Context: an optimization exercise on an open-source flow, tuned for small area and a short achievable clock period. The choices shown serve that exercise and are no tape-out recipe. At most, simulation tests tie the RTL to the original design; equivalence was not proved. The series may have gaps, and a smaller design here may also do less where the tests do not look. For runs 6 to 11, 17 and 20 to 23, only the layout was checked, not whether the RTL still works. Power figures rest on the tool's default switching activity, not on a simulated workload.

==> run_1/final_clocks.png <==
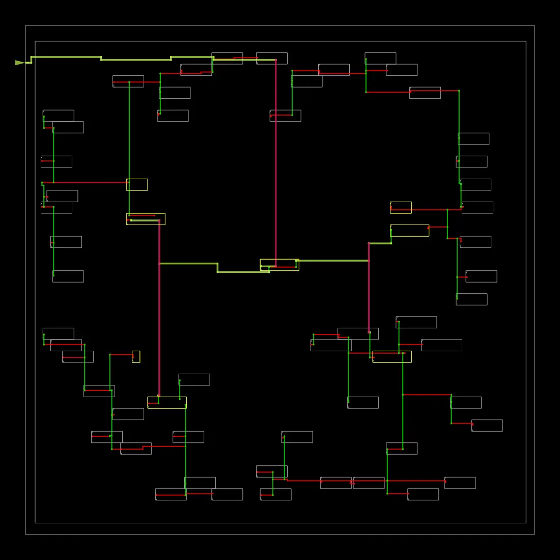
==> run_1/cell_classes.png <==
Bar = 20 µm. Fill, decap, tap and diode cells in gray.
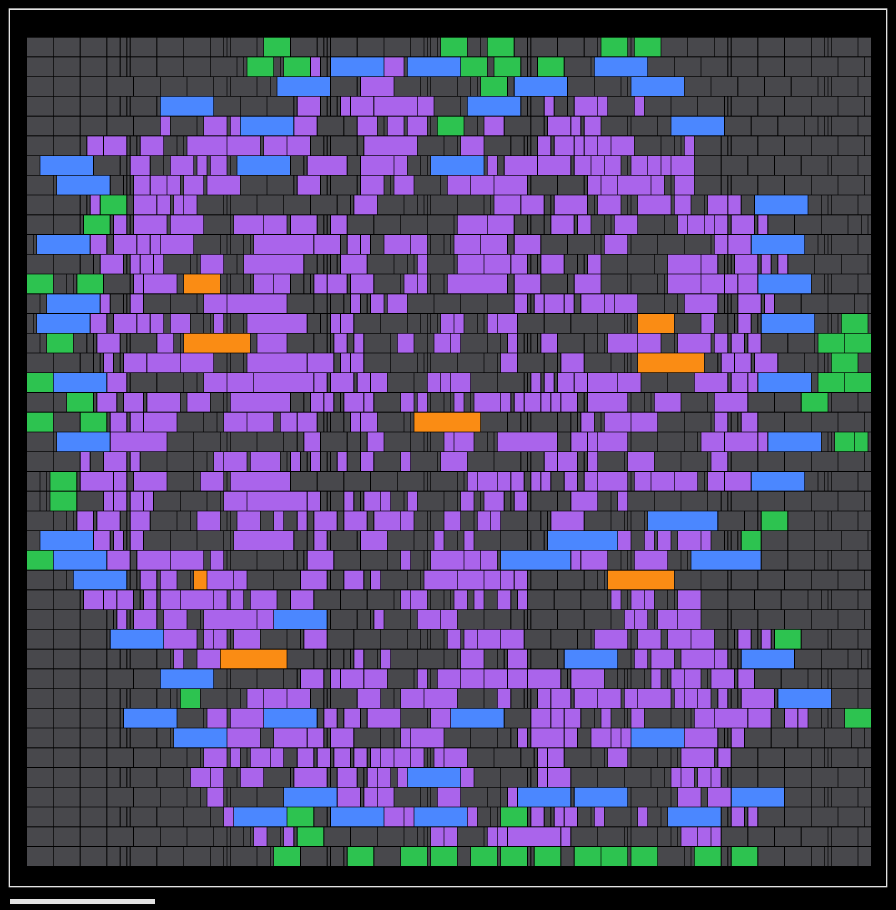
==> run_1/wire_density.png <==
Bar = 20 µm. 24 x 24 tiles, from dark blue (low) to red (high), scaled to the fullest tile. Values are wire area over tile area, all layers added.
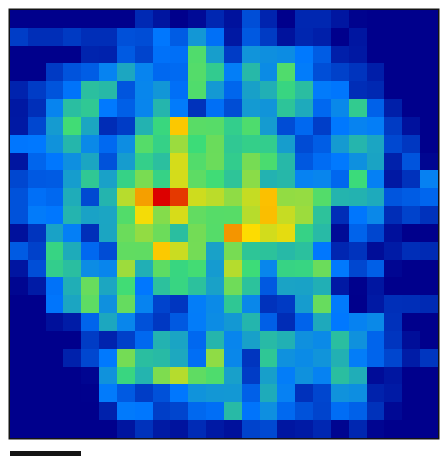
==> run_1/gate_families.png <==
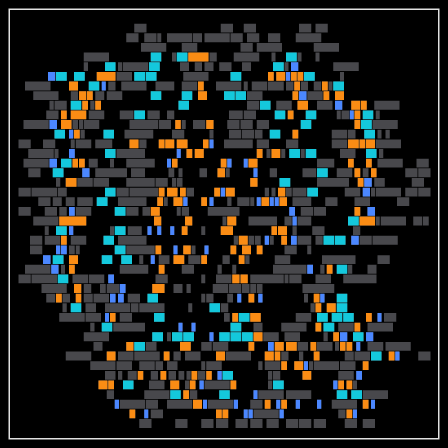
==> design.v <==
module cordic (
    input clk,
    input rst_n,
    input start,
    input [15:0] angle,
    output reg [15:0] cos,
    output reg [15:0] sin
);
    reg [16:0] r;
    reg [3:0] cnt;
    wire d = ~r[16];
    wire idle = cnt[3] & cnt[2] & cnt[1];
    reg [14:0] e;
    always @(*) begin
        case (cnt)
            4'd0:  e = 15'h6487;
            4'd1:  e = 15'h3B58;
            4'd2:  e = 15'h1F5B;
            4'd3:  e = 15'h0FEA;
            4'd4:  e = 15'h07FD;
            4'd5:  e = 15'h03FF;
            4'd6:  e = 15'h01FF;
            4'd7:  e = 15'h00FF;
            4'd8:  e = 15'h007F;
            4'd9:  e = 15'h003F;
            4'd10: e = 15'h001F;
            4'd11: e = 15'h000F;
            4'd12: e = 15'h0007;
            4'd13: e = 15'h0003;
            default: e = 15'h0000;
        endcase
    end
    wire [15:0] tc_sh = sin >> cnt;
    wire [15:0] ts_sh = cos >> cnt;
    wire [15:0] tc = {tc_sh[15:2], tc_sh[1:0] & {2{~idle}}};
    wire [15:0] ts = {ts_sh[15:2], ts_sh[1:0] & {2{~idle}}};
    wire [15:0] new_cos = cos + (tc ^ {16{d}}) + {15'd0, d};
    wire [15:0] new_sin = sin + (ts ^ {16{~d}}) + {15'd0, ~d};
    wire [16:0] new_r = r + ({2'b00, e} ^ {17{d}}) + {16'd0, d};
    wire lo = (cnt == 4'd0) && (r[15:0] < 16'd2516);
    always @(posedge clk) begin
        if (start) begin
            cos <= 16'h4DBA;
            sin <= 16'h0000;
            r <= {1'b0, angle};
        end else begin
            cos <= new_cos;
            sin <= new_sin;
            r <= {new_r[16], new_r[15] & ~lo, new_r[14:0]};
        end
    end
    always @(posedge clk or negedge rst_n) begin
        if (!rst_n)
            cnt <= 4'hF;
        else if (start)
            cnt <= 4'h0;
        else if (cnt != 4'hF)
            cnt <= cnt + 4'h1;
    end
endmodule
==> run.sh <==
#!/bin/bash
# synth_recipe.tcl (not shown) runs the flow's synth.tcl, then flattens the netlist and writes it again
# the make line also repeats each setting of config.mk as NAME=value (left out here)
make -C /OpenROAD-flow-scripts/flow DESIGN_CONFIG=/design/flow/config.mk WORK_HOME=/design/flow/orfs CLKGATE_MAP_FILE= SYNTH_SCRIPT=/design/flow/synth_recipe.tcl finish
==> config.mk <==
export PLATFORM = sky130hd
export DESIGN_NAME = cordic
export DESIGN_NICKNAME = cordic
export VERILOG_FILES = /design/flow/design.v
export SDC_FILE = /design/flow/constraint.sdc
export NUM_CORES = 4
export LEC_CHECK = 0
export CAP_MARGIN = 20
export CORE_MARGIN = 2
export CORE_UTILIZATION = 40
export SLEW_MARGIN = 20
==> constraint.sdc <==
create_clock -name core_clock -period 16.0 [get_ports {clk}]
set_input_delay 3.2000 -clock core_clock [delete_from_list [all_inputs] [get_ports {clk}]]
set_output_delay 3.2000 -clock core_clock [all_outputs]
set_load 0.01 [all_outputs]
==> impl_results.md, run 1 <==
- WL met1: 7290 µm
- Crit path buf inv count: 1
- Outcome: timing/DRC/antenna clean
- Worst Hold Path EP: r[0]$_DFF_P_
- RSZ-0062 raised after global routing: false
- Critical Path AT: 6.07 ns
- Worst-margin pin slew: 0.835 ns
- DRC viols: 0
- Fill cell count: 1315
- Gate power share: 76.6%
- Clock tree root driver cell: clkbuf_16
- Hold Path Stages: 2
- Worst reg-to-reg path cell count: 19
- Worst r2r dst: cos[14]$_SDFF_PP1_
- Post-Syn Area: 5450 µm²
- Dpl hpwl: approximately 11000 µm
- Clk_buf instances: 7
- Post-Synth Adder-Cell Area: 12.4%
- Vias/cell: 5.65
- Cts repair resizes: 0
- Compound-Gate Fraction of Synth Area: 20.4%
- Row cnt: 42
- Sw Ratio: 47.5%
- Sequential power: 0.000272 W
- Most frequent cells in the layout: xnor2_1, nor2_1, nand2_1
- Gr ovfl total: 0
- Final Hold Viols: 0
- Worst path most repeated cell: a21oi_1
- Pre-CTS WS: roughly 10 ns
- Reg power frac: 16.3%
- Sequential cell count: between 50 and 60
- Worst Setup EP: cos[14]$_SDFF_PP1_
- CP max-delay cell: dfstp_2
- Internal Power: 0.000875 W
- RD Place Congestion: 0.943
- Top cells by count, synth: xnor2_1, nor2_1, nand2_1, dfxtp_1, ha_1
- Total power: 0.00167 W
- Crit. End Element: flop
- Clock skew: 0.00963 ns
- Reg2reg start: cnt[1]$_DFFE_PN1P_
- Synth Net Count: 734
- Largest regs: r: 17 flops, cos: 16 flops, sin: 16 flops
- Max reg flops: 17
- Hold Path Origin: r[0]$_DFF_P_
- Detailed Routing Iterations Pass 1: 5
- Multi-input gates: 549
- Tapcells: 176
- Top FF cell, synth: dfxtp_1
- CP cell instances: clkinv_1, nor2_1, a21oi_1, mux2i_1, o32ai_1, a31o_2, a222oi_1, xnor2_1, fa_1, a21o_1, a21oi_1, o21ai_0, a21oi_1, nor2b_1, o2111ai_1, a311oi_1, a31oi_1, xnor2_1, or2_2
- Starting Density: 41.0%
- Most frequent cell after synthesis: xnor2_1
- Post-layout min period: 5.87 ns
- Largest family of logic cells by synthesized area: compound AO/OA/AOI/OAI gates
- Fmax: 0.170 GHz
- Clk buf depth: 2
- #FFs+latches synth: 53
Back to the opening pictures, final_clocks.png:
clock sinks: 53
clock insertion delay at the later pin of the skew report: 0.31 ns
Clk. pwr: 0.000118 W

Back to the opening pictures, cell_classes.png:
all other logic -> purple  # cells 573
clock drivers and dummy loads -> orange  # cells 8
flip-flops -> blue  # cells 53
other buffers and delay cells -> green  # cells 53
core area: 13300 µm²
sequential share of cell area: 17.6%
Design Area, Final: 6180 µm²
Util after Layout: 46.5%

Back to the opening pictures, wire_density.png:
mean over tiles = 0.16
densest ninth of the die = center
nearly empty tiles = 17%
via count: 4872
total track usage: 20.7%
WL final: 14600 µm
mean routed wirelength per cell: 16.9 µm

Back to the opening pictures, gate_families.png:
NAND gates -> blue  # cells 80, where spread over the die
XOR/XNOR gates -> cyan  # cells 84, where spread over the die
inverting AOI/OAI gates -> orange  # cells 150, where spread over the die

==> inputs of run 2 (changes only) <==
==> flow/run.sh (new file) <==
#!/bin/bash
# Standard layout, with repair_timing aiming for extra setup slack so that the
# achieved period, not just the 16 ns clock, is optimised.
set -euo pipefail
bash standard.sh SETUP_SLACK_MARGIN=11.5 finish > standard_flow.log 2>&1
==> standard.sh (new file) <==
#!/bin/bash
# synth_recipe.tcl (not shown) runs the flow's synth.tcl, then flattens the netlist and writes it again
# the make line also repeats each setting of config.mk as NAME=value (left out here)
make -C /OpenROAD-flow-scripts/flow DESIGN_CONFIG=/design/flow/config.mk WORK_HOME=/design/flow/orfs CLKGATE_MAP_FILE= SYNTH_SCRIPT=/design/flow/synth_recipe.tcl "${@:-finish}"
removed: run.sh
==> run 2 against run 1 <==
Still clean. Area after synthesis did not move. Maximum frequency rose by 31%. Critical path depth rose by 1. Sequential share of layout area is 0.45 points lower. Synthesized cell count unchanged. Non-clock buffer count grew 18. Core utilization increased by 3.5 points. Critical path type unchanged. Critical endpoint unchanged. Largest cell class unchanged.
==> impl_results.md, run 2 <==
- Clk_buf instances: 5
- Via count: between 5000 and 6000
- RD Place Congestion: 0.879
- #FFs+latches synth: 53
- Dpl hpwl: roughly 11000 µm
- Mean routed wirelength per cell: between 15 and 20 µm
- WL met1: roughly 7600 µm
- Worst Setup EP: cos[14]$_SDFF_PP1_
- Top FF cell, synth: dfxtp_1
- Gr ovfl total: 0
- Reg power frac: 15.5%
- Worst-margin pin slew: 0.692 ns
- Largest regs: r: 17 flops, cos: 16 flops, sin: 16 flops
- Row cnt: 42
- Clock insertion delay at the later pin of the skew report: ~0.31 ns
- Worst r2r dst: cos[14]$_SDFF_PP1_
- Multi-input gates: 549
- Clock sinks: 53
- Outcome: timing/DRC/antenna clean
- Clk. pwr: 0.000129 W
- Total track usage: a little over a fifth
- Post-layout min period: about 4.5 ns
- Post-Synth Adder-Cell Area: 12.4%
- Starting Density: approximately 41%
- Detailed Routing Iterations Pass 1: 5
- Crit path buf inv count: 1
- CP max-delay cell: dfstp_2
- Final Hold Viols: 0
- Cts repair resizes: 36
- Crit. End Element: flop
- WL final: 16100 µm
- Pre-CTS WS: 10.29 ns
- Reg2reg start: cnt[0]$_DFFE_PN1P_
- Most frequent cell after synthesis: xnor2_1
- Clock tree root driver cell: clkbuf_16
- Worst reg-to-reg path cell count: 20
- Fmax: approximately 0.22 GHz
- Top cells by count, synth: xnor2_1, nor2_1, nand2_1, dfxtp_1, ha_1
- Clock skew: 0.0106 ns
- RSZ-0062 raised after global routing: true
- DRC viols: 0
- Vias/cell: 5.76
==> run_2/wire_density.png <==
Bar = 20 µm. 24 x 24 tiles, from dark blue (low) to red (high), scaled to the fullest tile. Values are wire area over tile area, all layers added.
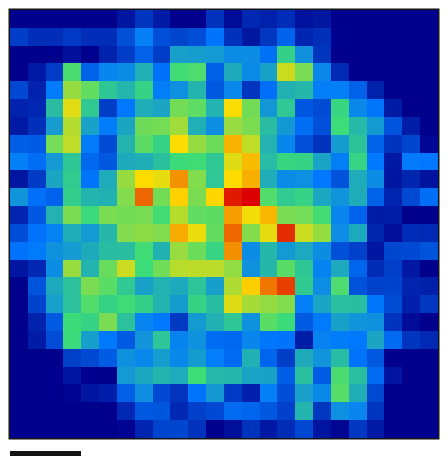
tiles over half the peak = 18%
densest ninth of the die = center
mean over tiles = 0.17

==> run_2/registers.png <==
Other sequential cells in the stronger gray, the rest of the logic in the fainter gray.
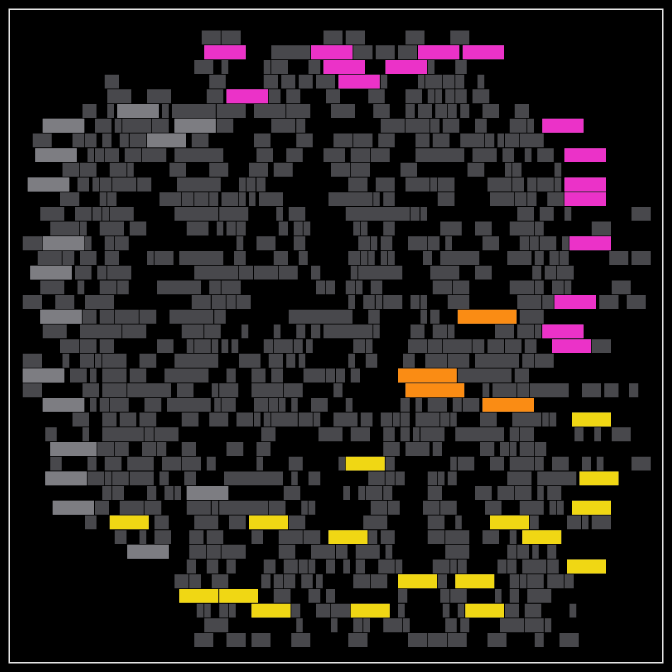
`sin` -> magenta  # flops 16
`r` -> yellow  # flops 17
`cnt` -> orange  # flops 4
not colored = 16
Storage cell area: 1140 µm²
sequential power: 0.000281 W
Util after Layout: 50.0%
sequential share of cell area: 17.1%

==> inputs of run 3 (changes only) <==
--- a/config.mk
+++ b/config.mk
@@ -5,6 +5,7 @@
 export SDC_FILE = /design/flow/constraint.sdc
 export NUM_CORES = 4
 export LEC_CHECK = 0
+export ABC_AREA = 1
 export CAP_MARGIN = 20
 export CORE_MARGIN = 2
 export CORE_UTILIZATION = 40
==> run 3 against run 2 <==
Clock skew about the same. Maximum frequency grew 0.56%. Largest power group unchanged. Still clean on timing, DRC and antenna. Sequential share of layout area grew 0.78 points. Final cell count rose by 23%. Wire length down 3.3%. Worst hold slack worse by 0.087 ns.
==> impl_results.md, run 3 <==
- Fmax: 0.224 GHz
- Most frequent cell after synthesis: nand2_1
- Clock insertion delay at the later pin of the skew report: 0.31 ns
- #FFs+latches synth: 53
- Top cells by count, synth: nand2_1, nand3_1, a21oi_1, inv_1, nor2_1
- Worst reg-to-reg path cell count: 15
- DRC viols: 0
- Core area: 13200 µm²
- Hold Path Stages: 2
- Reg2reg start: cnt[1]$_DFFE_PN1P_
- Mean routed wirelength per cell: between 10 and 15 µm
- Hold Path Origin: r[0]$_DFF_P_
- Most frequent cells in the layout: nand2_1, nand3_1, a21oi_1
- Vias/cell: approximately 5.3
- Cts repair resizes: 8
- Sequential share of cell area: 17.9%
- Synth Net Count: 942
- Multi-input gates: between 700 and 800
- Reg power frac: 16.8%
- Total power: 0.00158 W
- Clk buf depth: 2
- Critical Path AT: 1.26 ns
- RD Place Congestion: 0.964
- Pre-CTS WS: between 10 and 15 ns
- Gr ovfl total: 0
- Post-Synth Adder-Cell Area: approximately an eighth
- Largest regs: r: 17 flops, cos: 16 flops, sin: 16 flops
- Detailed Routing Iterations Pass 1: 5
- Outcome: timing/DRC/antenna clean
- Compound-Gate Fraction of Synth Area: between 10% and 20%
- Row cnt: 42
- Largest family of logic cells by synthesized area: simple AND/OR/NAND/NOR gates
- Dpl hpwl: approximately 12000 µm
- Sw Ratio: 53.1%
- RSZ-0062 raised after global routing: false
- WL final: 15600 µm
- Crit. End Element: output pin
- Via count: 5712
- Util after Layout: 47.3%
- Max reg flops: 17
- Internal Power: roughly 0.00074 W
- Top FF cell, synth: dfxtp_1
- Gate power share: between 70% and 80%
- Design Area, Final: about 6300 µm²
- WL met1: 7090 µm
- Post-layout min period: between 4 and 5 ns
- Clk_buf instances: 6
- CP max-delay cell: clkdlybuf4s50_1
- Worst r2r dst: sin[12]$_SDFF_PP0_
- Final Hold Viols: 0
==> run_3/final_clocks.png <==
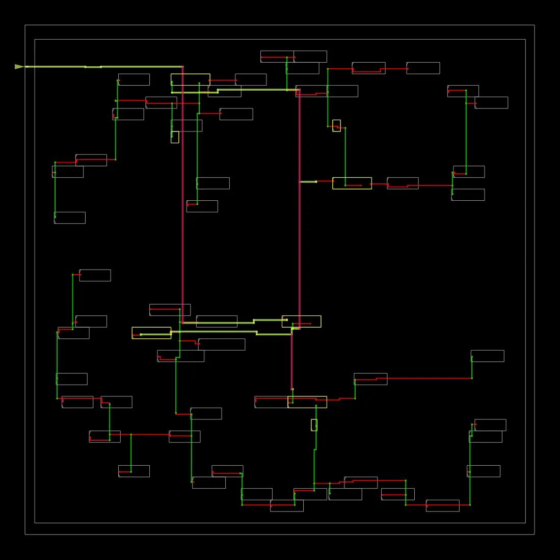
Clk. pwr: 0.000110 W
sequential cell count: 53

==> run_3/gate_families.png <==
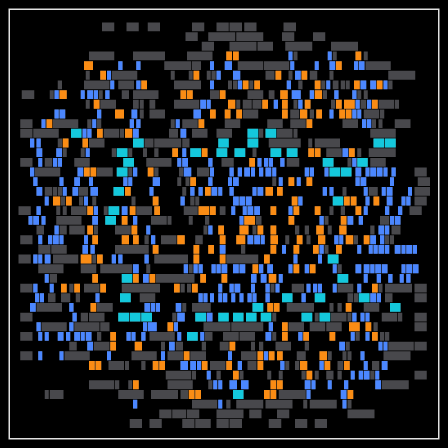
NAND gates -> blue  # cells 337
XOR/XNOR gates -> cyan  # cells 45
inverting AOI/OAI gates -> orange  # cells 168

==> inputs of run 4 (changes only) <==
==> flow/run.sh (replaced) <==
#!/bin/bash
# Standard layout, with repair_timing aiming for extra setup slack so that the
# achieved period, not just the 16 ns clock, is optimised.
set -euo pipefail
bash standard.sh SETUP_SLACK_MARGIN=12.0 finish > standard_flow.log 2>&1
==> run 4 against run 3 <==
Critical endpoint is now sin[11]. Global-route usage rose by 1.4 points. Synthesized cell count did not move. Critical path type unchanged. Via count increased by 3.0%. Area after synthesis stayed put. Largest power group unchanged. Sequential cell count unchanged.
==> impl_results.md, run 4 <==
- Clk. pwr: 0.000113 W
- Hold Path Origin: r[0]$_DFF_P_
- WL final: 16600 µm
- Clock sinks: 53
- Most frequent cells in the layout: nand2_1, nand3_1, a21oi_1
- Sequential power: 0.000244 W
- Clock insertion delay at the later pin of the skew report: a little over 0.3 ns
- Core area: 13200 µm²
- Synth Net Count: roughly 940
- Reg power frac: 14.9%
- DRC viols: 0
- Total power: around 0.0016 W
- Starting Density: 40.9%
- Fill cell count: 1432
- Sw Ratio: 52.9%
- Largest family of logic cells by synthesized area: simple AND/OR/NAND/NOR gates
- Worst r2r dst: sin[12]$_SDFF_PP0_
- Vias/cell: 5.22
- Clk buf depth: 2
- WL met1: 7450 µm
- Reg2reg start: cnt[0]$_DFFE_PN1P_
- Clock skew: 0.00501 ns
- Cts repair resizes: 189
- Critical Path AT: 0.78 ns
- Fmax: 0.251 GHz
- Max reg flops: 17
- Final Hold Viols: 0
- Internal Power: 0.000773 W
- Gr ovfl total: 0
- RD Place Congestion: around 0.97
- Design Area, Final: 6610 µm²
- Worst Setup EP: sin[11]
- Crit. End Element: output pin
- Sequential share of cell area: 17.7%
- Post-Syn Area: 5420 µm²
- Top cells by count, synth: nand2_1, nand3_1, a21oi_1, inv_1, nor2_1
- Crit path buf inv count: 1
- CP cell instances: buf_6
- CP max-delay cell: dfxtp_4
- Pre-CTS WS: 10.77 ns
- Outcome: timing/DRC/antenna clean
- Storage cell area: 1170 µm²
- Largest regs: r: 17 flops, cos: 16 flops, sin: 16 flops
- Compound-Gate Fraction of Synth Area: a little under a fifth
- Row cnt: 42
- Total track usage: 23.3%
==> run_4/registers.png <==
Other sequential cells in the stronger gray, the rest of the logic in the fainter gray.
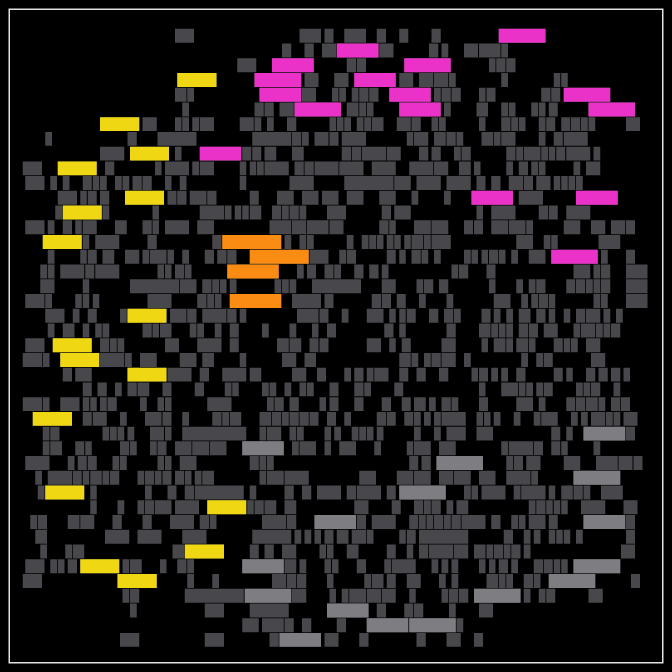
`r` -> yellow  # flops 17
`sin` -> magenta  # flops 16
`cnt` -> orange  # flops 4
not colored = 16

==> run_4/gate_families.png <==
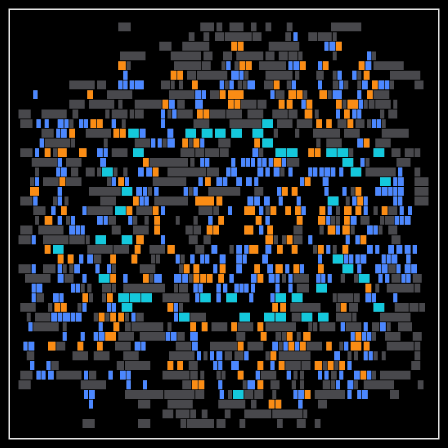
inverting AOI/OAI gates -> orange  # cells 168
XOR/XNOR gates -> cyan  # cells 45
NAND gates -> blue  # cells 337, where spread over the die
fraction of area in multi-input gates: 59.1%
fin cells: 1128
leading cell type in the layout, fill and taps excluded: nand2_1

==> inputs of run 5 (changes only) <==
==> flow/run.sh (replaced) <==
#!/bin/bash
# Standard layout, with repair_timing aiming for extra setup slack so that the
# achieved period, not just the 16 ns clock, is optimised.
set -euo pipefail
bash standard.sh SETUP_SLACK_MARGIN=12.5 finish > standard_flow.log 2>&1
==> run 5 against run 4 <==
Largest cell class unchanged. Critical path type unchanged. Via count up 4.5%. Sequential share of layout area down 1.7 points. Largest power group unchanged. Maximum frequency about the same. Highest routed layer unchanged. Combinational power up 14%. Cell area up 10%. Register-to-register slack better by 0.31 ns. Clock power about the same. Non-clock buffer count up 24. Core utilization up 5.2 points. Sequential cell count unchanged. Still clean on timing, DRC and antenna. First-iteration DRC count up 0.62%.
==> impl_results.md, run 5 <==
- Clock tree root driver cell: clkbuf_16
- Fmax: 0.251 GHz
- Leading cell type in the layout, fill and taps excluded: nand2_1
- Pre-CTS WS: 11.27 ns
- Multi-input gates: 709
- Outcome: timing/DRC/antenna clean
- Fill cell count: between 1000 and 1500
- Core area: roughly 13000 µm²
- Most frequent cells in the layout: nand2_1, inv_1, nand3_1
- Hold Path Stages: 2
- Mean routed wirelength per cell: roughly 15 µm
- Clock sinks: 53
- Fraction of area in multi-input gates: 56.9%
- Worst r2r dst: cos[12]$_SDFF_PP0_
- Design Area, Final: 7300 µm²
- Internal Power: just under 0.0009 W
- CP cell instances: buf_6
- Via count: roughly 6200
- Dpl hpwl: 11900 µm
- WL final: around 18000 µm
- Top FF cell, synth: dfxtp_1
- Worst reg-to-reg path cell count: 21
- Sequential cell count: 53
- Post-layout min period: 3.98 ns
- Tapcells: between 150 and 200
- #FFs+latches synth: 53
- Total power: approximately 0.0018 W
- Clk. pwr: 0.000116 W
- Largest regs: r: 17 flops, cos: 16 flops, sin: 16 flops
- Sw Ratio: 52.3%
- Worst Setup EP: cos[1]
- Max reg flops: 17
- Starting Density: 40.9%
- Gate power share: 80.1%
- Final Hold Viols: 0
==> run_5/cell_classes.png <==
Bar = 20 µm. Fill, decap, tap and diode cells in gray.
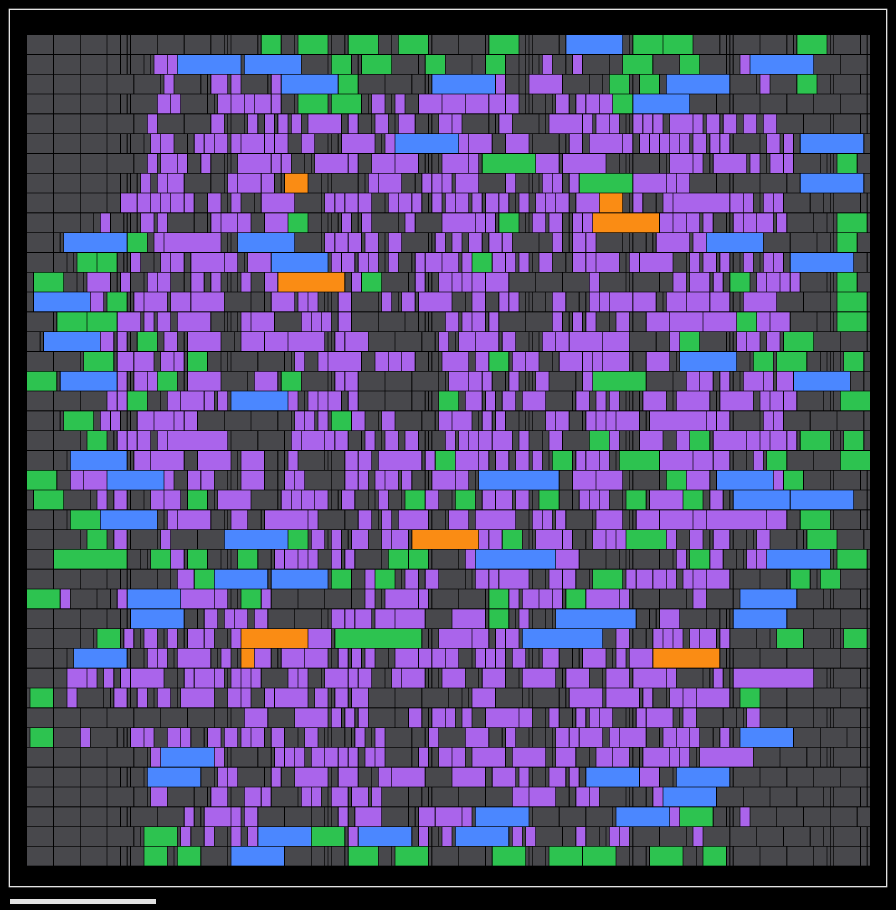
other buffers and delay cells -> green  # cells 125
all other logic -> purple  # cells 793
clock drivers and dummy loads -> orange  # cells 8
flip-flops -> blue  # cells 53

==> run_5/registers.png <==
Other sequential cells in the stronger gray, the rest of the logic in the fainter gray.
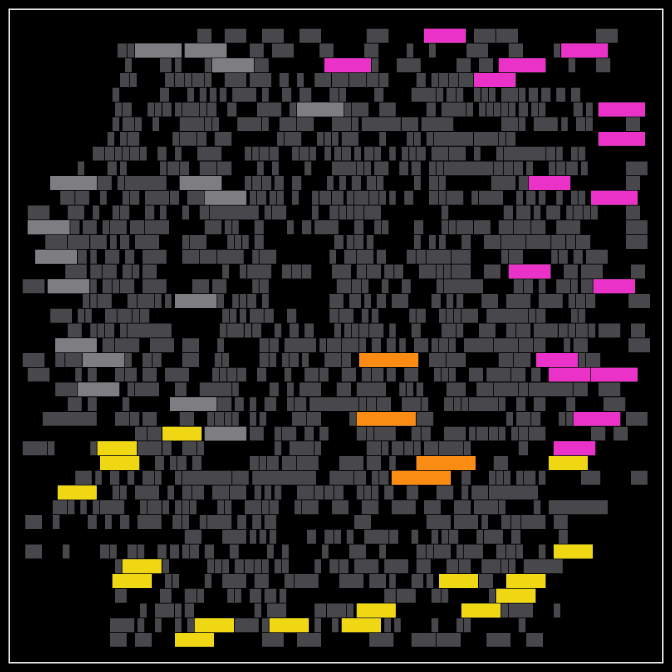
`cnt` -> orange  # flops 4
`sin` -> magenta  # flops 16
`r` -> yellow  # flops 17
not colored = 16
Util after Layout: 55.1%
Storage cell area: 1170 µm²
sequential power: 0.000248 W
sequential share of cell area: 16.0%

==> inputs of run 6 (changes only) <==
--- a/design.v
+++ b/design.v
@@ -1,3 +1,44 @@
+module add_bk #(parameter N = 16) (
+    input  [N-1:0] a,
+    input  [N-1:0] b,
+    input          ci,
+    output [N-1:0] s
+);
+    localparam L = $clog2(N);
+    wire [N-1:0] p0 = a ^ b;
+    wire [N-1:0] g0 = a & b;
+    wire [N*2*L-1:0] G;
+    wire [N*2*L-1:0] P;
+    assign G[N-1:0] = {g0[N-1:1], g0[0] | (p0[0] & ci)};
+    assign P[N-1:0] = p0;
+    genvar l, i;
+    generate
+        for (l = 0; l < L; l = l + 1) begin : up
+            for (i = 0; i < N; i = i + 1) begin : bt
+                if (((i + 1) % (2 << l)) == 0) begin : node
+                    assign G[(l+1)*N+i] = G[l*N+i] | (P[l*N+i] & G[l*N+i-(1<<l)]);
+                    assign P[(l+1)*N+i] = P[l*N+i] & P[l*N+i-(1<<l)];
+                end else begin : pass
+                    assign G[(l+1)*N+i] = G[l*N+i];
+                    assign P[(l+1)*N+i] = P[l*N+i];
+                end
+            end
+        end
+        for (l = L - 2; l >= 0; l = l - 1) begin : down
+            for (i = 0; i < N; i = i + 1) begin : bt
+                if (((i + 1) % (2 << l)) == (1 << l) && i >= (2 << l)) begin : node
+                    assign G[(2*L-1-l)*N+i] = G[(2*L-2-l)*N+i] | (P[(2*L-2-l)*N+i] & G[(2*L-2-l)*N+i-(1<<l)]);
+                    assign P[(2*L-1-l)*N+i] = P[(2*L-2-l)*N+i] & P[(2*L-2-l)*N+i-(1<<l)];
+                end else begin : pass
+                    assign G[(2*L-1-l)*N+i] = G[(2*L-2-l)*N+i];
+                    assign P[(2*L-1-l)*N+i] = P[(2*L-2-l)*N+i];
+                end
+            end
+        end
+    endgenerate
+    wire [N-1:0] gf = G[(2*L-1)*N +: N];
+    assign s = p0 ^ {gf[N-2:0], ci};
+endmodule
 module cordic (
     input clk,
     input rst_n,
@@ -34,9 +75,12 @@
     wire [15:0] ts_sh = cos >> cnt;
     wire [15:0] tc = {tc_sh[15:2], tc_sh[1:0] & {2{~idle}}};
     wire [15:0] ts = {ts_sh[15:2], ts_sh[1:0] & {2{~idle}}};
-    wire [15:0] new_cos = cos + (tc ^ {16{d}}) + {15'd0, d};
-    wire [15:0] new_sin = sin + (ts ^ {16{~d}}) + {15'd0, ~d};
-    wire [16:0] new_r = r + ({2'b00, e} ^ {17{d}}) + {16'd0, d};
+    wire [15:0] new_cos;
+    wire [15:0] new_sin;
+    wire [16:0] new_r;
+    add_bk #(16) i_add_c (.a(cos), .b(tc ^ {16{d}}), .ci(d), .s(new_cos));
+    add_bk #(16) i_add_s (.a(sin), .b(ts ^ {16{~d}}), .ci(~d), .s(new_sin));
+    assign new_r = r + ({2'b00, e} ^ {17{d}}) + {16'd0, d};
     wire lo = (cnt == 4'd0) && (r[15:0] < 16'd2516);
     always @(posedge clk) begin
         if (start) begin
==> flow/run.sh (replaced) <==
#!/bin/bash
# Standard layout, with repair_timing aiming for extra setup slack so that the
# achieved period, not just the 16 ns clock, is optimised.
set -euo pipefail
bash standard.sh SETUP_SLACK_MARGIN=12.0 finish > standard_flow.log 2>&1
==> run 6 against run 5 <==
Wire length fell by 8.7%. Worst setup slack got worse by 0.00090 ns. Combinational power is about 20% lower. Maximum frequency hardly changed. Still clean. Critical path type unchanged. Area after synthesis is 0.44% lower. Largest power group unchanged. Sequential power down 3%.
==> impl_results.md, run 6 <==
- Worst reg-to-reg path cell count: 20
- DRC viols: 0
- Cts repair resizes: 192
- Clk. pwr: 0.000115 W
- Reg power frac: 15.8%
- #FFs+latches synth: 53
- Fin cells: between 1000 and 1500
- Starting Density: between 40% and 50%
- RD Place Congestion: between 0.9 and 1
- Clock skew: 0.00799 ns
- Multi-input gates: 605
- Sequential power: 0.000241 W
- Compound-Gate Fraction of Synth Area: between 10% and 20%
- Outcome: timing/DRC/antenna clean
- Vias/cell: ~5.2
- Largest family of logic cells by synthesized area: simple AND/OR/NAND/NOR gates
- Tapcells: about 180
- Gr ovfl total: 0
- Critical Path AT: about 0.8 ns
- Fraction of area in multi-input gates: 58.5%
- Worst Setup EP: cos[15]
- Total power: 0.00152 W
- Worst r2r dst: cos[15]$_SDFF_PP0_
- Crit. End Element: output pin
- Post-Syn Area: 5390 µm²
- Detailed Routing Iterations Pass 1: 5
- Leading cell type in the layout, fill and taps excluded: nand2_1
- Most frequent cell after synthesis: nand2_1
- Hold Path Stages: 2
- Top cells by count, synth: nand2_1, inv_1, o21ai_0
- Core area: 13200 µm²
==> run_6/registers.png <==
Other sequential cells in the stronger gray, the rest of the logic in the fainter gray.
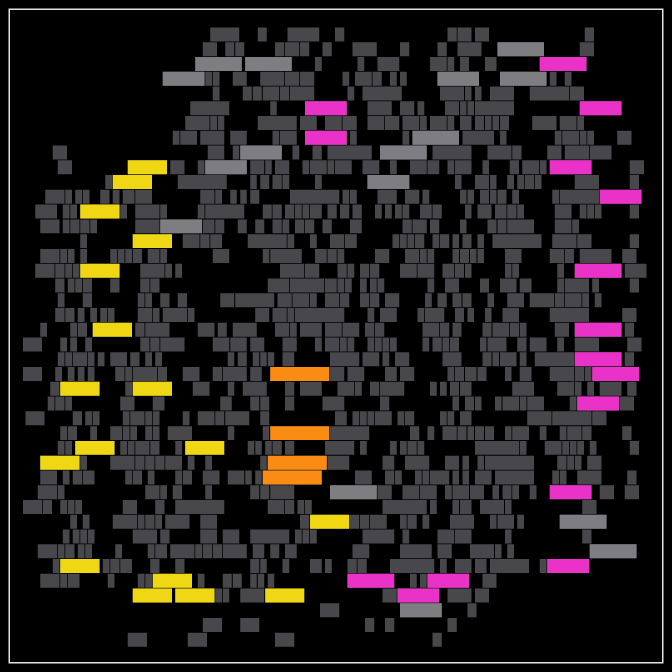
`r` -> yellow  # flops 17
`cnt` -> orange  # flops 4
`sin` -> magenta  # flops 16
not colored = 16

==> run_6/wire_density.png <==
Bar = 20 µm. 24 x 24 tiles, from dark blue (low) to red (high), scaled to the fullest tile. Values are wire area over tile area, all layers added.
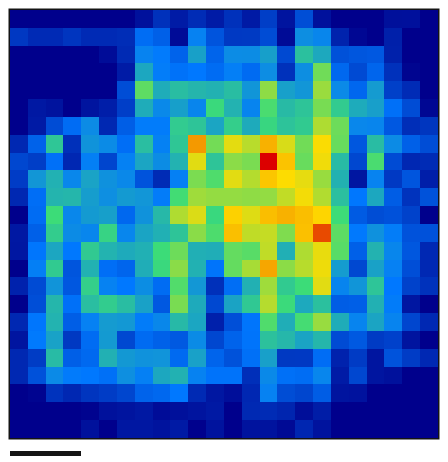
tiles over half the peak = 14%
mean over tiles = 0.18
fullest tile = 0.68
densest ninth of the die = center
nearly empty tiles = 14%
total track usage: 23.0%
via count: 5340
mean routed wirelength per cell: 15.6 µm
WL final: 16100 µm

==> inputs of run 7 (changes only) <==
--- a/design.v
+++ b/design.v
@@ -38,6 +38,52 @@
     endgenerate
     wire [N-1:0] gf = G[(2*L-1)*N +: N];
     assign s = p0 ^ {gf[N-2:0], ci};
+endmodule
+module add_sk #(parameter N = 16) (
+    input  [N-1:0] a,
+    input  [N-1:0] b,
+    input          ci,
+    output [N-1:0] s
+);
+    localparam L = $clog2(N);
+    wire [N-1:0] p0 = a ^ b;
+    wire [N-1:0] g0 = a & b;
+    wire [N*(L+1)-1:0] G;
+    wire [N*(L+1)-1:0] P;
+    assign G[N-1:0] = {g0[N-1:1], g0[0] | (p0[0] & ci)};
+    assign P[N-1:0] = p0;
+    genvar l, i;
+    generate
+        for (l = 0; l < L; l = l + 1) begin : lv
+            for (i = 0; i < N; i = i + 1) begin : bt
+                if ((i >> l) % 2 == 1) begin : node
+                    assign G[(l+1)*N+i] = G[l*N+i] | (P[l*N+i] & G[l*N+((i>>l)<<l)-1]);
+                    assign P[(l+1)*N+i] = P[l*N+i] & P[l*N+((i>>l)<<l)-1];
+                end else begin : pass
+                    assign G[(l+1)*N+i] = G[l*N+i];
+                    assign P[(l+1)*N+i] = P[l*N+i];
+                end
+            end
+        end
+    endgenerate
+    wire [N-1:0] gf = G[L*N +: N];
+    assign s = p0 ^ {gf[N-2:0], ci};
+endmodule
+module add_rc #(parameter N = 16) (
+    input  [N-1:0] a,
+    input  [N-1:0] b,
+    input          ci,
+    output [N-1:0] s
+);
+    wire [N:0] c;
+    assign c[0] = ci;
+    genvar i;
+    generate
+        for (i = 0; i < N; i = i + 1) begin : bt
+            assign c[i+1] = (a[i] & b[i]) | (c[i] & (a[i] ^ b[i]));
+        end
+    endgenerate
+    assign s = a ^ b ^ c[N-1:0];
 endmodule
 module cordic (
     input clk,
@@ -80,7 +126,7 @@
     wire [16:0] new_r;
     add_bk #(16) i_add_c (.a(cos), .b(tc ^ {16{d}}), .ci(d), .s(new_cos));
     add_bk #(16) i_add_s (.a(sin), .b(ts ^ {16{~d}}), .ci(~d), .s(new_sin));
-    assign new_r = r + ({2'b00, e} ^ {17{d}}) + {16'd0, d};
+    add_bk #(17) i_add_r (.a(r), .b({2'b00, e} ^ {17{d}}), .ci(d), .s(new_r));
     wire lo = (cnt == 4'd0) && (r[15:0] < 16'd2516);
     always @(posedge clk) begin
         if (start) begin
==> flow/run.sh (replaced) <==
#!/bin/bash
# Standard layout, with repair_timing aiming for extra setup slack so that the
# achieved period, not just the 16 ns clock, is optimised, and plain buffers
# (instead of delay cells) on the ports.
set -euo pipefail
bash standard.sh SETUP_SLACK_MARGIN=12.0 'BUFFER_PORTS_ARGS=-buffer_cell sky130_fd_sc_hd__buf_2' finish > standard_flow.log 2>&1
==> run 7 against run 6 <==
Die area is 2.3% lower. Final cell count is 1.6% lower. Wire length is 9.2% lower. Global-route usage is 1.7 points lower.
==> impl_results.md, run 7 <==
- Outcome: timing/DRC/antenna clean
- Sequential cell count: 53
- Largest family of logic cells by synthesized area: simple AND/OR/NAND/NOR gates
- Max reg flops: 17
- Detailed Routing Iterations Pass 1: 4
- Mean routed wirelength per cell: 14.4 µm
- Top cells by count, synth: nand2_1, nand3_1, inv_1, nor2_1, dfxtp_1
- Gate power share: 72.8%
- Row cnt: between 40 and 50
- Worst r2r dst: sin[15]$_SDFF_PP0_
- Fill cell count: 1332
- Most frequent cell after synthesis: nand2_1
- Most frequent cells in the layout: nand2_1, nand3_1, inv_1
- Critical Path AT: 0.79 ns
- Core area: 12700 µm²
- Worst Hold Path EP: r[0]$_DFF_P_
- Largest regs: r: 17 flops, cos: 16 flops, sin: 16 flops
- RSZ-0062 raised after global routing: true
- Leading cell type in the layout, fill and taps excluded: nand2_1
- Clock tree root driver cell: clkbuf_16
- Clock insertion delay at the later pin of the skew report: a little over 0.3 ns
- Reg power frac: 17.6%
- Util after Layout: about half
- Sequential power: 0.000243 W
- Post-Synth Adder-Cell Area: 19.3%
- Total power: between 0.001 and 0.0015 W
- Storage cell area: about 1200 µm²
- Total track usage: 21.3%
- Clk buf depth: 2
- Design Area, Final: 6160 µm²
- Vias/cell: 5.09
- Fin cells: 1015
- RD Place Congestion: 0.902
- Post-layout min period: 3.99 ns
- Top FF cell, synth: dfxtp_1
==> run_7/registers.png <==
Other sequential cells in the stronger gray, the rest of the logic in the fainter gray.
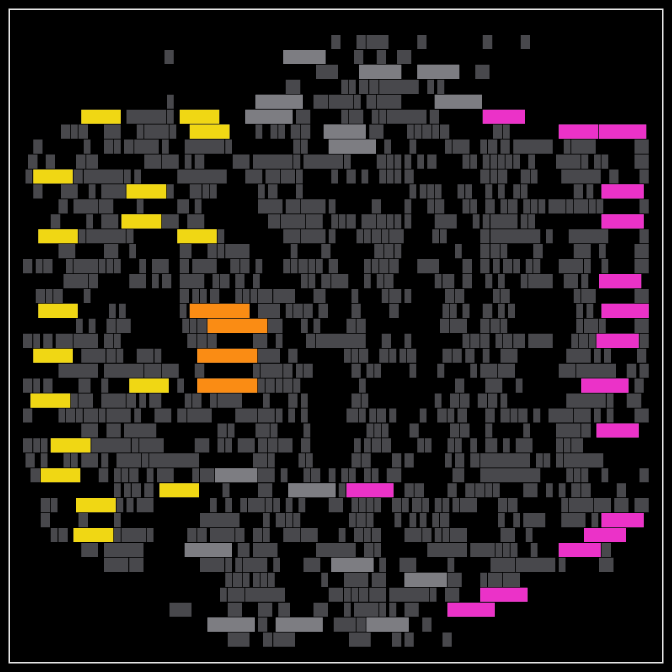
`r` -> yellow  # flops 17
`cnt` -> orange  # flops 4
`sin` -> magenta  # flops 16
not colored = 16

==> run_7/gate_families.png <==
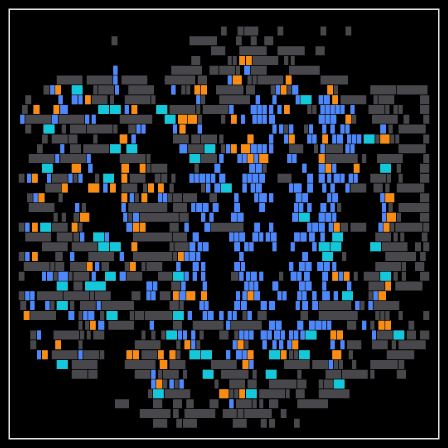
XOR/XNOR gates -> cyan  # cells 48
NAND gates -> blue  # cells 332
inverting AOI/OAI gates -> orange  # cells 90

==> inputs of run 8 (changes only) <==
==> flow/run.sh (replaced) <==
#!/bin/bash
# Standard layout, with repair_timing aiming for extra setup slack so that the
# achieved period, not just the 16 ns clock, is optimised, and plain buffers
# (instead of delay cells) on the ports.
set -euo pipefail
bash standard.sh SETUP_SLACK_MARGIN=11.8 'BUFFER_PORTS_ARGS=-buffer_cell sky130_fd_sc_hd__buf_2' finish > standard_flow.log 2>&1
==> run 8 against run 7 <==
Maximum frequency decreased by 3.3%. Sequential cell count unchanged. Cell area decreased by 6.8%. Still clean. Largest power group unchanged. Critical path type unchanged. Register-to-register slack got worse by 0.13 ns. Worst hold slack improved by 0.0091 ns. First-iteration DRC count decreased by 25%. Via count decreased by 2.4%. Core utilization decreased by 3.3 points. Clock power decreased by 15%.
==> impl_results.md, run 8 <==
- Total track usage: 21.1%
- Clk_buf instances: 6
- Hold Path Stages: 2
- Sequential cell count: 53
- WL final: 14500 µm
- Clock insertion delay at the later pin of the skew report: approximately 0.31 ns
- #FFs+latches synth: 53
- Worst Setup EP: sin[8]
- CP max-delay cell: dfxtp_1
- Starting Density: between 40% and 50%
- Detailed Routing Iterations Pass 1: 5
- Crit path buf inv count: 1
- RSZ-0062 raised after global routing: true
- Critical Path AT: 0.92 ns
- Post-Synth Adder-Cell Area: roughly 19%
- Gate power share: 71.2%
- Synth Net Count: a little under 900
- Sequential share of cell area: approximately 19%
- Reg2reg start: cnt[3]$_DFFE_PN1P_
- Worst reg-to-reg path cell count: 19
- Top cells by count, synth: nand2_1, nand3_1, inv_1, nor2_1, dfxtp_1
- Fmax: 0.243 GHz
- DRC viols: 0
- Outcome: timing/DRC/antenna clean
- Top FF cell, synth: dfxtp_1
- Leading cell type in the layout, fill and taps excluded: nand2_1
- Final Hold Viols: 0
- CP cell instances: buf_2
- Gr ovfl total: 0
- RD Place Congestion: 0.907
- Largest family of logic cells by synthesized area: simple AND/OR/NAND/NOR gates
- Vias/cell: 5.13
- Internal Power: approximately 0.00063 W
- Compound-Gate Fraction of Synth Area: between 10% and 20%
- Fill cell count: 1399
- Clk. pwr: 0.000112 W
- Row cnt: between 40 and 50
- Hold Path Origin: r[0]$_DFF_P_
- Max reg flops: 17
- Clock skew: 0.00838 ns
- Mean routed wirelength per cell: 14.8 µm
- Via count: 5046
- Post-Syn Area: 5260 µm²
- Most frequent cells in the layout: nand2_1, nand3_1, inv_1
- Util after Layout: a little under half
- Most frequent cell after synthesis: nand2_1
- Reg power frac: 20.1%
- Crit. End Element: output pin
- Sw Ratio: roughly half
==> run_8/wire_density.png <==
Bar = 20 µm. 24 x 24 tiles, from dark blue (low) to red (high), scaled to the fullest tile. Values are wire area over tile area, all layers added.
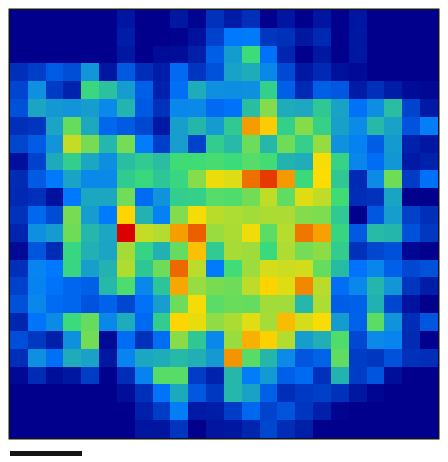
densest ninth of the die = center
tiles over half the peak = 20%
mean over tiles = 0.16

==> run_8/gate_families.png <==
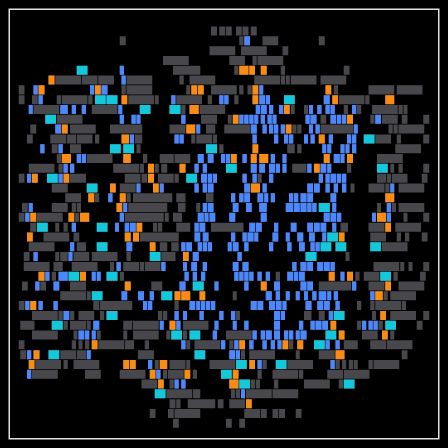
XOR/XNOR gates -> cyan  # cells 48
NAND gates -> blue  # cells 332
inverting AOI/OAI gates -> orange  # cells 90, where spread over the die
fraction of area in multi-input gates: 63.2%
fin cells: 983

==> inputs of run 9 (changes only) <==
==> flow/run.sh (replaced) <==
#!/bin/bash
# Standard layout, with repair_timing aiming for extra setup slack so that the
# achieved period, not just the 16 ns clock, is optimised, and plain buffers
# (instead of delay cells) on the ports.
set -euo pipefail
bash standard.sh SETUP_SLACK_MARGIN=11.6 'BUFFER_PORTS_ARGS=-buffer_cell sky130_fd_sc_hd__buf_2' finish > standard_flow.log 2>&1
==> run 9 against run 8 <==
First-iteration DRC count increased by 8.3%. Synthesized cell count unchanged. Worst hold slack about the same. Largest cell class unchanged.
==> impl_results.md, run 9 <==
- Outcome: timing/DRC/antenna clean
- Sequential power: 0.000259 W
- Largest regs: r: 17 flops, cos: 16 flops, sin: 16 flops
- Worst Hold Path EP: sin[0]$_SDFF_PP0_
- Detailed Routing Iterations Pass 1: 5
- Util after Layout: 44.7%
- Sequential share of cell area: 19.3%
- Crit. End Element: output pin
- Worst-margin pin slew: about 0.55 ns
- Post-layout min period: 4.19 ns
- Fmax: 0.239 GHz
- Final Hold Viols: 0
- Mean routed wirelength per cell: 14.5 µm
- Storage cell area: 1100 µm²
- Dpl hpwl: between 10000 and 15000 µm
- WL met1: 6350 µm
- Starting Density: 41.4%
- Internal Power: 0.000630 W
- Vias/cell: roughly 5.1
- #FFs+latches synth: 53
- Worst reg-to-reg path cell count: 23
- Reg power frac: about a fifth
- Compound-Gate Fraction of Synth Area: 10.3%
- WL final: roughly 14000 µm
- CP max-delay cell: dfxtp_1
- Reg2reg start: cnt[0]$_DFFE_PN1P_
==> run_9/wire_density.png <==
Bar = 20 µm. 24 x 24 tiles, from dark blue (low) to red (high), scaled to the fullest tile. Values are wire area over tile area, all layers added.
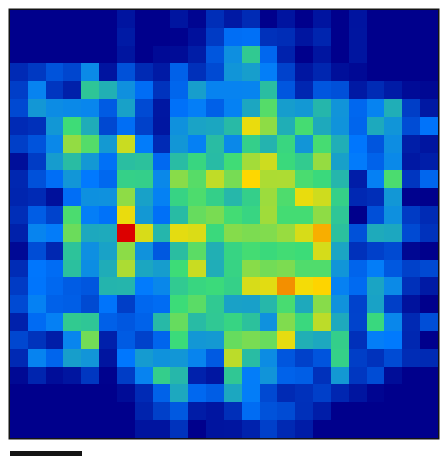
tiles over half the peak = 14%
densest ninth of the die = center
mean over tiles = 0.16
nearly empty tiles = 17%
fullest tile = 0.64

==> run_9/gate_families.png <==
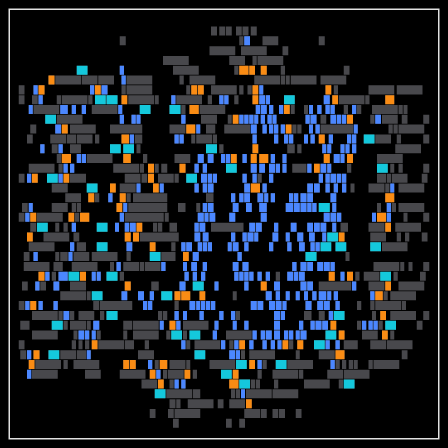
inverting AOI/OAI gates -> orange  # cells 90, where spread over the die
NAND gates -> blue  # cells 332
XOR/XNOR gates -> cyan  # cells 48
fin cells: 979
fraction of area in multi-input gates: 63.8%

==> inputs of run 10 (changes only) <==
==> flow/run.sh (replaced) <==
#!/bin/bash
# Standard layout, with repair_timing aiming for extra setup slack so that the
# achieved period, not just the 16 ns clock, is optimised, and plain buffers
# (instead of delay cells) on the ports.
set -euo pipefail
bash standard.sh SETUP_SLACK_MARGIN=11.4 'BUFFER_PORTS_ARGS=-buffer_cell sky130_fd_sc_hd__buf_2' finish > standard_flow.log 2>&1
==> run 10 against run 9 <==
Still clean. Non-clock buffer count stayed put. Area after synthesis unchanged. Global-route usage is the same. Core utilization is 0.12 points lower. Combinational power about the same. Critical path depth did not move. Clock skew shrank 0.00090 ns. Die area stayed put. Cell area fell by 0.26%. First-iteration DRC count increased by 1.6%. Largest cell class unchanged.
==> impl_results.md, run 10 <==
- Total track usage: 21.1%
- Top cells by count, synth: nand2_1, nand3_1, inv_1, nor2_1, dfxtp_1
- Largest family of logic cells by synthesized area: simple AND/OR/NAND/NOR gates
- Fmax: 0.238 GHz
- CP cell instances: buf_2
- Starting Density: between 40% and 50%
- Fin cells: around 980
- Worst r2r dst: cos[15]$_SDFF_PP0_
- Synth Net Count: 867
- Vias/cell: between 5 and 6
- Clock tree root driver cell: clkbuf_16
- Compound-Gate Fraction of Synth Area: 10.3%
- Final Hold Viols: 0
- Tapcells: 172
- Gate power share: 71.1%
- Storage cell area: between 1000 and 1500 µm²
- Internal Power: 0.000629 W
- Clock insertion delay at the later pin of the skew report: 0.31 ns
- #FFs+latches synth: between 50 and 60
- Post-layout min period: 4.20 ns
- Sequential cell count: 53
- Total power: between 0.001 and 0.0015 W
- Reg2reg start: cnt[3]$_DFFE_PN1P_
- Worst reg-to-reg path cell count: 19
- Most frequent cells in the layout: nand2_1, nand3_1, inv_1
- Critical Path AT: 1.00 ns
- Worst-margin pin slew: 0.909 ns
- Top FF cell, synth: dfxtp_1
- Fill cell count: 1409
- Pre-CTS WS: 10.69 ns
- Post-Syn Area: 5260 µm²
- Sequential power: 0.000259 W
- Fraction of area in multi-input gates: between 60% and 70%
- Clock sinks: 53
- Cts repair resizes: 2
- Clk_buf instances: 6
- Post-Synth Adder-Cell Area: 19.3%
- Hold Path Stages: 2
- Via count: approximately 5000
- Sw Ratio: 50.9%
- Worst Setup EP: cos[8]
- Largest regs: r: 17 flops, cos: 16 flops, sin: 16 flops
- RD Place Congestion: roughly 0.9
- Outcome: timing/DRC/antenna clean
- DRC viols: 0
- Detailed Routing Iterations Pass 1: 5
- Mean routed wirelength per cell: approximately 15 µm
==> run_10/final_clocks.png <==
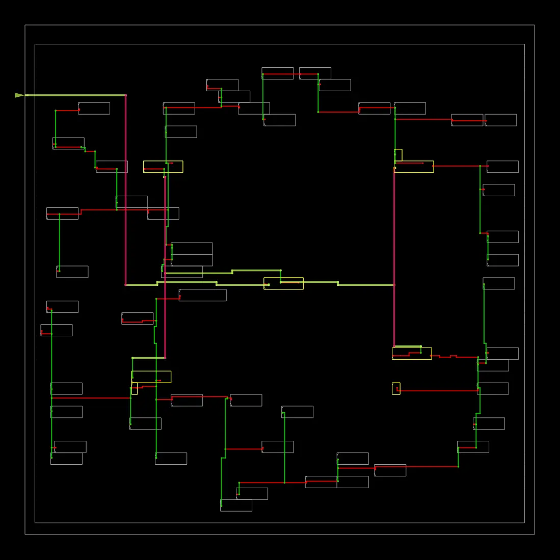
clock skew: 0.00742 ns
Inserted Clock Buffers: 5
Clk. pwr: 0.000112 W

==> run_10/cell_classes.png <==
Bar = 20 µm. Fill, decap, tap and diode cells in gray.
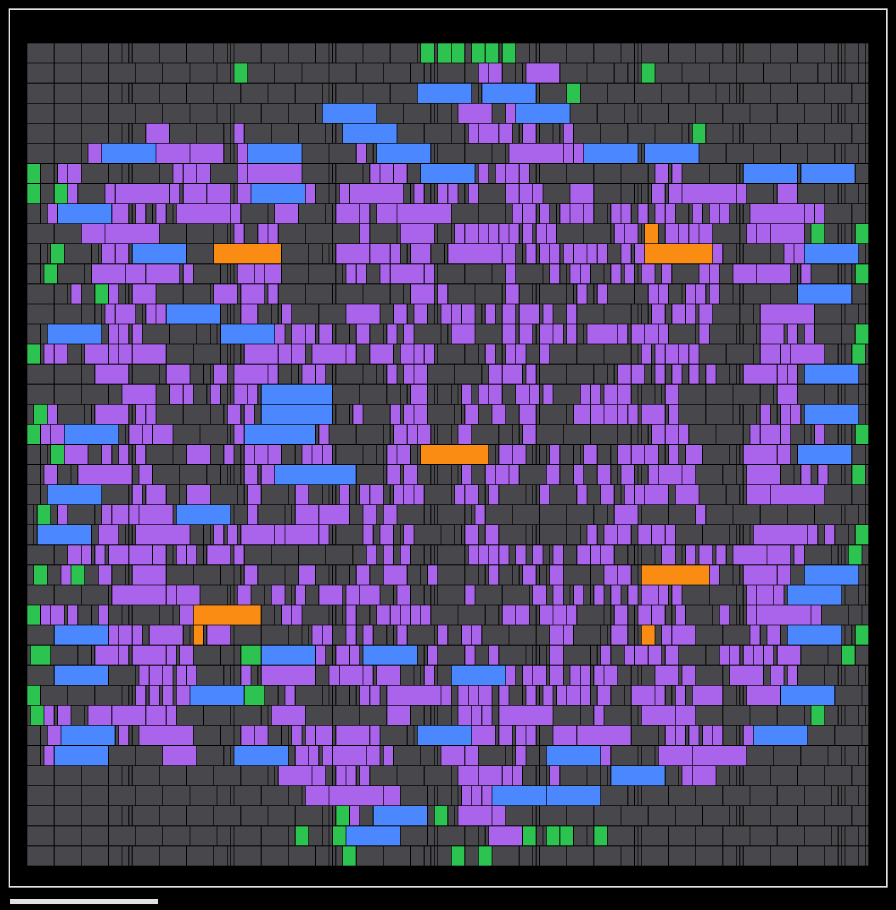
other buffers and delay cells -> green  # cells 52
flip-flops -> blue  # cells 53
all other logic -> purple  # cells 694
clock drivers and dummy loads -> orange  # cells 8
core area: 12700 µm²
row cnt: 41
sequential share of cell area: 19.2%
Design Area, Final: 5680 µm²
Util after Layout: 44.6%

==> inputs of run 11 (changes only) <==
--- a/design.v
+++ b/design.v
@@ -126,7 +126,7 @@
     wire [16:0] new_r;
     add_bk #(16) i_add_c (.a(cos), .b(tc ^ {16{d}}), .ci(d), .s(new_cos));
     add_bk #(16) i_add_s (.a(sin), .b(ts ^ {16{~d}}), .ci(~d), .s(new_sin));
-    add_bk #(17) i_add_r (.a(r), .b({2'b00, e} ^ {17{d}}), .ci(d), .s(new_r));
+    add_rc #(17) i_add_r (.a(r), .b({2'b00, e} ^ {17{d}}), .ci(d), .s(new_r));
     wire lo = (cnt == 4'd0) && (r[15:0] < 16'd2516);
     always @(posedge clk) begin
         if (start) begin
==> flow/run.sh (replaced) <==
#!/bin/bash
# Standard layout, with repair_timing aiming for extra setup slack so that the
# achieved period, not just the 16 ns clock, is optimised, and plain buffers
# (instead of delay cells) on the ports.
set -euo pipefail
bash standard.sh SETUP_SLACK_MARGIN=11.8 'BUFFER_PORTS_ARGS=-buffer_cell sky130_fd_sc_hd__buf_2' finish > standard_flow.log 2>&1
==> run 11 against run 10 <==
Largest cell class unchanged. Critical endpoint is now r[15]$_DFF_P_. Power decreased by 3.8%. Worst setup slack got worse by 2.7 ns. Synthesized cell count decreased by 4.5%. Sequential share of layout area decreased by 1.1 points. Worst hold slack improved by 0.0068 ns. Global-route usage increased by 3.3 points. Highest routed layer unchanged. Maximum frequency decreased by 39%. First-iteration DRC count increased by 28%. Clock-buffer cell count decreased by 1.
==> impl_results.md, run 11 <==
- Clock tree root driver cell: clkbuf_16
- Max reg flops: 17
- Top cells by count, synth: nand2_1, nand3_1, inv_1, dfxtp_1, nor2_1
- Fill cell count: 1348
- Row cnt: a little over 40
- Clk. pwr: 0.000131 W
- Worst Setup EP: r[15]$_DFF_P_
- Cts repair resizes: 35
- Clock skew: 0.0134 ns
- Gr ovfl total: 0
- Outcome: timing/DRC/antenna clean
- RSZ-0062 raised after global routing: true
- Total track usage: 24.5%
- DRC viols: 0
- Post-layout min period: 6.86 ns
- Dpl hpwl: approximately 12000 µm
- Detailed Routing Iterations Pass 1: 5
- Sequential cell count: 53
- Crit. End Element: flop
- Clk_buf instances: 5
- Storage cell area: 1100 µm²
- Leading cell type in the layout, fill and taps excluded: nand2_1
- Worst path most repeated cell: fa_2
- WL met1: 7510 µm
- Inserted Clock Buffers: 5
- Worst Hold Path EP: r[0]$_DFF_P_
- Hold Path Origin: r[0]$_DFF_P_
- Fmax: 0.146 GHz
- Reg2reg start: cnt[0]$_DFFE_PN1P_
- Internal Power: 0.000613 W
- Crit path buf inv count: 3
- #FFs+latches synth: 53
- Most frequent cell after synthesis: nand2_1
- Reg power frac: between 20 and 25%
- CP max-delay cell: dfstp_2
- Total power: about 0.0012 W
- Tapcells: 172
- Largest family of logic cells by synthesized area: simple AND/OR/NAND/NOR gates
- RD Place Congestion: 0.891
- Sequential power: 0.000253 W
- Sw Ratio: 50.3%
- Vias/cell: 5.20
- Worst reg-to-reg path cell count: 26
- Critical Path AT: 7.07 ns
- Clk buf depth: 2
==> run_11/gate_families.png <==
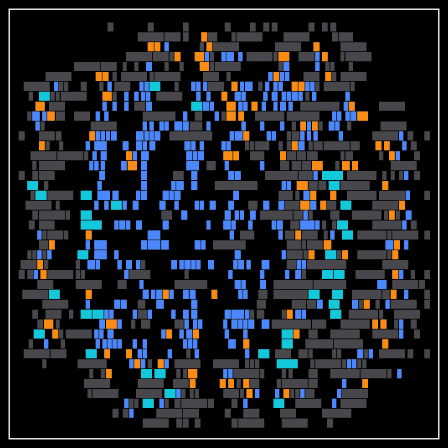
XOR/XNOR gates -> cyan  # cells 36
inverting AOI/OAI gates -> orange  # cells 92, where spread over the die
NAND gates -> blue  # cells 320
fin cells: 976
fraction of area in multi-input gates: 59.7%

==> run_11/cell_classes.png <==
Bar = 20 µm. Fill, decap, tap and diode cells in gray.
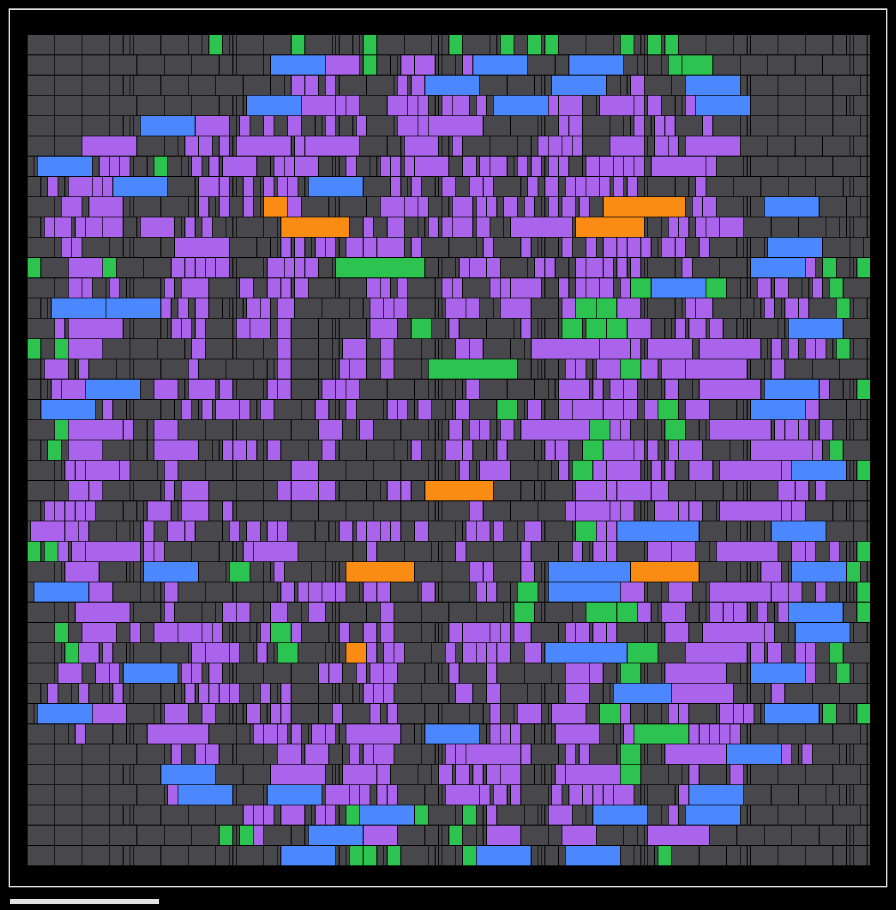
other buffers and delay cells -> green  # cells 82
flip-flops -> blue  # cells 53
all other logic -> purple  # cells 661
clock drivers and dummy loads -> orange  # cells 8
core area: 12600 µm²
Design Area, Final: 6070 µm²
sequential share of cell area: 18.1%
Util after Layout: 48.1%

==> inputs of run 12 (changes only) <==
--- a/design.v
+++ b/design.v
@@ -4,7 +4,7 @@
     input          ci,
     output [N-1:0] s
 );
-    localparam L = $clog2(N);
+    localparam L = (N <= 2) ? 1 : (N <= 4) ? 2 : (N <= 8) ? 3 : (N <= 16) ? 4 : (N <= 32) ? 5 : 6;
     wire [N-1:0] p0 = a ^ b;
     wire [N-1:0] g0 = a & b;
     wire [N*2*L-1:0] G;
@@ -45,7 +45,7 @@
     input          ci,
     output [N-1:0] s
 );
-    localparam L = $clog2(N);
+    localparam L = (N <= 2) ? 1 : (N <= 4) ? 2 : (N <= 8) ? 3 : (N <= 16) ? 4 : (N <= 32) ? 5 : 6;
     wire [N-1:0] p0 = a ^ b;
     wire [N-1:0] g0 = a & b;
     wire [N*(L+1)-1:0] G;
@@ -126,7 +126,7 @@
     wire [16:0] new_r;
     add_bk #(16) i_add_c (.a(cos), .b(tc ^ {16{d}}), .ci(d), .s(new_cos));
     add_bk #(16) i_add_s (.a(sin), .b(ts ^ {16{~d}}), .ci(~d), .s(new_sin));
-    add_rc #(17) i_add_r (.a(r), .b({2'b00, e} ^ {17{d}}), .ci(d), .s(new_r));
+    add_bk #(17) i_add_r (.a(r), .b({2'b00, e} ^ {17{d}}), .ci(d), .s(new_r));
     wire lo = (cnt == 4'd0) && (r[15:0] < 16'd2516);
     always @(posedge clk) begin
         if (start) begin
--- a/config.mk
+++ b/config.mk
@@ -8,5 +8,5 @@
 export ABC_AREA = 1
 export CAP_MARGIN = 20
 export CORE_MARGIN = 2
-export CORE_UTILIZATION = 40
+export CORE_UTILIZATION = 60
 export SLEW_MARGIN = 20
==> run 12 against run 11 <==
Die area down 31%. Highest routed layer unchanged. Core utilization rose by 18 points. Sequential power hardly changed. Global-route usage grew 5.5 points. Critical endpoint is now cos[11]. Largest power group unchanged. Sequential cell count stayed put. Combinational power increased by 9.3%.
==> impl_results.md, run 12 <==
- Clk buf depth: 2
- Reg2reg start: cnt[0]$_DFFE_PN1P_
- Cts repair resizes: 6
- Starting Density: between 60% and 70%
- CP max-delay cell: dfxtp_1
- Final Hold Viols: 0
- Hold Path Stages: 2
- Crit. End Element: output pin
- Worst Hold Path EP: r[0]$_DFF_P_
- RSZ-0062 raised after global routing: true
- CP cell instances: buf_2
- DRC viols: 0
- Sequential power: 0.000255 W
- Post-Syn Area: 5260 µm²
- Total power: 0.00127 W
- Most frequent cells in the layout: nand2_1, nand3_1, inv_1
- Compound-Gate Fraction of Synth Area: 10.3%
- Clock tree root driver cell: clkbuf_8
- Leading cell type in the layout, fill and taps excluded: nand2_1
- Fin cells: 924
- Fmax: 0.242 GHz
- Gate power share: ~73%
- #FFs+latches synth: 53
- Crit path buf inv count: 1
- Most frequent cell after synthesis: nand2_1
- Via count: 5196
- Core area: 8590 µm²
- Tapcells: 108
- Multi-input gates: 606
- WL met1: 5790 µm
- Reg power frac: 20.1%
- Sw Ratio: 51.8%
- Worst r2r dst: sin[15]$_SDFF_PP0_
- Outcome: timing/DRC/antenna clean
- Worst Setup EP: cos[11]
- Worst-margin pin slew: around 0.59 ns
- Post-layout min period: 4.13 ns
- Design Area, Final: roughly 5600 µm²
- Worst reg-to-reg path cell count: 24
- Row cnt: 34
- Detailed Routing Iterations Pass 1: 6
- Critical Path AT: 0.93 ns
- Largest family of logic cells by synthesized area: simple AND/OR/NAND/NOR gates
- Hold Path Origin: r[0]$_DFF_P_
- Storage cell area: 1100 µm²
- Sequential share of cell area: 19.6%
==> run_12/wire_density.png <==
Bar = 20 µm. 20 x 20 tiles, from dark blue (low) to red (high), scaled to the fullest tile. Values are wire area over tile area, all layers added.
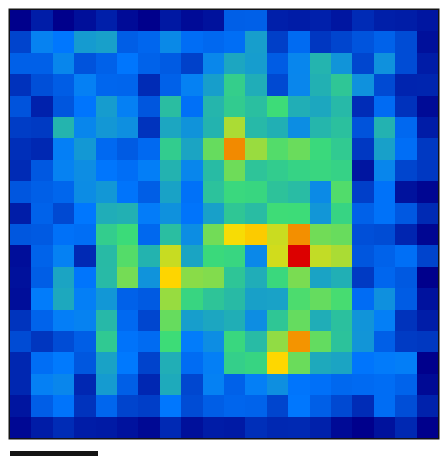
densest ninth of the die = center
nearly empty tiles = 2.8%
tiles over half the peak = 10%
mean over tiles = 0.24
fullest tile = 0.88
mean routed wirelength per cell: 15.3 µm
total track usage: 30.0%

==> run_12/final_clocks.png <==
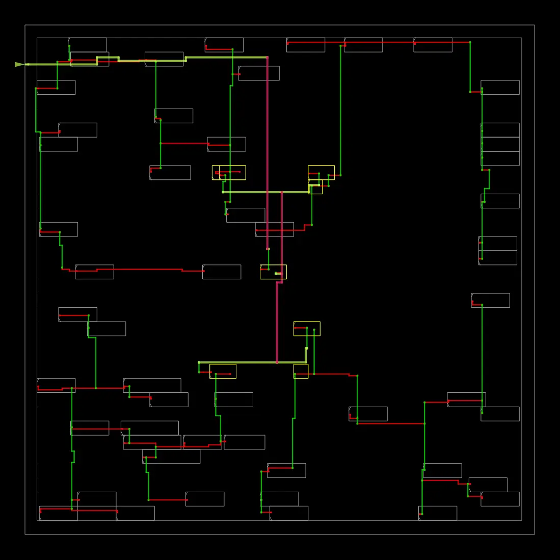
clock skew: 0.0125 ns
Clk. pwr: 0.0000820 W
clock insertion delay at the later pin of the skew report: 0.33 ns
clk_buf instances: 6

==> inputs of run 13 (changes only) <==
--- a/config.mk
+++ b/config.mk
@@ -8,5 +8,5 @@
 export ABC_AREA = 1
 export CAP_MARGIN = 20
 export CORE_MARGIN = 2
-export CORE_UTILIZATION = 60
+export CORE_UTILIZATION = 40
 export SLEW_MARGIN = 20
==> run 13 against run 12 <==
Maximum frequency grew 0.31%. Largest cell class unchanged. Via count shrank 2.9%. Critical endpoint is now sin[8]. Register-to-register slack gained 0.05 ns. Sequential cell count is the same.
==> impl_results.md, run 13 <==
- Outcome: timing/DRC/antenna clean
- Top FF cell, synth: dfxtp_1
- Total track usage: 21.1%
- Top cells by count, synth: nand2_1, nand3_1, inv_1, nor2_1, dfxtp_1
- Via count: about 5000
- Post-Syn Area: roughly 5300 µm²
- Crit. End Element: output pin
- Post-layout min period: 4.12 ns
- Core area: 12700 µm²
- Row cnt: 41
- Design Area, Final: 5750 µm²
- Clock insertion delay at the later pin of the skew report: 0.31 ns
- Cts repair resizes: 5
- Fraction of area in multi-input gates: 63.2%
- #FFs+latches synth: 53
- Clock tree root driver cell: clkbuf_16
- Clk_buf instances: 6
- Sequential cell count: 53
- Clock skew: 0.00838 ns
- Fill cell count: 1399
- Fmax: 0.243 GHz
- Hold Path Stages: 2
- Most frequent cells in the layout: nand2_1, nand3_1, inv_1
- Crit path buf inv count: 1
- DRC viols: 0
- Total power: 0.00129 W
- Worst reg-to-reg path cell count: 19
- Starting Density: 41.4%
- RSZ-0062 raised after global routing: true
- Worst-margin pin slew: 0.556 ns
- Inserted Clock Buffers: 5
- Hold Path Origin: r[0]$_DFF_P_
- Reg2reg start: cnt[3]$_DFFE_PN1P_
- Tapcells: around 170
- Clk buf depth: 2
- Reg power frac: 20.1%
- Max reg flops: 17
- Leading cell type in the layout, fill and taps excluded: nand2_1
- Largest family of logic cells by synthesized area: simple AND/OR/NAND/NOR gates
- Clk. pwr: 0.000112 W
- Largest regs: r: 17 flops, cos: 16 flops, sin: 16 flops
- Fin cells: 983
- Internal Power: about 0.00063 W
- Pre-CTS WS: 10.69 ns
- RD Place Congestion: 0.907
- Synth Net Count: 867
- CP cell instances: buf_2
- Most frequent cell after synthesis: nand2_1
- Gate power share: 71.2%
- Multi-input gates: 606
==> run_13/registers.png <==
Other sequential cells in the stronger gray, the rest of the logic in the fainter gray.
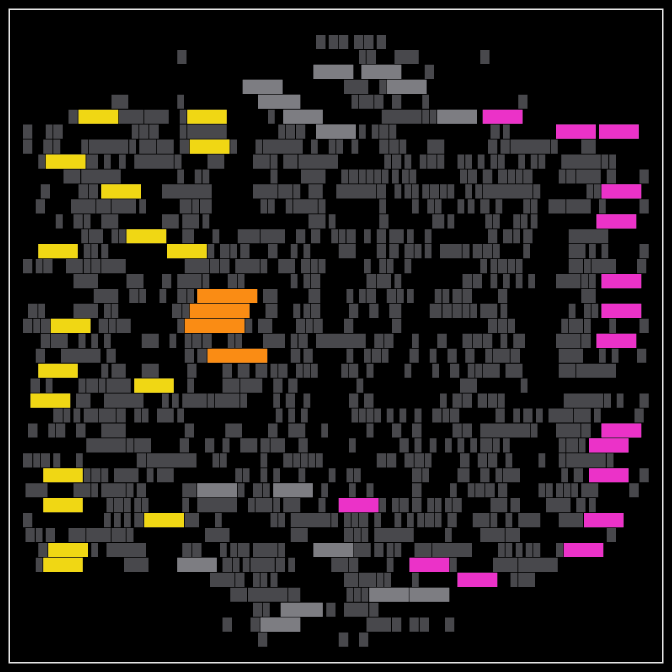
`r` -> yellow  # flops 17
`cnt` -> orange  # flops 4
`sin` -> magenta  # flops 16
not colored = 16
Storage cell area: 1100 µm²
sequential power: 0.000258 W
sequential share of cell area: 19.2%

==> run_13/cell_classes.png <==
Bar = 20 µm. Fill, decap, tap and diode cells in gray.
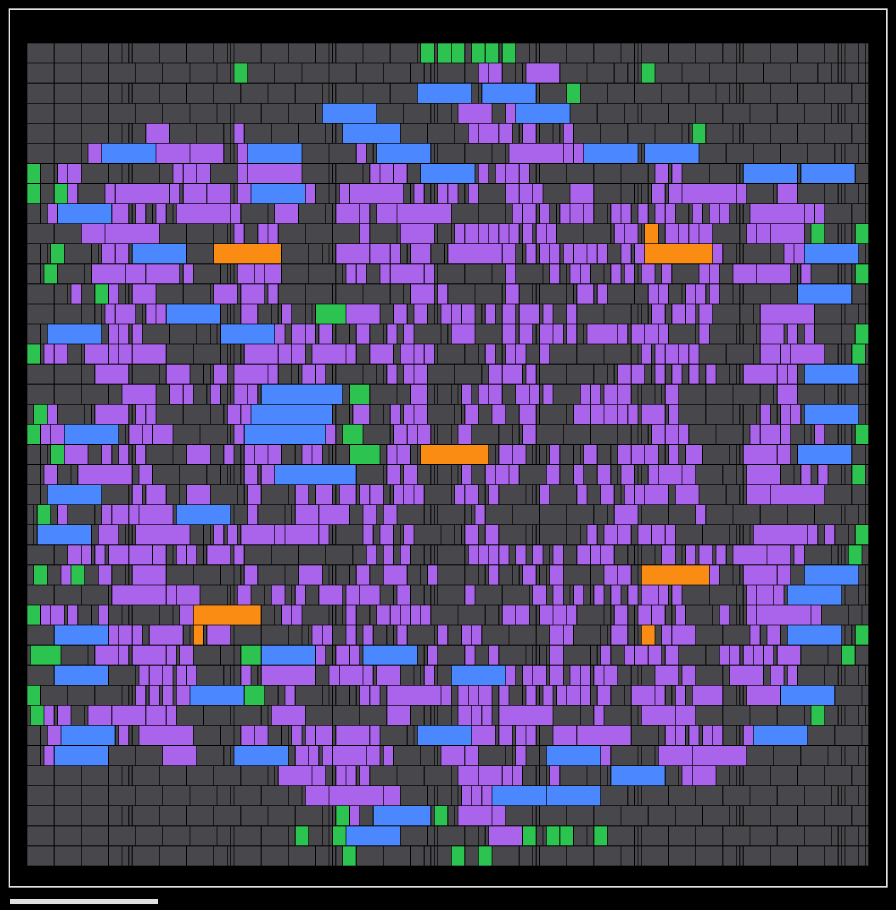
flip-flops -> blue  # cells 53
all other logic -> purple  # cells 694
other buffers and delay cells -> green  # cells 56
clock drivers and dummy loads -> orange  # cells 8

==> inputs of run 14 (changes only) <==
--- a/config.mk
+++ b/config.mk
@@ -9,4 +9,6 @@
 export CAP_MARGIN = 20
 export CORE_MARGIN = 2
 export CORE_UTILIZATION = 40
+export CTS_CLUSTER_DIAMETER = 300
+export CTS_CLUSTER_SIZE = 60
 export SLEW_MARGIN = 20
==> run 14 against run 13 <==
Non-clock buffer count unchanged. Worst hold slack unchanged. Clock-buffer cell count unchanged. First-iteration DRC count unchanged. Critical path depth unchanged. Highest routed layer unchanged.
==> impl_results.md, run 14 <==
- Sequential power: 0.000258 W
- Dpl hpwl: 10700 µm
- Hold Path Origin: r[0]$_DFF_P_
- Design Area, Final: 5750 µm²
- Most frequent cells in the layout: nand2_1, nand3_1, inv_1
- Fin cells: a little under 1000
- Fraction of area in multi-input gates: 63.2%
- Multi-input gates: around 600
- Pre-CTS WS: 10.69 ns
- Storage cell area: 1100 µm²
- Worst reg-to-reg path cell count: 19
- Clk buf depth: 2
- Sequential cell count: 53
- Total power: 0.00129 W
- RSZ-0062 raised after global routing: true
- Fmax: 0.243 GHz
- Util after Layout: 45.2%
- #FFs+latches synth: 53
- DRC viols: 0
- Final Hold Viols: 0
- Post-layout min period: 4.12 ns
- Hold Path Stages: 2
- Mean routed wirelength per cell: approximately 15 µm
- Post-Synth Adder-Cell Area: 19.3%
- Compound-Gate Fraction of Synth Area: between 10% and 20%
- Worst Setup EP: sin[8]
- Total track usage: 21.1%
- Most frequent cell after synthesis: nand2_1
- Tapcells: approximately 170
- Sequential share of cell area: 19.2%
- Largest family of logic cells by synthesized area: simple AND/OR/NAND/NOR gates
- Inserted Clock Buffers: 5
- Top FF cell, synth: dfxtp_1
- Worst r2r dst: cos[15]$_SDFF_PP0_
- Internal Power: ~0.00063 W
- Largest regs: r: 17 flops, cos: 16 flops, sin: 16 flops
- Clk_buf instances: 6
- CP max-delay cell: dfxtp_1
- WL met1: 6470 µm
- Starting Density: 41.4%
- Max reg flops: 17
- Reg2reg start: cnt[3]$_DFFE_PN1P_
- Clk. pwr: 0.000112 W
- Reg power frac: 20.1%
- Leading cell type in the layout, fill and taps excluded: nand2_1
- Fill cell count: 1399
- Crit. End Element: output pin
- Clock sinks: 53
- Via count: 5046
- Vias/cell: between 5 and 6
- Sw Ratio: 50.9%
- Outcome: timing/DRC/antenna clean
- Post-Syn Area: 5260 µm²
- CP cell instances: buf_2
- Clock tree root driver cell: clkbuf_16
- Gr ovfl total: 0
- RD Place Congestion: 0.907
==> run_14/final_clocks.png <==
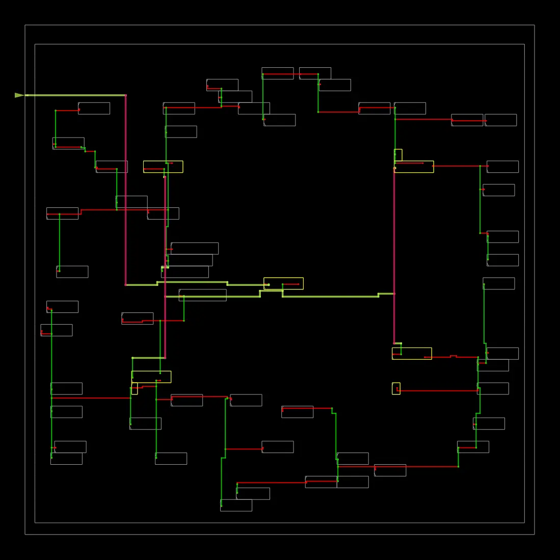
clock skew: 0.00838 ns
clock insertion delay at the later pin of the skew report: 0.31 ns

==> inputs of run 15 (changes only) <==
--- a/config.mk
+++ b/config.mk
@@ -9,6 +9,5 @@
 export CAP_MARGIN = 20
 export CORE_MARGIN = 2
 export CORE_UTILIZATION = 40
-export CTS_CLUSTER_DIAMETER = 300
-export CTS_CLUSTER_SIZE = 60
+export GPL_TIMING_DRIVEN = 1
 export SLEW_MARGIN = 20
==> run 15 against run 14 <==
Still clean. Sequential cell count unchanged. Wire length unchanged. Register-to-register slack about the same. Area after synthesis unchanged. Via count unchanged. Clock-buffer cell count unchanged. First-iteration DRC count unchanged. Sequential power about the same. Clock power about the same. Worst hold slack unchanged. Synthesized cell count unchanged. Global-route usage unchanged. Largest cell class unchanged. Largest power group unchanged.
==> impl_results.md, run 15 <==
- Fraction of area in multi-input gates: a little over three fifths
- Post-Synth Adder-Cell Area: between 15 and 20%
- Reg power frac: 20.1%
- Fill cell count: 1399
- Outcome: timing/DRC/antenna clean
- RD Place Congestion: 0.907
- Crit. End Element: output pin
- DRC viols: 0
- Pre-CTS WS: 10.69 ns
- Top FF cell, synth: dfxtp_1
- Clk_buf instances: 6
- Max reg flops: 17
- Sequential cell count: 53
- Most frequent cell after synthesis: nand2_1
- Final Hold Viols: 0
- Worst Setup EP: sin[8]
- Clock skew: 0.00838 ns
- Row cnt: 41
- Util after Layout: between 40% and 50%
- Mean routed wirelength per cell: 14.8 µm
- Total power: 0.00129 W
- Synth Net Count: 867
- Cts repair resizes: 5
- Multi-input gates: around 610
- Sequential share of cell area: 19.2%
- Gate power share: a little under three quarters
- Vias/cell: 5.13
- Sw Ratio: between 50 and 60%
- RSZ-0062 raised after global routing: true
- Total track usage: a little over a fifth
- Gr ovfl total: 0
- Via count: 5046
- Compound-Gate Fraction of Synth Area: around 10%
- Starting Density: 41.4%
- Crit path buf inv count: 1
- Storage cell area: 1100 µm²
- Fin cells: 983
- Fmax: between 0.2 and 0.25 GHz
- Critical Path AT: approximately 0.9 ns
- Post-layout min period: ~4 ns
- Largest family of logic cells by synthesized area: simple AND/OR/NAND/NOR gates
- Core area: around 13000 µm²
- CP cell instances: buf_2
- CP max-delay cell: dfxtp_1
- Worst reg-to-reg path cell count: 19
- Dpl hpwl: 10700 µm
- Design Area, Final: 5750 µm²
- Hold Path Origin: r[0]$_DFF_P_
- WL met1: 6470 µm
- #FFs+latches synth: 53
- Worst-margin pin slew: about 0.56 ns
==> inputs of run 16 (changes only) <==
--- a/config.mk
+++ b/config.mk
@@ -5,9 +5,8 @@
 export SDC_FILE = /design/flow/constraint.sdc
 export NUM_CORES = 4
 export LEC_CHECK = 0
-export ABC_AREA = 1
+export ABC_AREA = 0
 export CAP_MARGIN = 20
 export CORE_MARGIN = 2
 export CORE_UTILIZATION = 40
-export GPL_TIMING_DRIVEN = 1
 export SLEW_MARGIN = 20
==> run 16 against run 15 <==
Clock skew grew 0.00055 ns. Global-route usage grew 1.3 points. Register-to-register slack lost 0.38 ns. Combinational power grew 23%. Sequential power grew 12%. Sequential cell count is the same. Final cell count shrank 14%. Via count shrank 3.9%. Largest power group unchanged. Still clean. Area after synthesis grew 4.1%. Clock power grew 18%. Core utilization grew 3.3 points. Clock-buffer cell count grew 1.
==> impl_results.md, run 16 <==
- Outcome: timing/DRC/antenna clean
- Gate power share: 72.8%
- Total power: 0.00155 W
- Sequential cell count: between 50 and 60
- Most frequent cell after synthesis: xnor2_1
- Reg2reg start: cnt[0]$_DFFE_PN1P_
- Hold Path Origin: r[11]$_DFF_P_
- Worst r2r dst: sin[15]$_SDFF_PP0_
- RD Place Congestion: 0.954
- Inserted Clock Buffers: 5
- WL met1: roughly 7000 µm
- Dpl hpwl: 10800 µm
- Clock insertion delay at the later pin of the skew report: 0.31 ns
- Detailed Routing Iterations Pass 1: 5
- #FFs+latches synth: 53
- Post-layout min period: 4.29 ns
- Most frequent cells in the layout: xnor2_1, nand2_1, nor2_1
- Worst Hold Path EP: r[15]$_DFF_P_
- Hold Path Stages: 2
- Clk buf depth: 2
- Critical Path AT: 4.47 ns
- Clk_buf instances: 7
- Worst path most repeated cell: xnor2_1
- Storage cell area: 1110 µm²
- Fmax: between 0.2 and 0.25 GHz
- Top FF cell, synth: dfxtp_1
- Fin cells: 849
- Max reg flops: 17
- Fill cell count: 1282
- Post-Syn Area: 5480 µm²
- Worst-margin pin slew: between 0.7 and 0.8 ns
- RSZ-0062 raised after global routing: true
- Multi-input gates: 499
- Worst Setup EP: sin[15]$_SDFF_PP0_
- Largest regs: r: 17 flops, cos: 16 flops, sin: 16 flops
- Tapcells: 176
- Clock sinks: 53
- Clk. pwr: 0.000132 W
- Sequential power: 0.000290 W
- Post-Synth Adder-Cell Area: 18.6%
- Crit. End Element: flop
- Pre-CTS WS: 10.97 ns
==> run_16/cell_classes.png <==
Bar = 20 µm. Fill, decap, tap and diode cells in gray.
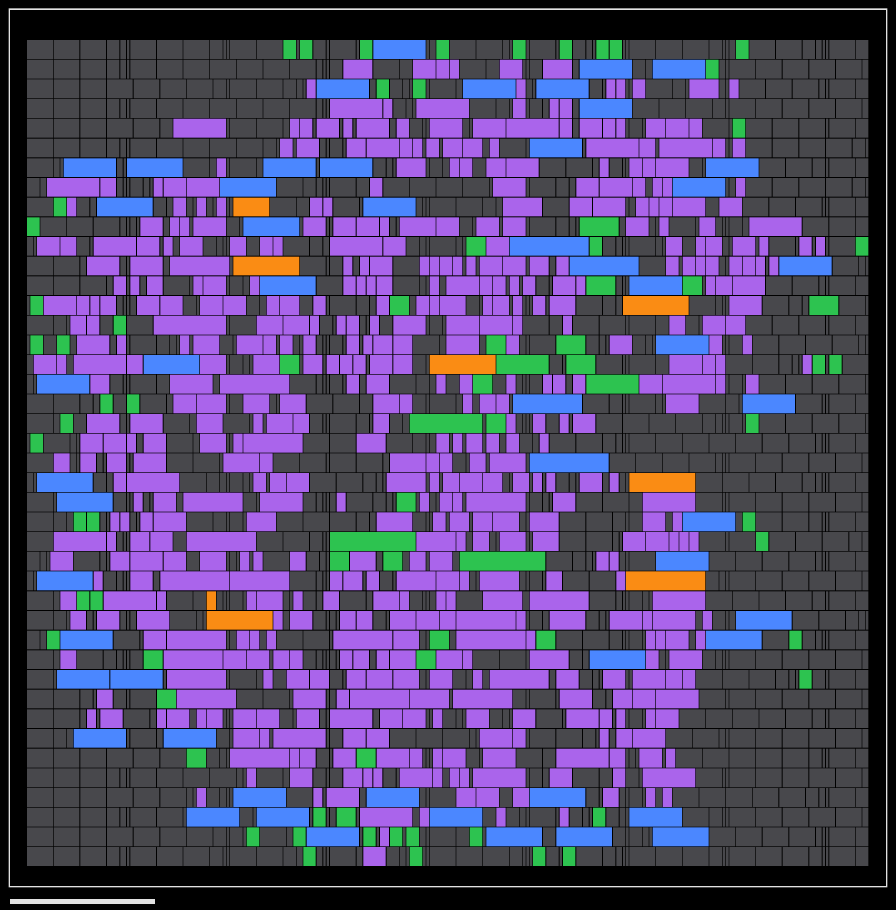
clock drivers and dummy loads -> orange  # cells 8
other buffers and delay cells -> green  # cells 77
all other logic -> purple  # cells 535
flip-flops -> blue  # cells 53
row cnt: 42
core area: 13300 µm²
Util after Layout: 48.5%
sequential share of cell area: 17.3%

==> run_16/wire_density.png <==
Bar = 20 µm. 24 x 24 tiles, from dark blue (low) to red (high), scaled to the fullest tile. Values are wire area over tile area, all layers added.
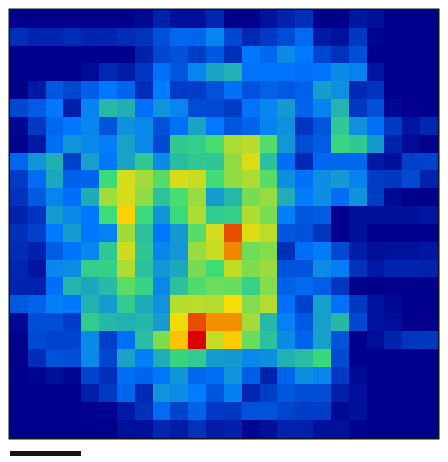
nearly empty tiles = 20%
tiles over half the peak = 12%
emptiest ninth of the die = lower right
densest ninth of the die = center
total track usage: 22.5%
mean routed wirelength per cell: 18.9 µm
WL final: 16100 µm
via count: 4850

==> inputs of run 17 (changes only) <==
--- a/design.v
+++ b/design.v
@@ -97,6 +97,7 @@
     reg [3:0] cnt;
     wire d = ~r[16];
     wire idle = cnt[3] & cnt[2] & cnt[1];
+    wire first = (cnt == 4'd0);
     reg [14:0] e;
     always @(*) begin
         case (cnt)
@@ -127,17 +128,21 @@
     add_bk #(16) i_add_c (.a(cos), .b(tc ^ {16{d}}), .ci(d), .s(new_cos));
     add_bk #(16) i_add_s (.a(sin), .b(ts ^ {16{~d}}), .ci(~d), .s(new_sin));
     add_bk #(17) i_add_r (.a(r), .b({2'b00, e} ^ {17{d}}), .ci(d), .s(new_r));
-    wire lo = (cnt == 4'd0) && (r[15:0] < 16'd2516);
+    wire lo = first && (r[15:0] < 16'd2516);
     always @(posedge clk) begin
-        if (start) begin
+        if (first) begin
             cos <= 16'h4DBA;
-            sin <= 16'h0000;
-            r <= {1'b0, angle};
+            sin <= 16'h4DBA;
         end else begin
             cos <= new_cos;
             sin <= new_sin;
+        end
+    end
+    always @(posedge clk) begin
+        if (start)
+            r <= {1'b0, angle};
+        else
             r <= {new_r[16], new_r[15] & ~lo, new_r[14:0]};
-        end
     end
     always @(posedge clk or negedge rst_n) begin
         if (!rst_n)
--- a/config.mk
+++ b/config.mk
@@ -5,7 +5,7 @@
 export SDC_FILE = /design/flow/constraint.sdc
 export NUM_CORES = 4
 export LEC_CHECK = 0
-export ABC_AREA = 0
+export ABC_AREA = 1
 export CAP_MARGIN = 20
 export CORE_MARGIN = 2
 export CORE_UTILIZATION = 40
==> run 17 against run 16 <==
Via count is 1.6% higher. First-iteration DRC count is 40% lower. Register-to-register slack better by 0.44 ns. Clock-buffer cell count is 1 lower. Sequential cell count stayed put. Maximum frequency is 3.4% higher. Critical path depth is 16 lower. Global-route usage is 2.8 points lower. Sequential share of layout area is 1.1 points higher. Final cell count is 16% higher. Wire length is 14% lower. Still clean on timing, DRC and antenna. Largest cell class unchanged.
==> impl_results.md, run 17 <==
- Outcome: timing/DRC/antenna clean
- Crit path buf inv count: 1
- Clock tree root driver cell: clkbuf_16
- Inserted Clock Buffers: 5
- WL met1: 6580 µm
- Post-Synth Adder-Cell Area: 18.4%
- Worst-margin pin slew: roughly 0.67 ns
- Clk. pwr: 0.000117 W
- Worst r2r dst: sin[15]$_SDFF_PP0_
- Final Hold Viols: 0
- Total power: approximately 0.0014 W
- Via count: 4927
- Sequential share of cell area: a little under a fifth
- Hold Path Stages: 2
- Gr ovfl total: 0
- Sequential cell count: 53
- Reg2reg start: cnt[2]$_DFFE_PN1P_
- RSZ-0062 raised after global routing: false
- Design Area, Final: 6010 µm²
- Hold Path Origin: r[0]$_DFF_P_
- Tapcells: between 150 and 200
- CP max-delay cell: dfxtp_1
- Compound-Gate Fraction of Synth Area: 9.60%
- Storage cell area: 1110 µm²
- Row cnt: 42
- Clock skew: 0.00777 ns
- Sw Ratio: 50.3%
- Clk buf depth: 2
- Vias/cell: approximately 5
- Clock insertion delay at the later pin of the skew report: 0.31 ns
- Largest family of logic cells by synthesized area: simple AND/OR/NAND/NOR gates
- Clock sinks: 53
- Worst Hold Path EP: r[0]$_DFF_P_
- Post-Syn Area: 5540 µm²
- Top FF cell, synth: dfxtp_1
- Max reg flops: 17
==> run_17/cell_classes.png <==
Bar = 20 µm. Fill, decap, tap and diode cells in gray.
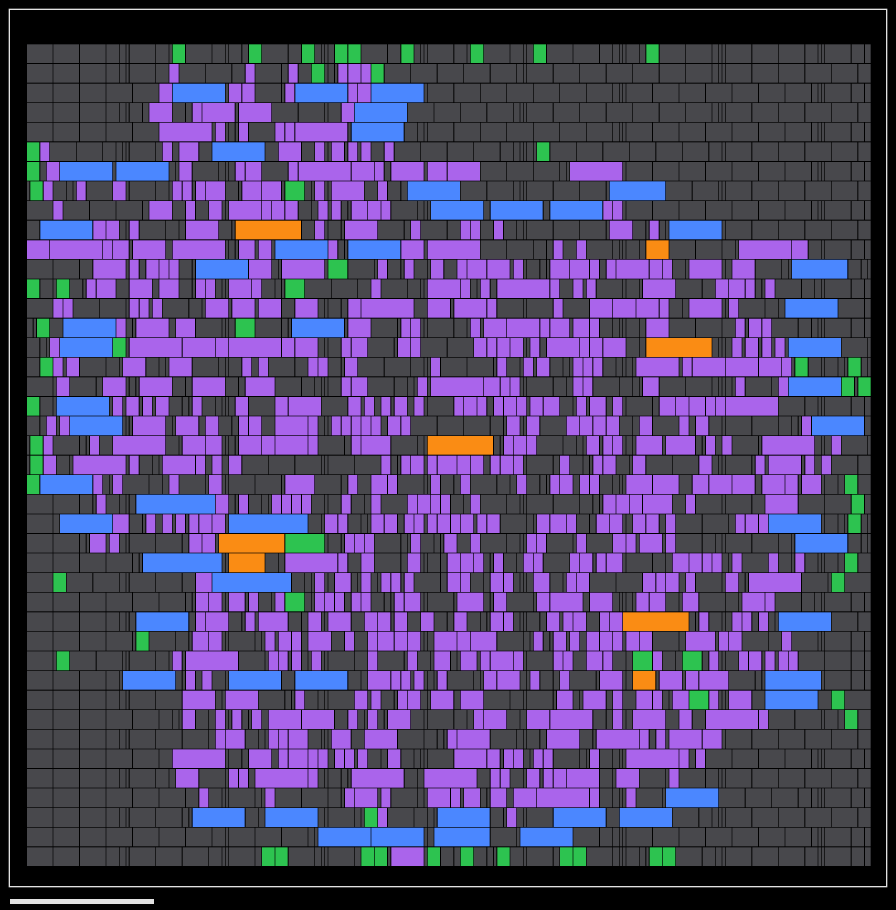
other buffers and delay cells -> green  # cells 59
flip-flops -> blue  # cells 53
clock drivers and dummy loads -> orange  # cells 8
all other logic -> purple  # cells 689

==> run_17/wire_density.png <==
Bar = 20 µm. 24 x 24 tiles, from dark blue (low) to red (high), scaled to the fullest tile. Values are wire area over tile area, all layers added.
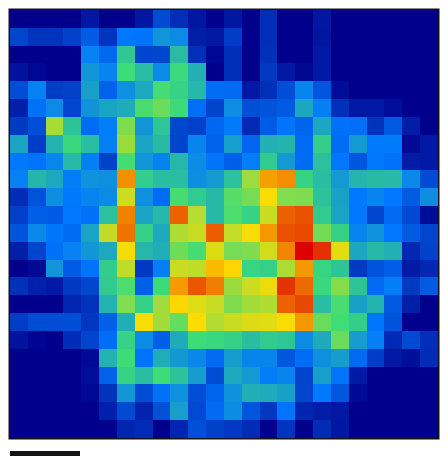
fullest tile = 0.55
emptiest ninth of the die = upper right
densest ninth of the die = center
nearly empty tiles = 20%
tiles over half the peak = 16%
WL final: 13800 µm
total track usage: 19.7%
mean routed wirelength per cell: 14.0 µm

==> inputs of run 18 (changes only) <==
--- a/design.v
+++ b/design.v
@@ -97,7 +97,6 @@
     reg [3:0] cnt;
     wire d = ~r[16];
     wire idle = cnt[3] & cnt[2] & cnt[1];
-    wire first = (cnt == 4'd0);
     reg [14:0] e;
     always @(*) begin
         case (cnt)
@@ -128,21 +127,17 @@
     add_bk #(16) i_add_c (.a(cos), .b(tc ^ {16{d}}), .ci(d), .s(new_cos));
     add_bk #(16) i_add_s (.a(sin), .b(ts ^ {16{~d}}), .ci(~d), .s(new_sin));
     add_bk #(17) i_add_r (.a(r), .b({2'b00, e} ^ {17{d}}), .ci(d), .s(new_r));
-    wire lo = first && (r[15:0] < 16'd2516);
+    wire lo = (cnt == 4'd0) && (r[15:0] < 16'd2516);
     always @(posedge clk) begin
-        if (first) begin
+        if (start) begin
             cos <= 16'h4DBA;
-            sin <= 16'h4DBA;
+            sin <= 16'h0000;
+            r <= {1'b0, angle};
         end else begin
             cos <= new_cos;
             sin <= new_sin;
+            r <= {new_r[16], new_r[15] & ~lo, new_r[14:0]};
         end
-    end
-    always @(posedge clk) begin
-        if (start)
-            r <= {1'b0, angle};
-        else
-            r <= {new_r[16], new_r[15] & ~lo, new_r[14:0]};
     end
     always @(posedge clk or negedge rst_n) begin
         if (!rst_n)
==> flow/run.sh (replaced) <==
#!/bin/bash
# Standard layout, with repair_timing aiming for extra setup slack so that the
# achieved period, not just the 16 ns clock, is optimised, and plain buffers
# (instead of delay cells) on the ports.
set -euo pipefail
bash standard.sh SETUP_SLACK_MARGIN=11.9 'BUFFER_PORTS_ARGS=-buffer_cell sky130_fd_sc_hd__buf_2' finish > standard_flow.log 2>&1
==> run 18 against run 17 <==
Critical path type unchanged. Clock power decreased by 4%. Critical endpoint is now cos[8]. Combinational power decreased by 5.7%. Largest power group unchanged. Critical path depth unchanged. Via count increased by 2.9%. Wire length increased by 5.1%. Synthesized cell count increased by 1.0%. Die area decreased by 4.8%. Final cell count increased by 0.20%.
==> impl_results.md, run 18 <==
- Post-Syn Area: between 5000 and 6000 µm²
- Total power: approximately 0.0013 W
- Outcome: timing/DRC/antenna clean
- Sequential cell count: 53
- DRC viols: 0
- Fin cells: approximately 990
- Compound-Gate Fraction of Synth Area: 10.3%
- #FFs+latches synth: 53
- Most frequent cell after synthesis: nand2_1
- Post-layout min period: 4.08 ns
- Vias/cell: 5.14
- Worst reg-to-reg path cell count: 22
- Internal Power: 0.000638 W
- Largest regs: r: 17 flops, cos: 16 flops, sin: 16 flops
- Crit path buf inv count: 1
- Final Hold Viols: 0
- Top cells by count, synth: nand2_1, nand3_1, inv_1, nor2_1, dfxtp_1
- RSZ-0062 raised after global routing: true
- Dpl hpwl: 10700 µm
- Synth Net Count: 867
- Hold Path Stages: 2
- Storage cell area: 1120 µm²
- Fill cell count: 1393
- Worst r2r dst: cos[15]$_SDFF_PP0_
- Design Area, Final: about 5800 µm²
- Fmax: between 0.2 and 0.25 GHz
- Clock insertion delay at the later pin of the skew report: 0.31 ns
- Most frequent cells in the layout: nand2_1, nand3_1, inv_1
- Worst Hold Path EP: sin[0]$_SDFF_PP0_
- Multi-input gates: 606
- Clock sinks: 53
- Clock skew: 0.00858 ns
- Hold Path Origin: sin[0]$_SDFF_PP0_
- Cts repair resizes: 20
- Clk buf depth: 2
- Pre-CTS WS: 10.69 ns
- Worst-margin pin slew: 0.472 ns
- Detailed Routing Iterations Pass 1: 5
- Largest family of logic cells by synthesized area: simple AND/OR/NAND/NOR gates
- Sequential share of cell area: 19.3%
- Row cnt: approximately 40
- Tapcells: 172
- CP cell instances: buf_2
- Reg2reg start: cnt[0]$_DFFE_PN1P_
- Post-Synth Adder-Cell Area: 19.3%
- Sw Ratio: 50.7%
==> run_18/wire_density.png <==
Bar = 20 µm. 24 x 24 tiles, from dark blue (low) to red (high), scaled to the fullest tile. Values are wire area over tile area, all layers added.
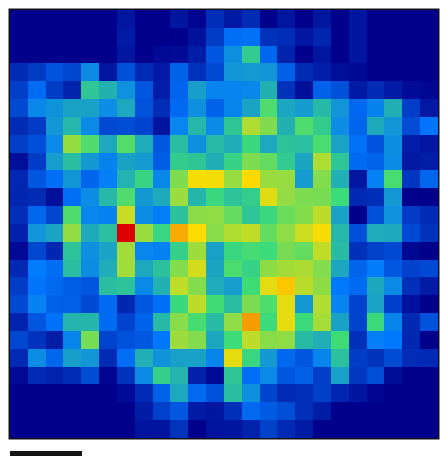
fullest tile = 0.64
nearly empty tiles = 17%
mean over tiles = 0.16
tiles over half the peak = 16%
WL final: 14500 µm
mean routed wirelength per cell: 14.7 µm
total track usage: 21.1%
via count: 5069

==> run_18/cell_classes.png <==
Bar = 20 µm. Fill, decap, tap and diode cells in gray.
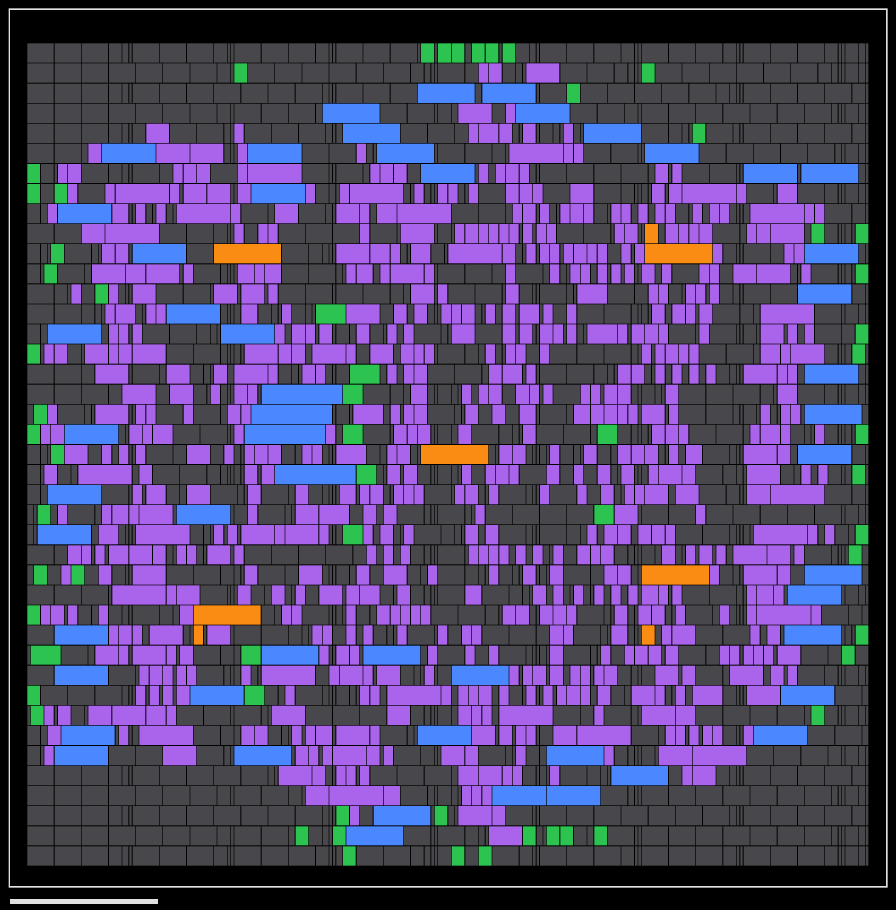
flip-flops -> blue  # cells 53
clock drivers and dummy loads -> orange  # cells 8
all other logic -> purple  # cells 694
other buffers and delay cells -> green  # cells 60

==> inputs of run 19 (changes only) <==
==> flow/run.sh (replaced) <==
#!/bin/bash
# Standard layout, with repair_timing aiming for extra setup slack so that the
# achieved period, not just the 16 ns clock, is optimised, and plain buffers
# (instead of delay cells) on the ports.
set -euo pipefail
bash standard.sh SETUP_SLACK_MARGIN=11.7 'BUFFER_PORTS_ARGS=-buffer_cell sky130_fd_sc_hd__buf_2' finish > standard_flow.log 2>&1
==> run 19 against run 18 <==
Final cell count fell by 0.71%. Sequential power barely moved. Sequential cell count did not move. Clock power barely moved. Non-clock buffer count fell by 7. Sequential share of layout area barely moved.
==> impl_results.md, run 19 <==
- Outcome: timing/DRC/antenna clean
- Tapcells: roughly 170
- Final Hold Viols: 0
- Worst Hold Path EP: r[0]$_DFF_P_
- Storage cell area: approximately 1100 µm²
- WL final: 14300 µm
- Reg power frac: 20.1%
- WL met1: roughly 6400 µm
- Largest family of logic cells by synthesized area: simple AND/OR/NAND/NOR gates
- #FFs+latches synth: 53
- Max reg flops: 17
- Core area: 12700 µm²
- Sequential share of cell area: slightly below 20%
- Hold Path Stages: 2
- Crit. End Element: output pin
- Util after Layout: 44.9%
- Crit path buf inv count: 1
- CP cell instances: buf_2
- Worst Setup EP: cos[8]
- Sw Ratio: 50.9%
- Multi-input gates: 606
- DRC viols: 0
- Top FF cell, synth: dfxtp_1
- RD Place Congestion: 0.907
- Detailed Routing Iterations Pass 1: 5
- Clk_buf instances: 6
- Worst r2r dst: cos[15]$_SDFF_PP0_
- Compound-Gate Fraction of Synth Area: 10.3%
- Critical Path AT: 0.99 ns
- Sequential cell count: 53
- Total power: 0.00128 W
- Top cells by count, synth: nand2_1, nand3_1, inv_1, nor2_1, dfxtp_1
- Clock insertion delay at the later pin of the skew report: about 0.31 ns
- Leading cell type in the layout, fill and taps excluded: nand2_1
- Most frequent cell after synthesis: nand2_1
- Post-Synth Adder-Cell Area: approximately a fifth
- Fill cell count: about 1400
- Clock skew: 0.00839 ns
- Gr ovfl total: 0
==> run_19/wire_density.png <==
Bar = 20 µm. 24 x 24 tiles, from dark blue (low) to red (high), scaled to the fullest tile. Values are wire area over tile area, all layers added.
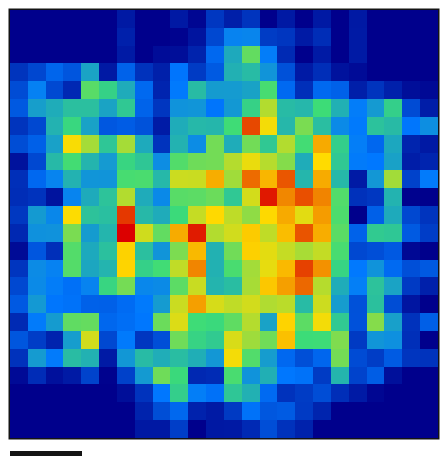
nearly empty tiles = 17%
tiles over half the peak = 23%
fullest tile = 0.53
densest ninth of the die = center
mean over tiles = 0.16

==> run_19/gate_families.png <==
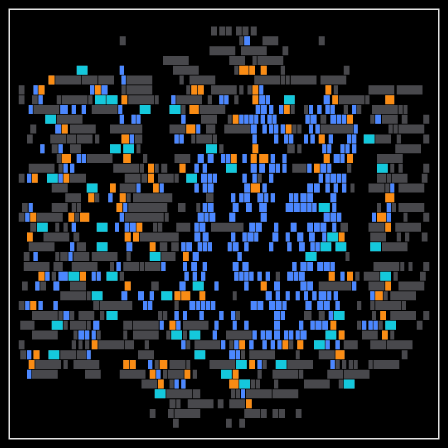
NAND gates -> blue  # cells 332
XOR/XNOR gates -> cyan  # cells 48
inverting AOI/OAI gates -> orange  # cells 90, where spread over the die
fraction of area in multi-input gates: 63.6%
fin cells: 980

==> inputs of run 20 (changes only) <==
--- a/design.v
+++ b/design.v
@@ -126,7 +126,7 @@
     wire [16:0] new_r;
     add_bk #(16) i_add_c (.a(cos), .b(tc ^ {16{d}}), .ci(d), .s(new_cos));
     add_bk #(16) i_add_s (.a(sin), .b(ts ^ {16{~d}}), .ci(~d), .s(new_sin));
-    add_bk #(17) i_add_r (.a(r), .b({2'b00, e} ^ {17{d}}), .ci(d), .s(new_r));
+    add_sk #(17) i_add_r (.a(r), .b({2'b00, e} ^ {17{d}}), .ci(d), .s(new_r));
     wire lo = (cnt == 4'd0) && (r[15:0] < 16'd2516);
     always @(posedge clk) begin
         if (start) begin
==> flow/run.sh (replaced) <==
#!/bin/bash
# Standard layout, with repair_timing aiming for extra setup slack so that the
# achieved period, not just the 16 ns clock, is optimised, and plain buffers
# (instead of delay cells) on the ports.
set -euo pipefail
bash standard.sh SETUP_SLACK_MARGIN=11.8 'BUFFER_PORTS_ARGS=-buffer_cell sky130_fd_sc_hd__buf_2' finish > standard_flow.log 2>&1
==> run 20 against run 19 <==
Still clean on timing, DRC and antenna. Power increased by 2.6%. Clock skew about the same. Worst setup slack improved by 0.049 ns. Cell area increased by 4.8%. Area after synthesis increased by 2.0%. Clock-buffer cell count decreased by 1. Clock power increased by 4%. Critical path depth unchanged. Non-clock buffer count increased by 13. Combinational power increased by 3.4%. Sequential share of layout area decreased by 0.77 points. Critical path type unchanged. Largest power group unchanged.
==> impl_results.md, run 20 <==
- Reg power frac: about a fifth
- Sw Ratio: 51.2%
- Clock tree root driver cell: clkbuf_16
- DRC viols: 0
- Tapcells: roughly 180
- Gr ovfl total: 0
- Leading cell type in the layout, fill and taps excluded: nand2_1
- Cts repair resizes: 7
- Mean routed wirelength per cell: 14.2 µm
- Fill cell count: 1419
- Internal Power: around 0.00064 W
- Worst reg-to-reg path cell count: 21
- Post-Syn Area: 5370 µm²
- Via count: 5120
- Largest family of logic cells by synthesized area: simple AND/OR/NAND/NOR gates
- Post-layout min period: 4.14 ns
- Dpl hpwl: 10200 µm
- Most frequent cell after synthesis: nand2_1
- Storage cell area: 1110 µm²
- Worst-margin pin slew: ~0.63 ns
- Max reg flops: 17
- Top FF cell, synth: dfxtp_1
- Sequential cell count: 53
- Worst Setup EP: cos[14]
- Worst r2r dst: cos[15]$_SDFF_PP0_
- Total power: 0.00132 W
- Critical Path AT: 0.94 ns
- Post-Synth Adder-Cell Area: 17.5%
- Clock sinks: 53
- CP cell instances: buf_2
- WL final: 14500 µm
- Outcome: timing/DRC/antenna clean
- Gate power share: 71.7%
- Hold Path Stages: 2
- Total track usage: 20.3%
- Worst Hold Path EP: r[0]$_DFF_P_
- #FFs+latches synth: 53
- Top cells by count, synth: nand2_1, inv_1, nand3_1, dfxtp_1, nor2_1
- RD Place Congestion: 0.914
- Multi-input gates: 618
- Most frequent cells in the layout: nand2_1, nand3_1, inv_1
- Largest regs: r: 17 flops, cos: 16 flops, sin: 16 flops
==> run_20/gate_families.png <==
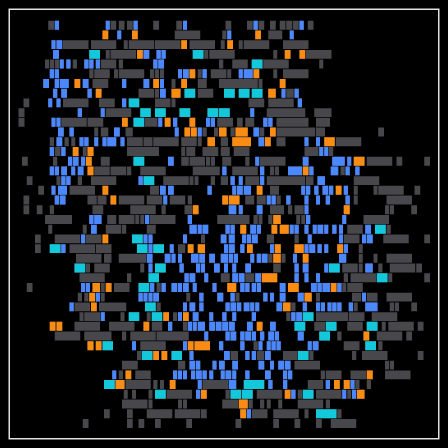
inverting AOI/OAI gates -> orange  # cells 90
NAND gates -> blue  # cells 345
XOR/XNOR gates -> cyan  # cells 47
fin cells: 1018
fraction of area in multi-input gates: 62.1%

==> run_20/cell_classes.png <==
Bar = 20 µm. Fill, decap, tap and diode cells in gray.
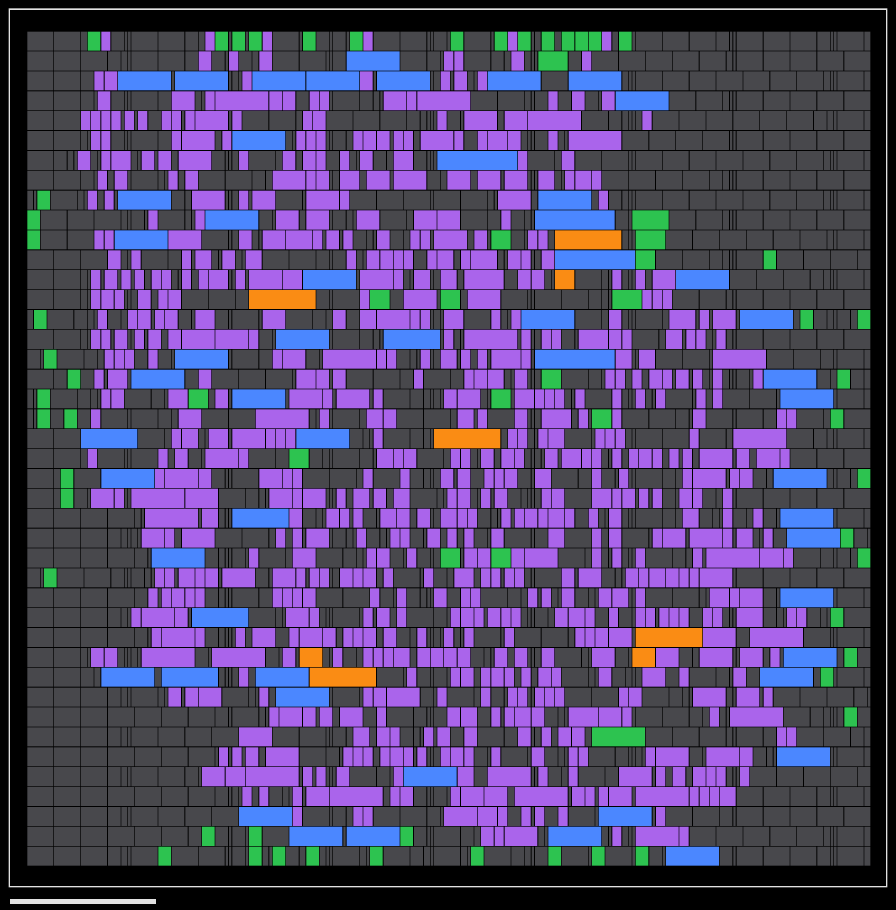
flip-flops -> blue  # cells 53
other buffers and delay cells -> green  # cells 66
all other logic -> purple  # cells 715
clock drivers and dummy loads -> orange  # cells 8
Util after Layout: 45.4%
core area: 13200 µm²
Design Area, Final: 5990 µm²

==> inputs of run 21 (changes only) <==
--- a/design.v
+++ b/design.v
@@ -126,7 +126,7 @@
     wire [16:0] new_r;
     add_bk #(16) i_add_c (.a(cos), .b(tc ^ {16{d}}), .ci(d), .s(new_cos));
     add_bk #(16) i_add_s (.a(sin), .b(ts ^ {16{~d}}), .ci(~d), .s(new_sin));
-    add_sk #(17) i_add_r (.a(r), .b({2'b00, e} ^ {17{d}}), .ci(d), .s(new_r));
+    assign new_r = r + ({2'b00, e} ^ {17{d}}) + {16'd0, d};
     wire lo = (cnt == 4'd0) && (r[15:0] < 16'd2516);
     always @(posedge clk) begin
         if (start) begin
==> run 21 against run 20 <==
Worst setup slack better by 0.0011 ns. Register-to-register slack worse by 0.14 ns. Still clean. Combinational power up 13%. Clock skew down 0.0043 ns. Largest power group unchanged. Area after synthesis up 0.42%. Cell area up 2.6%. Critical path depth unchanged. Maximum frequency about the same. Sequential share of layout area down 0.54 points.
==> impl_results.md, run 21 <==
- Tapcells: 176
- DRC viols: 0
- Clock insertion delay at the later pin of the skew report: approximately 0.30 ns
- Fill cell count: ~1400
- Crit. End Element: output pin
- Gate power share: 74.1%
- Clock skew: 0.00449 ns
- RSZ-0062 raised after global routing: true
- Pre-CTS WS: 10.78 ns
- Clock sinks: 53
- Row cnt: 42
- Worst Setup EP: sin[15]
- Post-layout min period: just over 4 ns
- Compound-Gate Fraction of Synth Area: 16.7%
- Total track usage: 20.7%
- Gr ovfl total: 0
- Worst r2r dst: cos[15]$_SDFF_PP0_
- Largest regs: r: 17 flops, cos: 16 flops, sin: 16 flops
- Top FF cell, synth: dfxtp_1
- Worst Hold Path EP: r[0]$_DFF_P_
- Post-Synth Adder-Cell Area: 16.5%
- Outcome: timing/DRC/antenna clean
- Worst-margin pin slew: 0.524 ns
- Final Hold Viols: 0
- Clock tree root driver cell: clkbuf_16
- Total power: 0.00144 W
- Inserted Clock Buffers: 5
- CP cell instances: buf_2
==> run_21/registers.png <==
Other sequential cells in the stronger gray, the rest of the logic in the fainter gray.
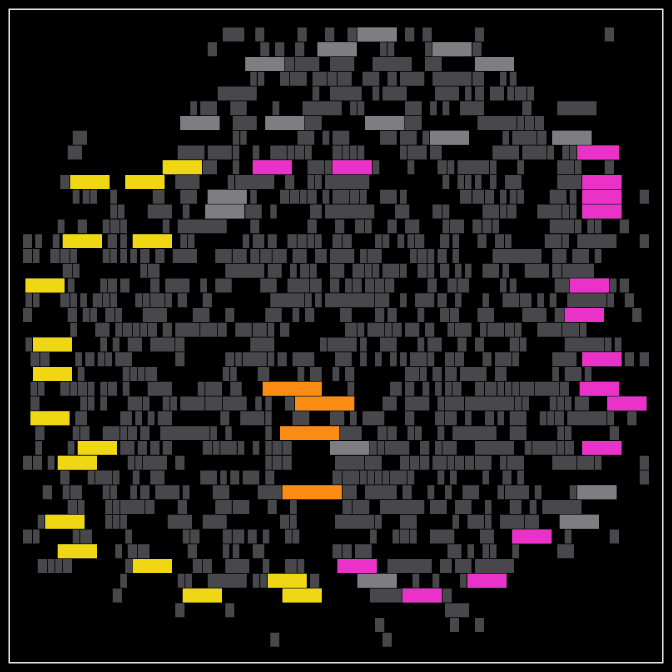
`cnt` -> orange  # flops 4
`sin` -> magenta  # flops 16
`r` -> yellow  # flops 17
not colored = 16
sequential power: 0.000254 W
Util after Layout: 46.5%
sequential share of cell area: 18.0%
Storage cell area: 1100 µm²

==> run_21/cell_classes.png <==
Bar = 20 µm. Fill, decap, tap and diode cells in gray.
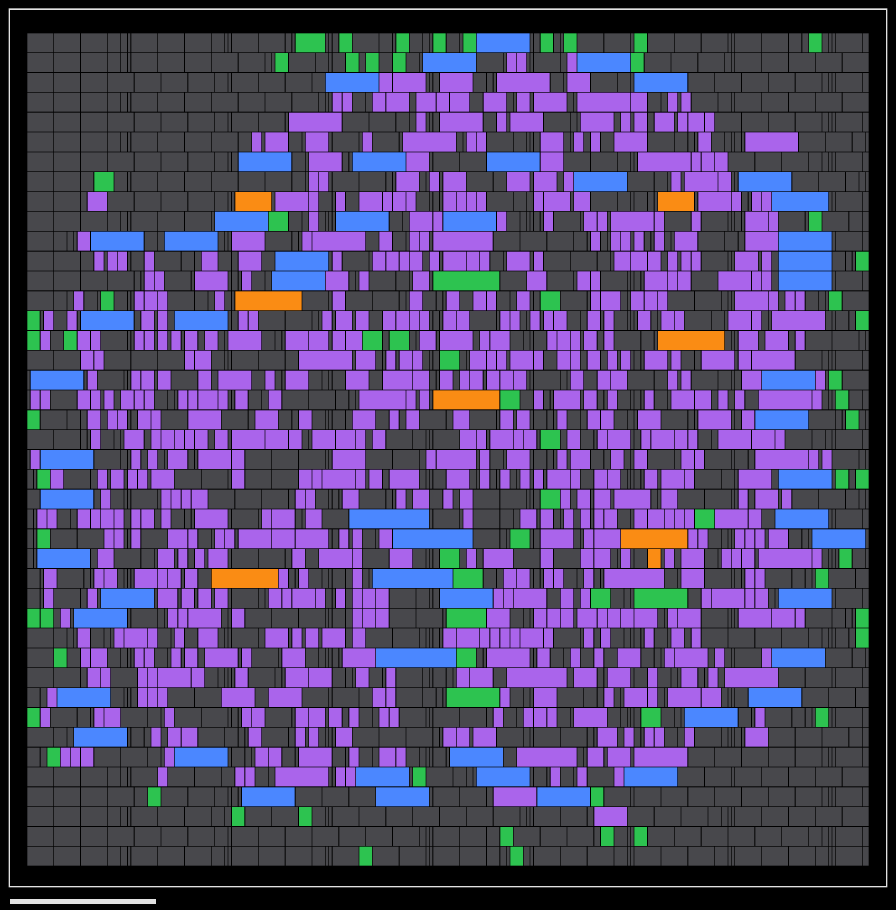
flip-flops -> blue  # cells 53
all other logic -> purple  # cells 690
clock drivers and dummy loads -> orange  # cells 8
other buffers and delay cells -> green  # cells 70
Design Area, Final: 6140 µm²

==> inputs of run 22 (changes only) <==
--- a/design.v
+++ b/design.v
@@ -124,9 +124,9 @@
     wire [15:0] new_cos;
     wire [15:0] new_sin;
     wire [16:0] new_r;
-    add_bk #(16) i_add_c (.a(cos), .b(tc ^ {16{d}}), .ci(d), .s(new_cos));
-    add_bk #(16) i_add_s (.a(sin), .b(ts ^ {16{~d}}), .ci(~d), .s(new_sin));
-    assign new_r = r + ({2'b00, e} ^ {17{d}}) + {16'd0, d};
+    assign new_cos = cos + (tc ^ {16{d}}) + {15'd0, d};
+    assign new_sin = sin + (ts ^ {16{~d}}) + {15'd0, ~d};
+    add_bk #(17) i_add_r (.a(r), .b({2'b00, e} ^ {17{d}}), .ci(d), .s(new_r));
     wire lo = (cnt == 4'd0) && (r[15:0] < 16'd2516);
     always @(posedge clk) begin
         if (start) begin
==> run 22 against run 21 <==
Largest power group unchanged. Final cell count up 3.9%. Die area is 1.6% lower. Power is 2.9% higher. Worst hold slack better by 0.010 ns. First-iteration DRC count decreased by 19%. Clock power is about 20% higher. Largest cell class unchanged.
==> impl_results.md, run 22 <==
- Internal Power: 0.000710 W
- Most frequent cell after synthesis: nand2_1
- WL final: 14100 µm
- Hold Path Stages: 2
- Post-Syn Area: 5300 µm²
- Sequential share of cell area: a little under a fifth
- Post-Synth Adder-Cell Area: around 15%
- Pre-CTS WS: 11.40 ns
- Largest family of logic cells by synthesized area: simple AND/OR/NAND/NOR gates
- Post-layout min period: between 4 and 5 ns
- Clk. pwr: 0.000142 W
- CP max-delay cell: dfxtp_1
- Top cells by count, synth: nand2_1, inv_1, nand3_1, a21oi_1, o21ai_0
- Gate power share: 73.3%
- Via count: 5253
- Outcome: timing/DRC/antenna clean
- Final Hold Viols: 0
- DRC viols: 0
- Worst Hold Path EP: r[0]$_DFF_P_
- Mean routed wirelength per cell: 13.7 µm
- Sequential power: 0.000253 W
- Leading cell type in the layout, fill and taps excluded: nand2_1
- Largest regs: r: 17 flops, cos: 16 flops, sin: 16 flops
- Total track usage: 20.3%
- Worst r2r dst: r[14]$_DFF_P_
- Critical Path AT: 0.87 ns
- Sw Ratio: between 50% and 60%
- Fin cells: 1036
- Clock sinks: 53
- Dpl hpwl: 10600 µm
- Gr ovfl total: 0
- WL met1: 6810 µm
- Storage cell area: 1090 µm²
- Synth Net Count: 903
- Clock skew: roughly 0.0044 ns
- Clk buf depth: 2
- Detailed Routing Iterations Pass 1: 5
- #FFs+latches synth: 53
- Crit. End Element: output pin
- Design Area, Final: between 5000 and 6000 µm²
- Fraction of area in multi-input gates: 64.0%
- Total power: 0.00148 W
- RD Place Congestion: 0.869
- Clock tree root driver cell: clkbuf_16
- Multi-input gates: ~660
- Hold Path Origin: r[0]$_DFF_P_
- Sequential cell count: between 50 and 60
- Top FF cell, synth: dfxtp_1
- Most frequent cells in the layout: nand2_1, inv_1, nand3_1
- Row cnt: 42
- Fill cell count: 1413
- Vias/cell: 5.07
- Clk_buf instances: 5
==> run_22/gate_families.png <==
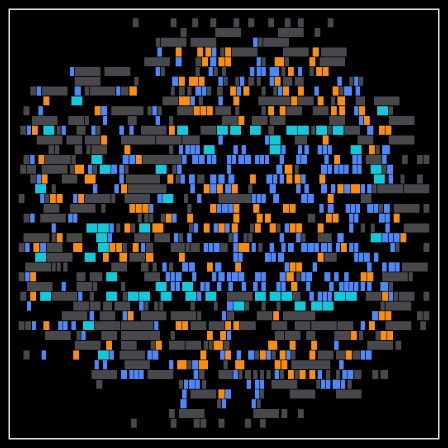
NAND gates -> blue  # cells 312
inverting AOI/OAI gates -> orange  # cells 158, where spread over the die
XOR/XNOR gates -> cyan  # cells 51

==> run_22/registers.png <==
Other sequential cells in the stronger gray, the rest of the logic in the fainter gray.
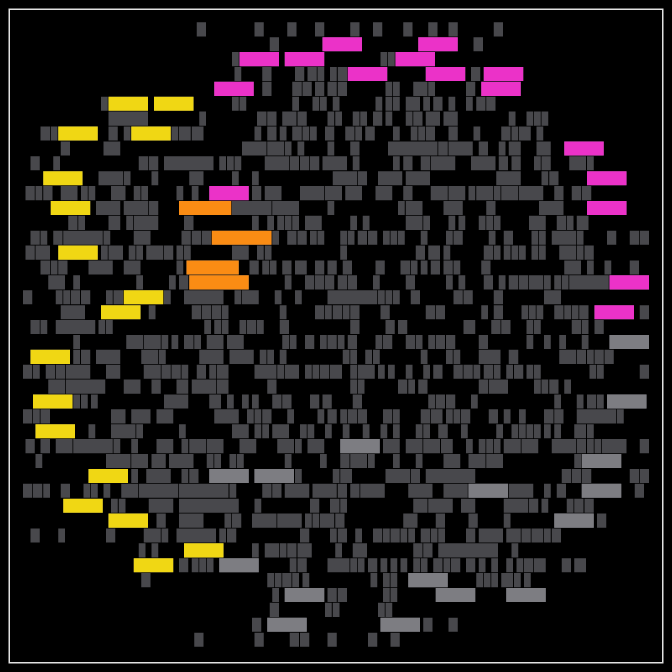
`cnt` -> orange  # flops 4
`r` -> yellow  # flops 17
`sin` -> magenta  # flops 16
not colored = 16

==> inputs of run 23 (changes only) <==
--- a/design.v
+++ b/design.v
@@ -4,7 +4,7 @@
     input          ci,
     output [N-1:0] s
 );
-    localparam L = (N <= 2) ? 1 : (N <= 4) ? 2 : (N <= 8) ? 3 : (N <= 16) ? 4 : (N <= 32) ? 5 : 6;
+    localparam L = $clog2(N);
     wire [N-1:0] p0 = a ^ b;
     wire [N-1:0] g0 = a & b;
     wire [N*2*L-1:0] G;
@@ -45,7 +45,7 @@
     input          ci,
     output [N-1:0] s
 );
-    localparam L = (N <= 2) ? 1 : (N <= 4) ? 2 : (N <= 8) ? 3 : (N <= 16) ? 4 : (N <= 32) ? 5 : 6;
+    localparam L = $clog2(N);
     wire [N-1:0] p0 = a ^ b;
     wire [N-1:0] g0 = a & b;
     wire [N*(L+1)-1:0] G;
@@ -124,8 +124,8 @@
     wire [15:0] new_cos;
     wire [15:0] new_sin;
     wire [16:0] new_r;
-    assign new_cos = cos + (tc ^ {16{d}}) + {15'd0, d};
-    assign new_sin = sin + (ts ^ {16{~d}}) + {15'd0, ~d};
+    add_sk #(16) i_add_c (.a(cos), .b(tc ^ {16{d}}), .ci(d), .s(new_cos));
+    add_sk #(16) i_add_s (.a(sin), .b(ts ^ {16{~d}}), .ci(~d), .s(new_sin));
     add_bk #(17) i_add_r (.a(r), .b({2'b00, e} ^ {17{d}}), .ci(d), .s(new_r));
     wire lo = (cnt == 4'd0) && (r[15:0] < 16'd2516);
     always @(posedge clk) begin
==> run 23 against run 22 <==
Still clean on timing, DRC and antenna. Non-clock buffer count rose by 4. Clock skew grew 0.0047 ns. Maximum frequency down 1.8%. Worst hold slack got worse by 0.0067 ns. Die area up 3.3%. Via count up 2.6%. Clock-buffer cell count increased by 1. Global-route usage is 0.62 points higher. Worst setup slack lost 0.075 ns. Core utilization shrank 0.21 points. Wire length grew 5.9%. Largest power group unchanged.
==> impl_results.md, run 23 <==
- Sw Ratio: about 53%
- CP max-delay cell: dfxtp_1
- Clk_buf instances: 6
- Multi-input gates: just under 700
- Gr ovfl total: 0
- Clk buf depth: 2
- Fraction of area in multi-input gates: 64.3%
- Post-Synth Adder-Cell Area: 16.1%
- #FFs+latches synth: 53
- Starting Density: 41.2%
- Via count: 5388
- Clock insertion delay at the later pin of the skew report: 0.31 ns
- Tapcells: around 180
- RD Place Congestion: 0.897
- Fin cells: 1067
- Worst reg-to-reg path cell count: 19
- Max reg flops: 17
- CP cell instances: buf_2
- Internal Power: 0.000642 W
- Synth Net Count: 939
- Post-layout min period: roughly 4.1 ns
- Cts repair resizes: 3
- Most frequent cell after synthesis: nand2_1
- Worst Hold Path EP: r[0]$_DFF_P_
- Outcome: timing/DRC/antenna clean
- Clk. pwr: 0.000110 W
- Final Hold Viols: 0
- Largest regs: r: 17 flops, cos: 16 flops, sin: 16 flops
- Dpl hpwl: approximately 11000 µm
- Reg2reg start: cnt[0]$_DFFE_PN1P_
- WL final: 15000 µm
- Fmax: around 0.24 GHz
- Fill cell count: 1483
- Detailed Routing Iterations Pass 1: 5
- Top cells by count, synth: nand2_1, nand3_1, inv_1, nor2_1, dfxtp_1
==> run_23/cell_classes.png <==
Bar = 20 µm. Fill, decap, tap and diode cells in gray.
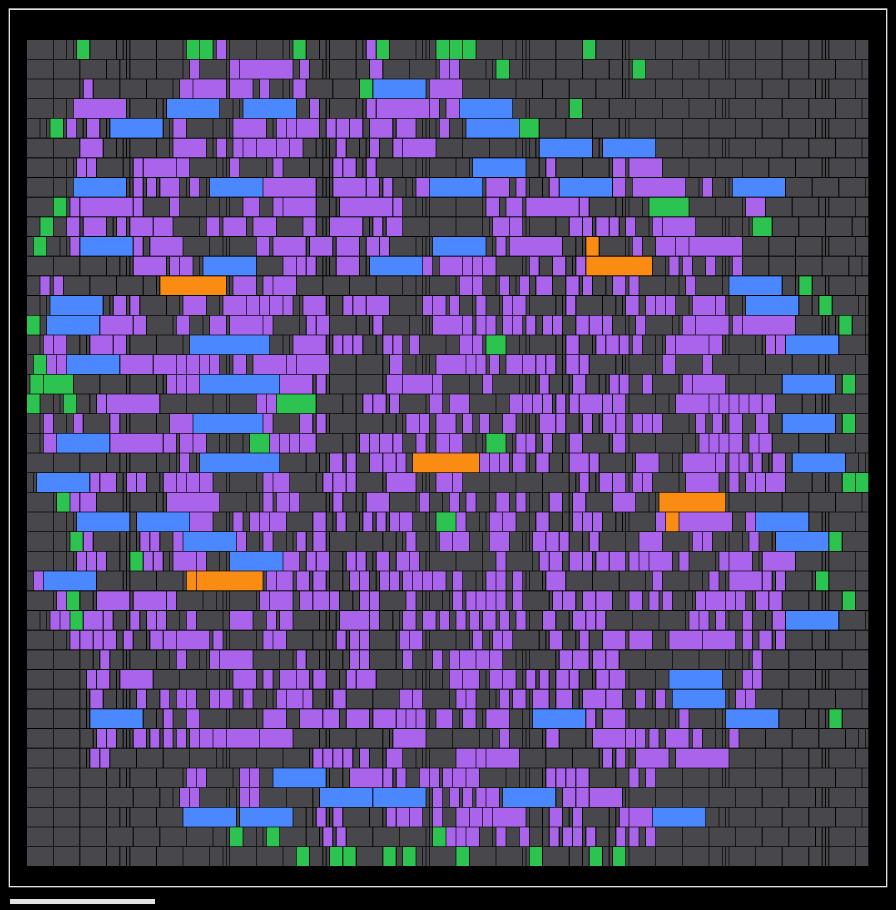
clock drivers and dummy loads -> orange  # cells 8
other buffers and delay cells -> green  # cells 59
all other logic -> purple  # cells 771
flip-flops -> blue  # cells 53
Design Area, Final: 5970 µm²
core area: 13300 µm²
Util after Layout: 44.9%
sequential share of cell area: 18.4%

==> run_23/registers.png <==
Other sequential cells in the stronger gray, the rest of the logic in the fainter gray.
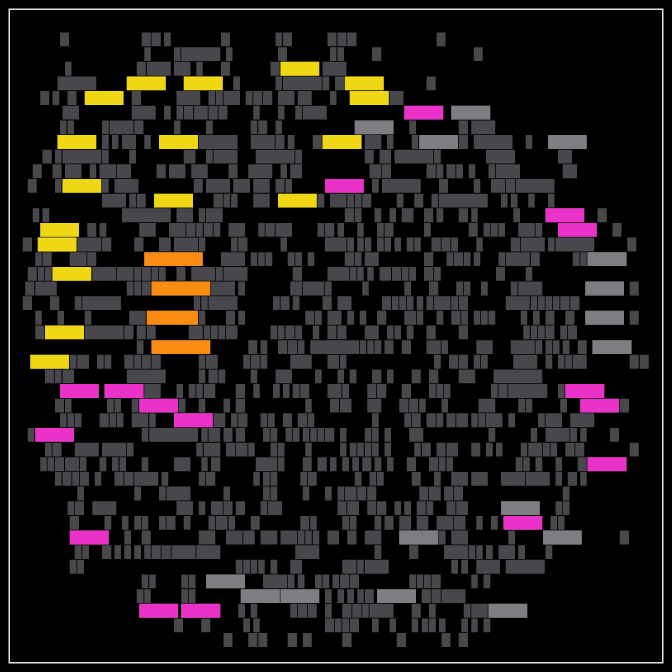
`sin` -> magenta  # flops 16
`r` -> yellow  # flops 17
`cnt` -> orange  # flops 4, where middle left
not colored = 16

==> afterwards: timing with drivers on the ports <==
How much do the figures lean on ideal ports? The routed layouts below were timed once more, with nothing changed but the port constraints.
Step 1, drivers: a clkbuf_16 drives clk and a buf_2 each remaining input, both assumed.
Step 2 moves the port delays by t, midway between the first and last clock arrival at a register: inputs arrive t later, outputs are due t later. That takes back most of the time a late clock gives input paths.
Slacks: no drivers / after step 1 / after step 2; pairs: no drivers / after step 1.
run | t (ns) | slack for setup (ns) | clock arrival spread, ns | pins driven straight from the clock port
run 1 | 0.342 | 10.126 / 10.126 / 10.126 | 0.010 / 0.010 | 1
run 2 | 0.351 | 11.514 / 11.476 / 11.514 | 0.012 / 0.012 | 1
run 3 | 0.346 | 11.539 / 11.496 / 11.339 | 0.010 / 0.011 | 1
run 4 | 0.345 | 12.020 / 11.980 / 11.772 | 0.006 / 0.005 | 1
run 5 | 0.357 | 12.019 / 11.973 / 12.085 | 0.005 / 0.005 | 1
run 6 | 0.345 | 12.018 / 11.979 / 11.777 | 0.009 / 0.009 | 1
run 7 | 0.345 | 12.014 / 11.976 / 11.811 | 0.003 / 0.003 | 1
run 8 | 0.346 | 11.879 / 11.839 / 11.671 | 0.009 / 0.008 | 1
run 9 | 0.347 | 11.813 / 11.773 / 11.499 | 0.009 / 0.009 | 1
run 10 | 0.348 | 11.802 / 11.763 / 11.501 | 0.008 / 0.008 | 1
run 11 | 0.353 | 9.140 / 9.140 / 9.140 | 0.014 / 0.014 | 1
run 12 | 0.354 | 11.866 / 11.832 / 11.671 | 0.012 / 0.012 | 1
run 13 | 0.346 | 11.879 / 11.839 / 11.671 | 0.009 / 0.008 | 1
run 14 | 0.346 | 11.879 / 11.839 / 11.671 | 0.009 / 0.008 | 1
run 15 | 0.346 | 11.879 / 11.839 / 11.671 | 0.009 / 0.008 | 1
run 16 | 0.342 | 11.711 / 11.711 / 11.601 | 0.009 / 0.009 | 1
run 17 | 0.348 | 11.851 / 11.810 / 11.673 | 0.009 / 0.008 | 1
run 18 | 0.348 | 11.916 / 11.877 / 11.668 | 0.009 / 0.009 | 1
run 19 | 0.347 | 11.814 / 11.775 / 11.675 | 0.009 / 0.009 | 1
run 20 | 0.348 | 11.863 / 11.823 / 11.685 | 0.011 / 0.011 | 1
run 21 | 0.341 | 11.864 / 11.823 / 11.763 | 0.005 / 0.005 | 1
run 22 | 0.339 | 11.927 / 11.889 / 11.654 | 0.005 / 0.004 | 1
run 23 | 0.345 | 11.852 / 11.810 / 11.736 | 0.011 / 0.010 | 1
After both steps setup and hold are still met in every run listed. The setup slack of run 9, which loses most, moves by -0.040 ns with the drivers and by -0.314 ns with both steps.
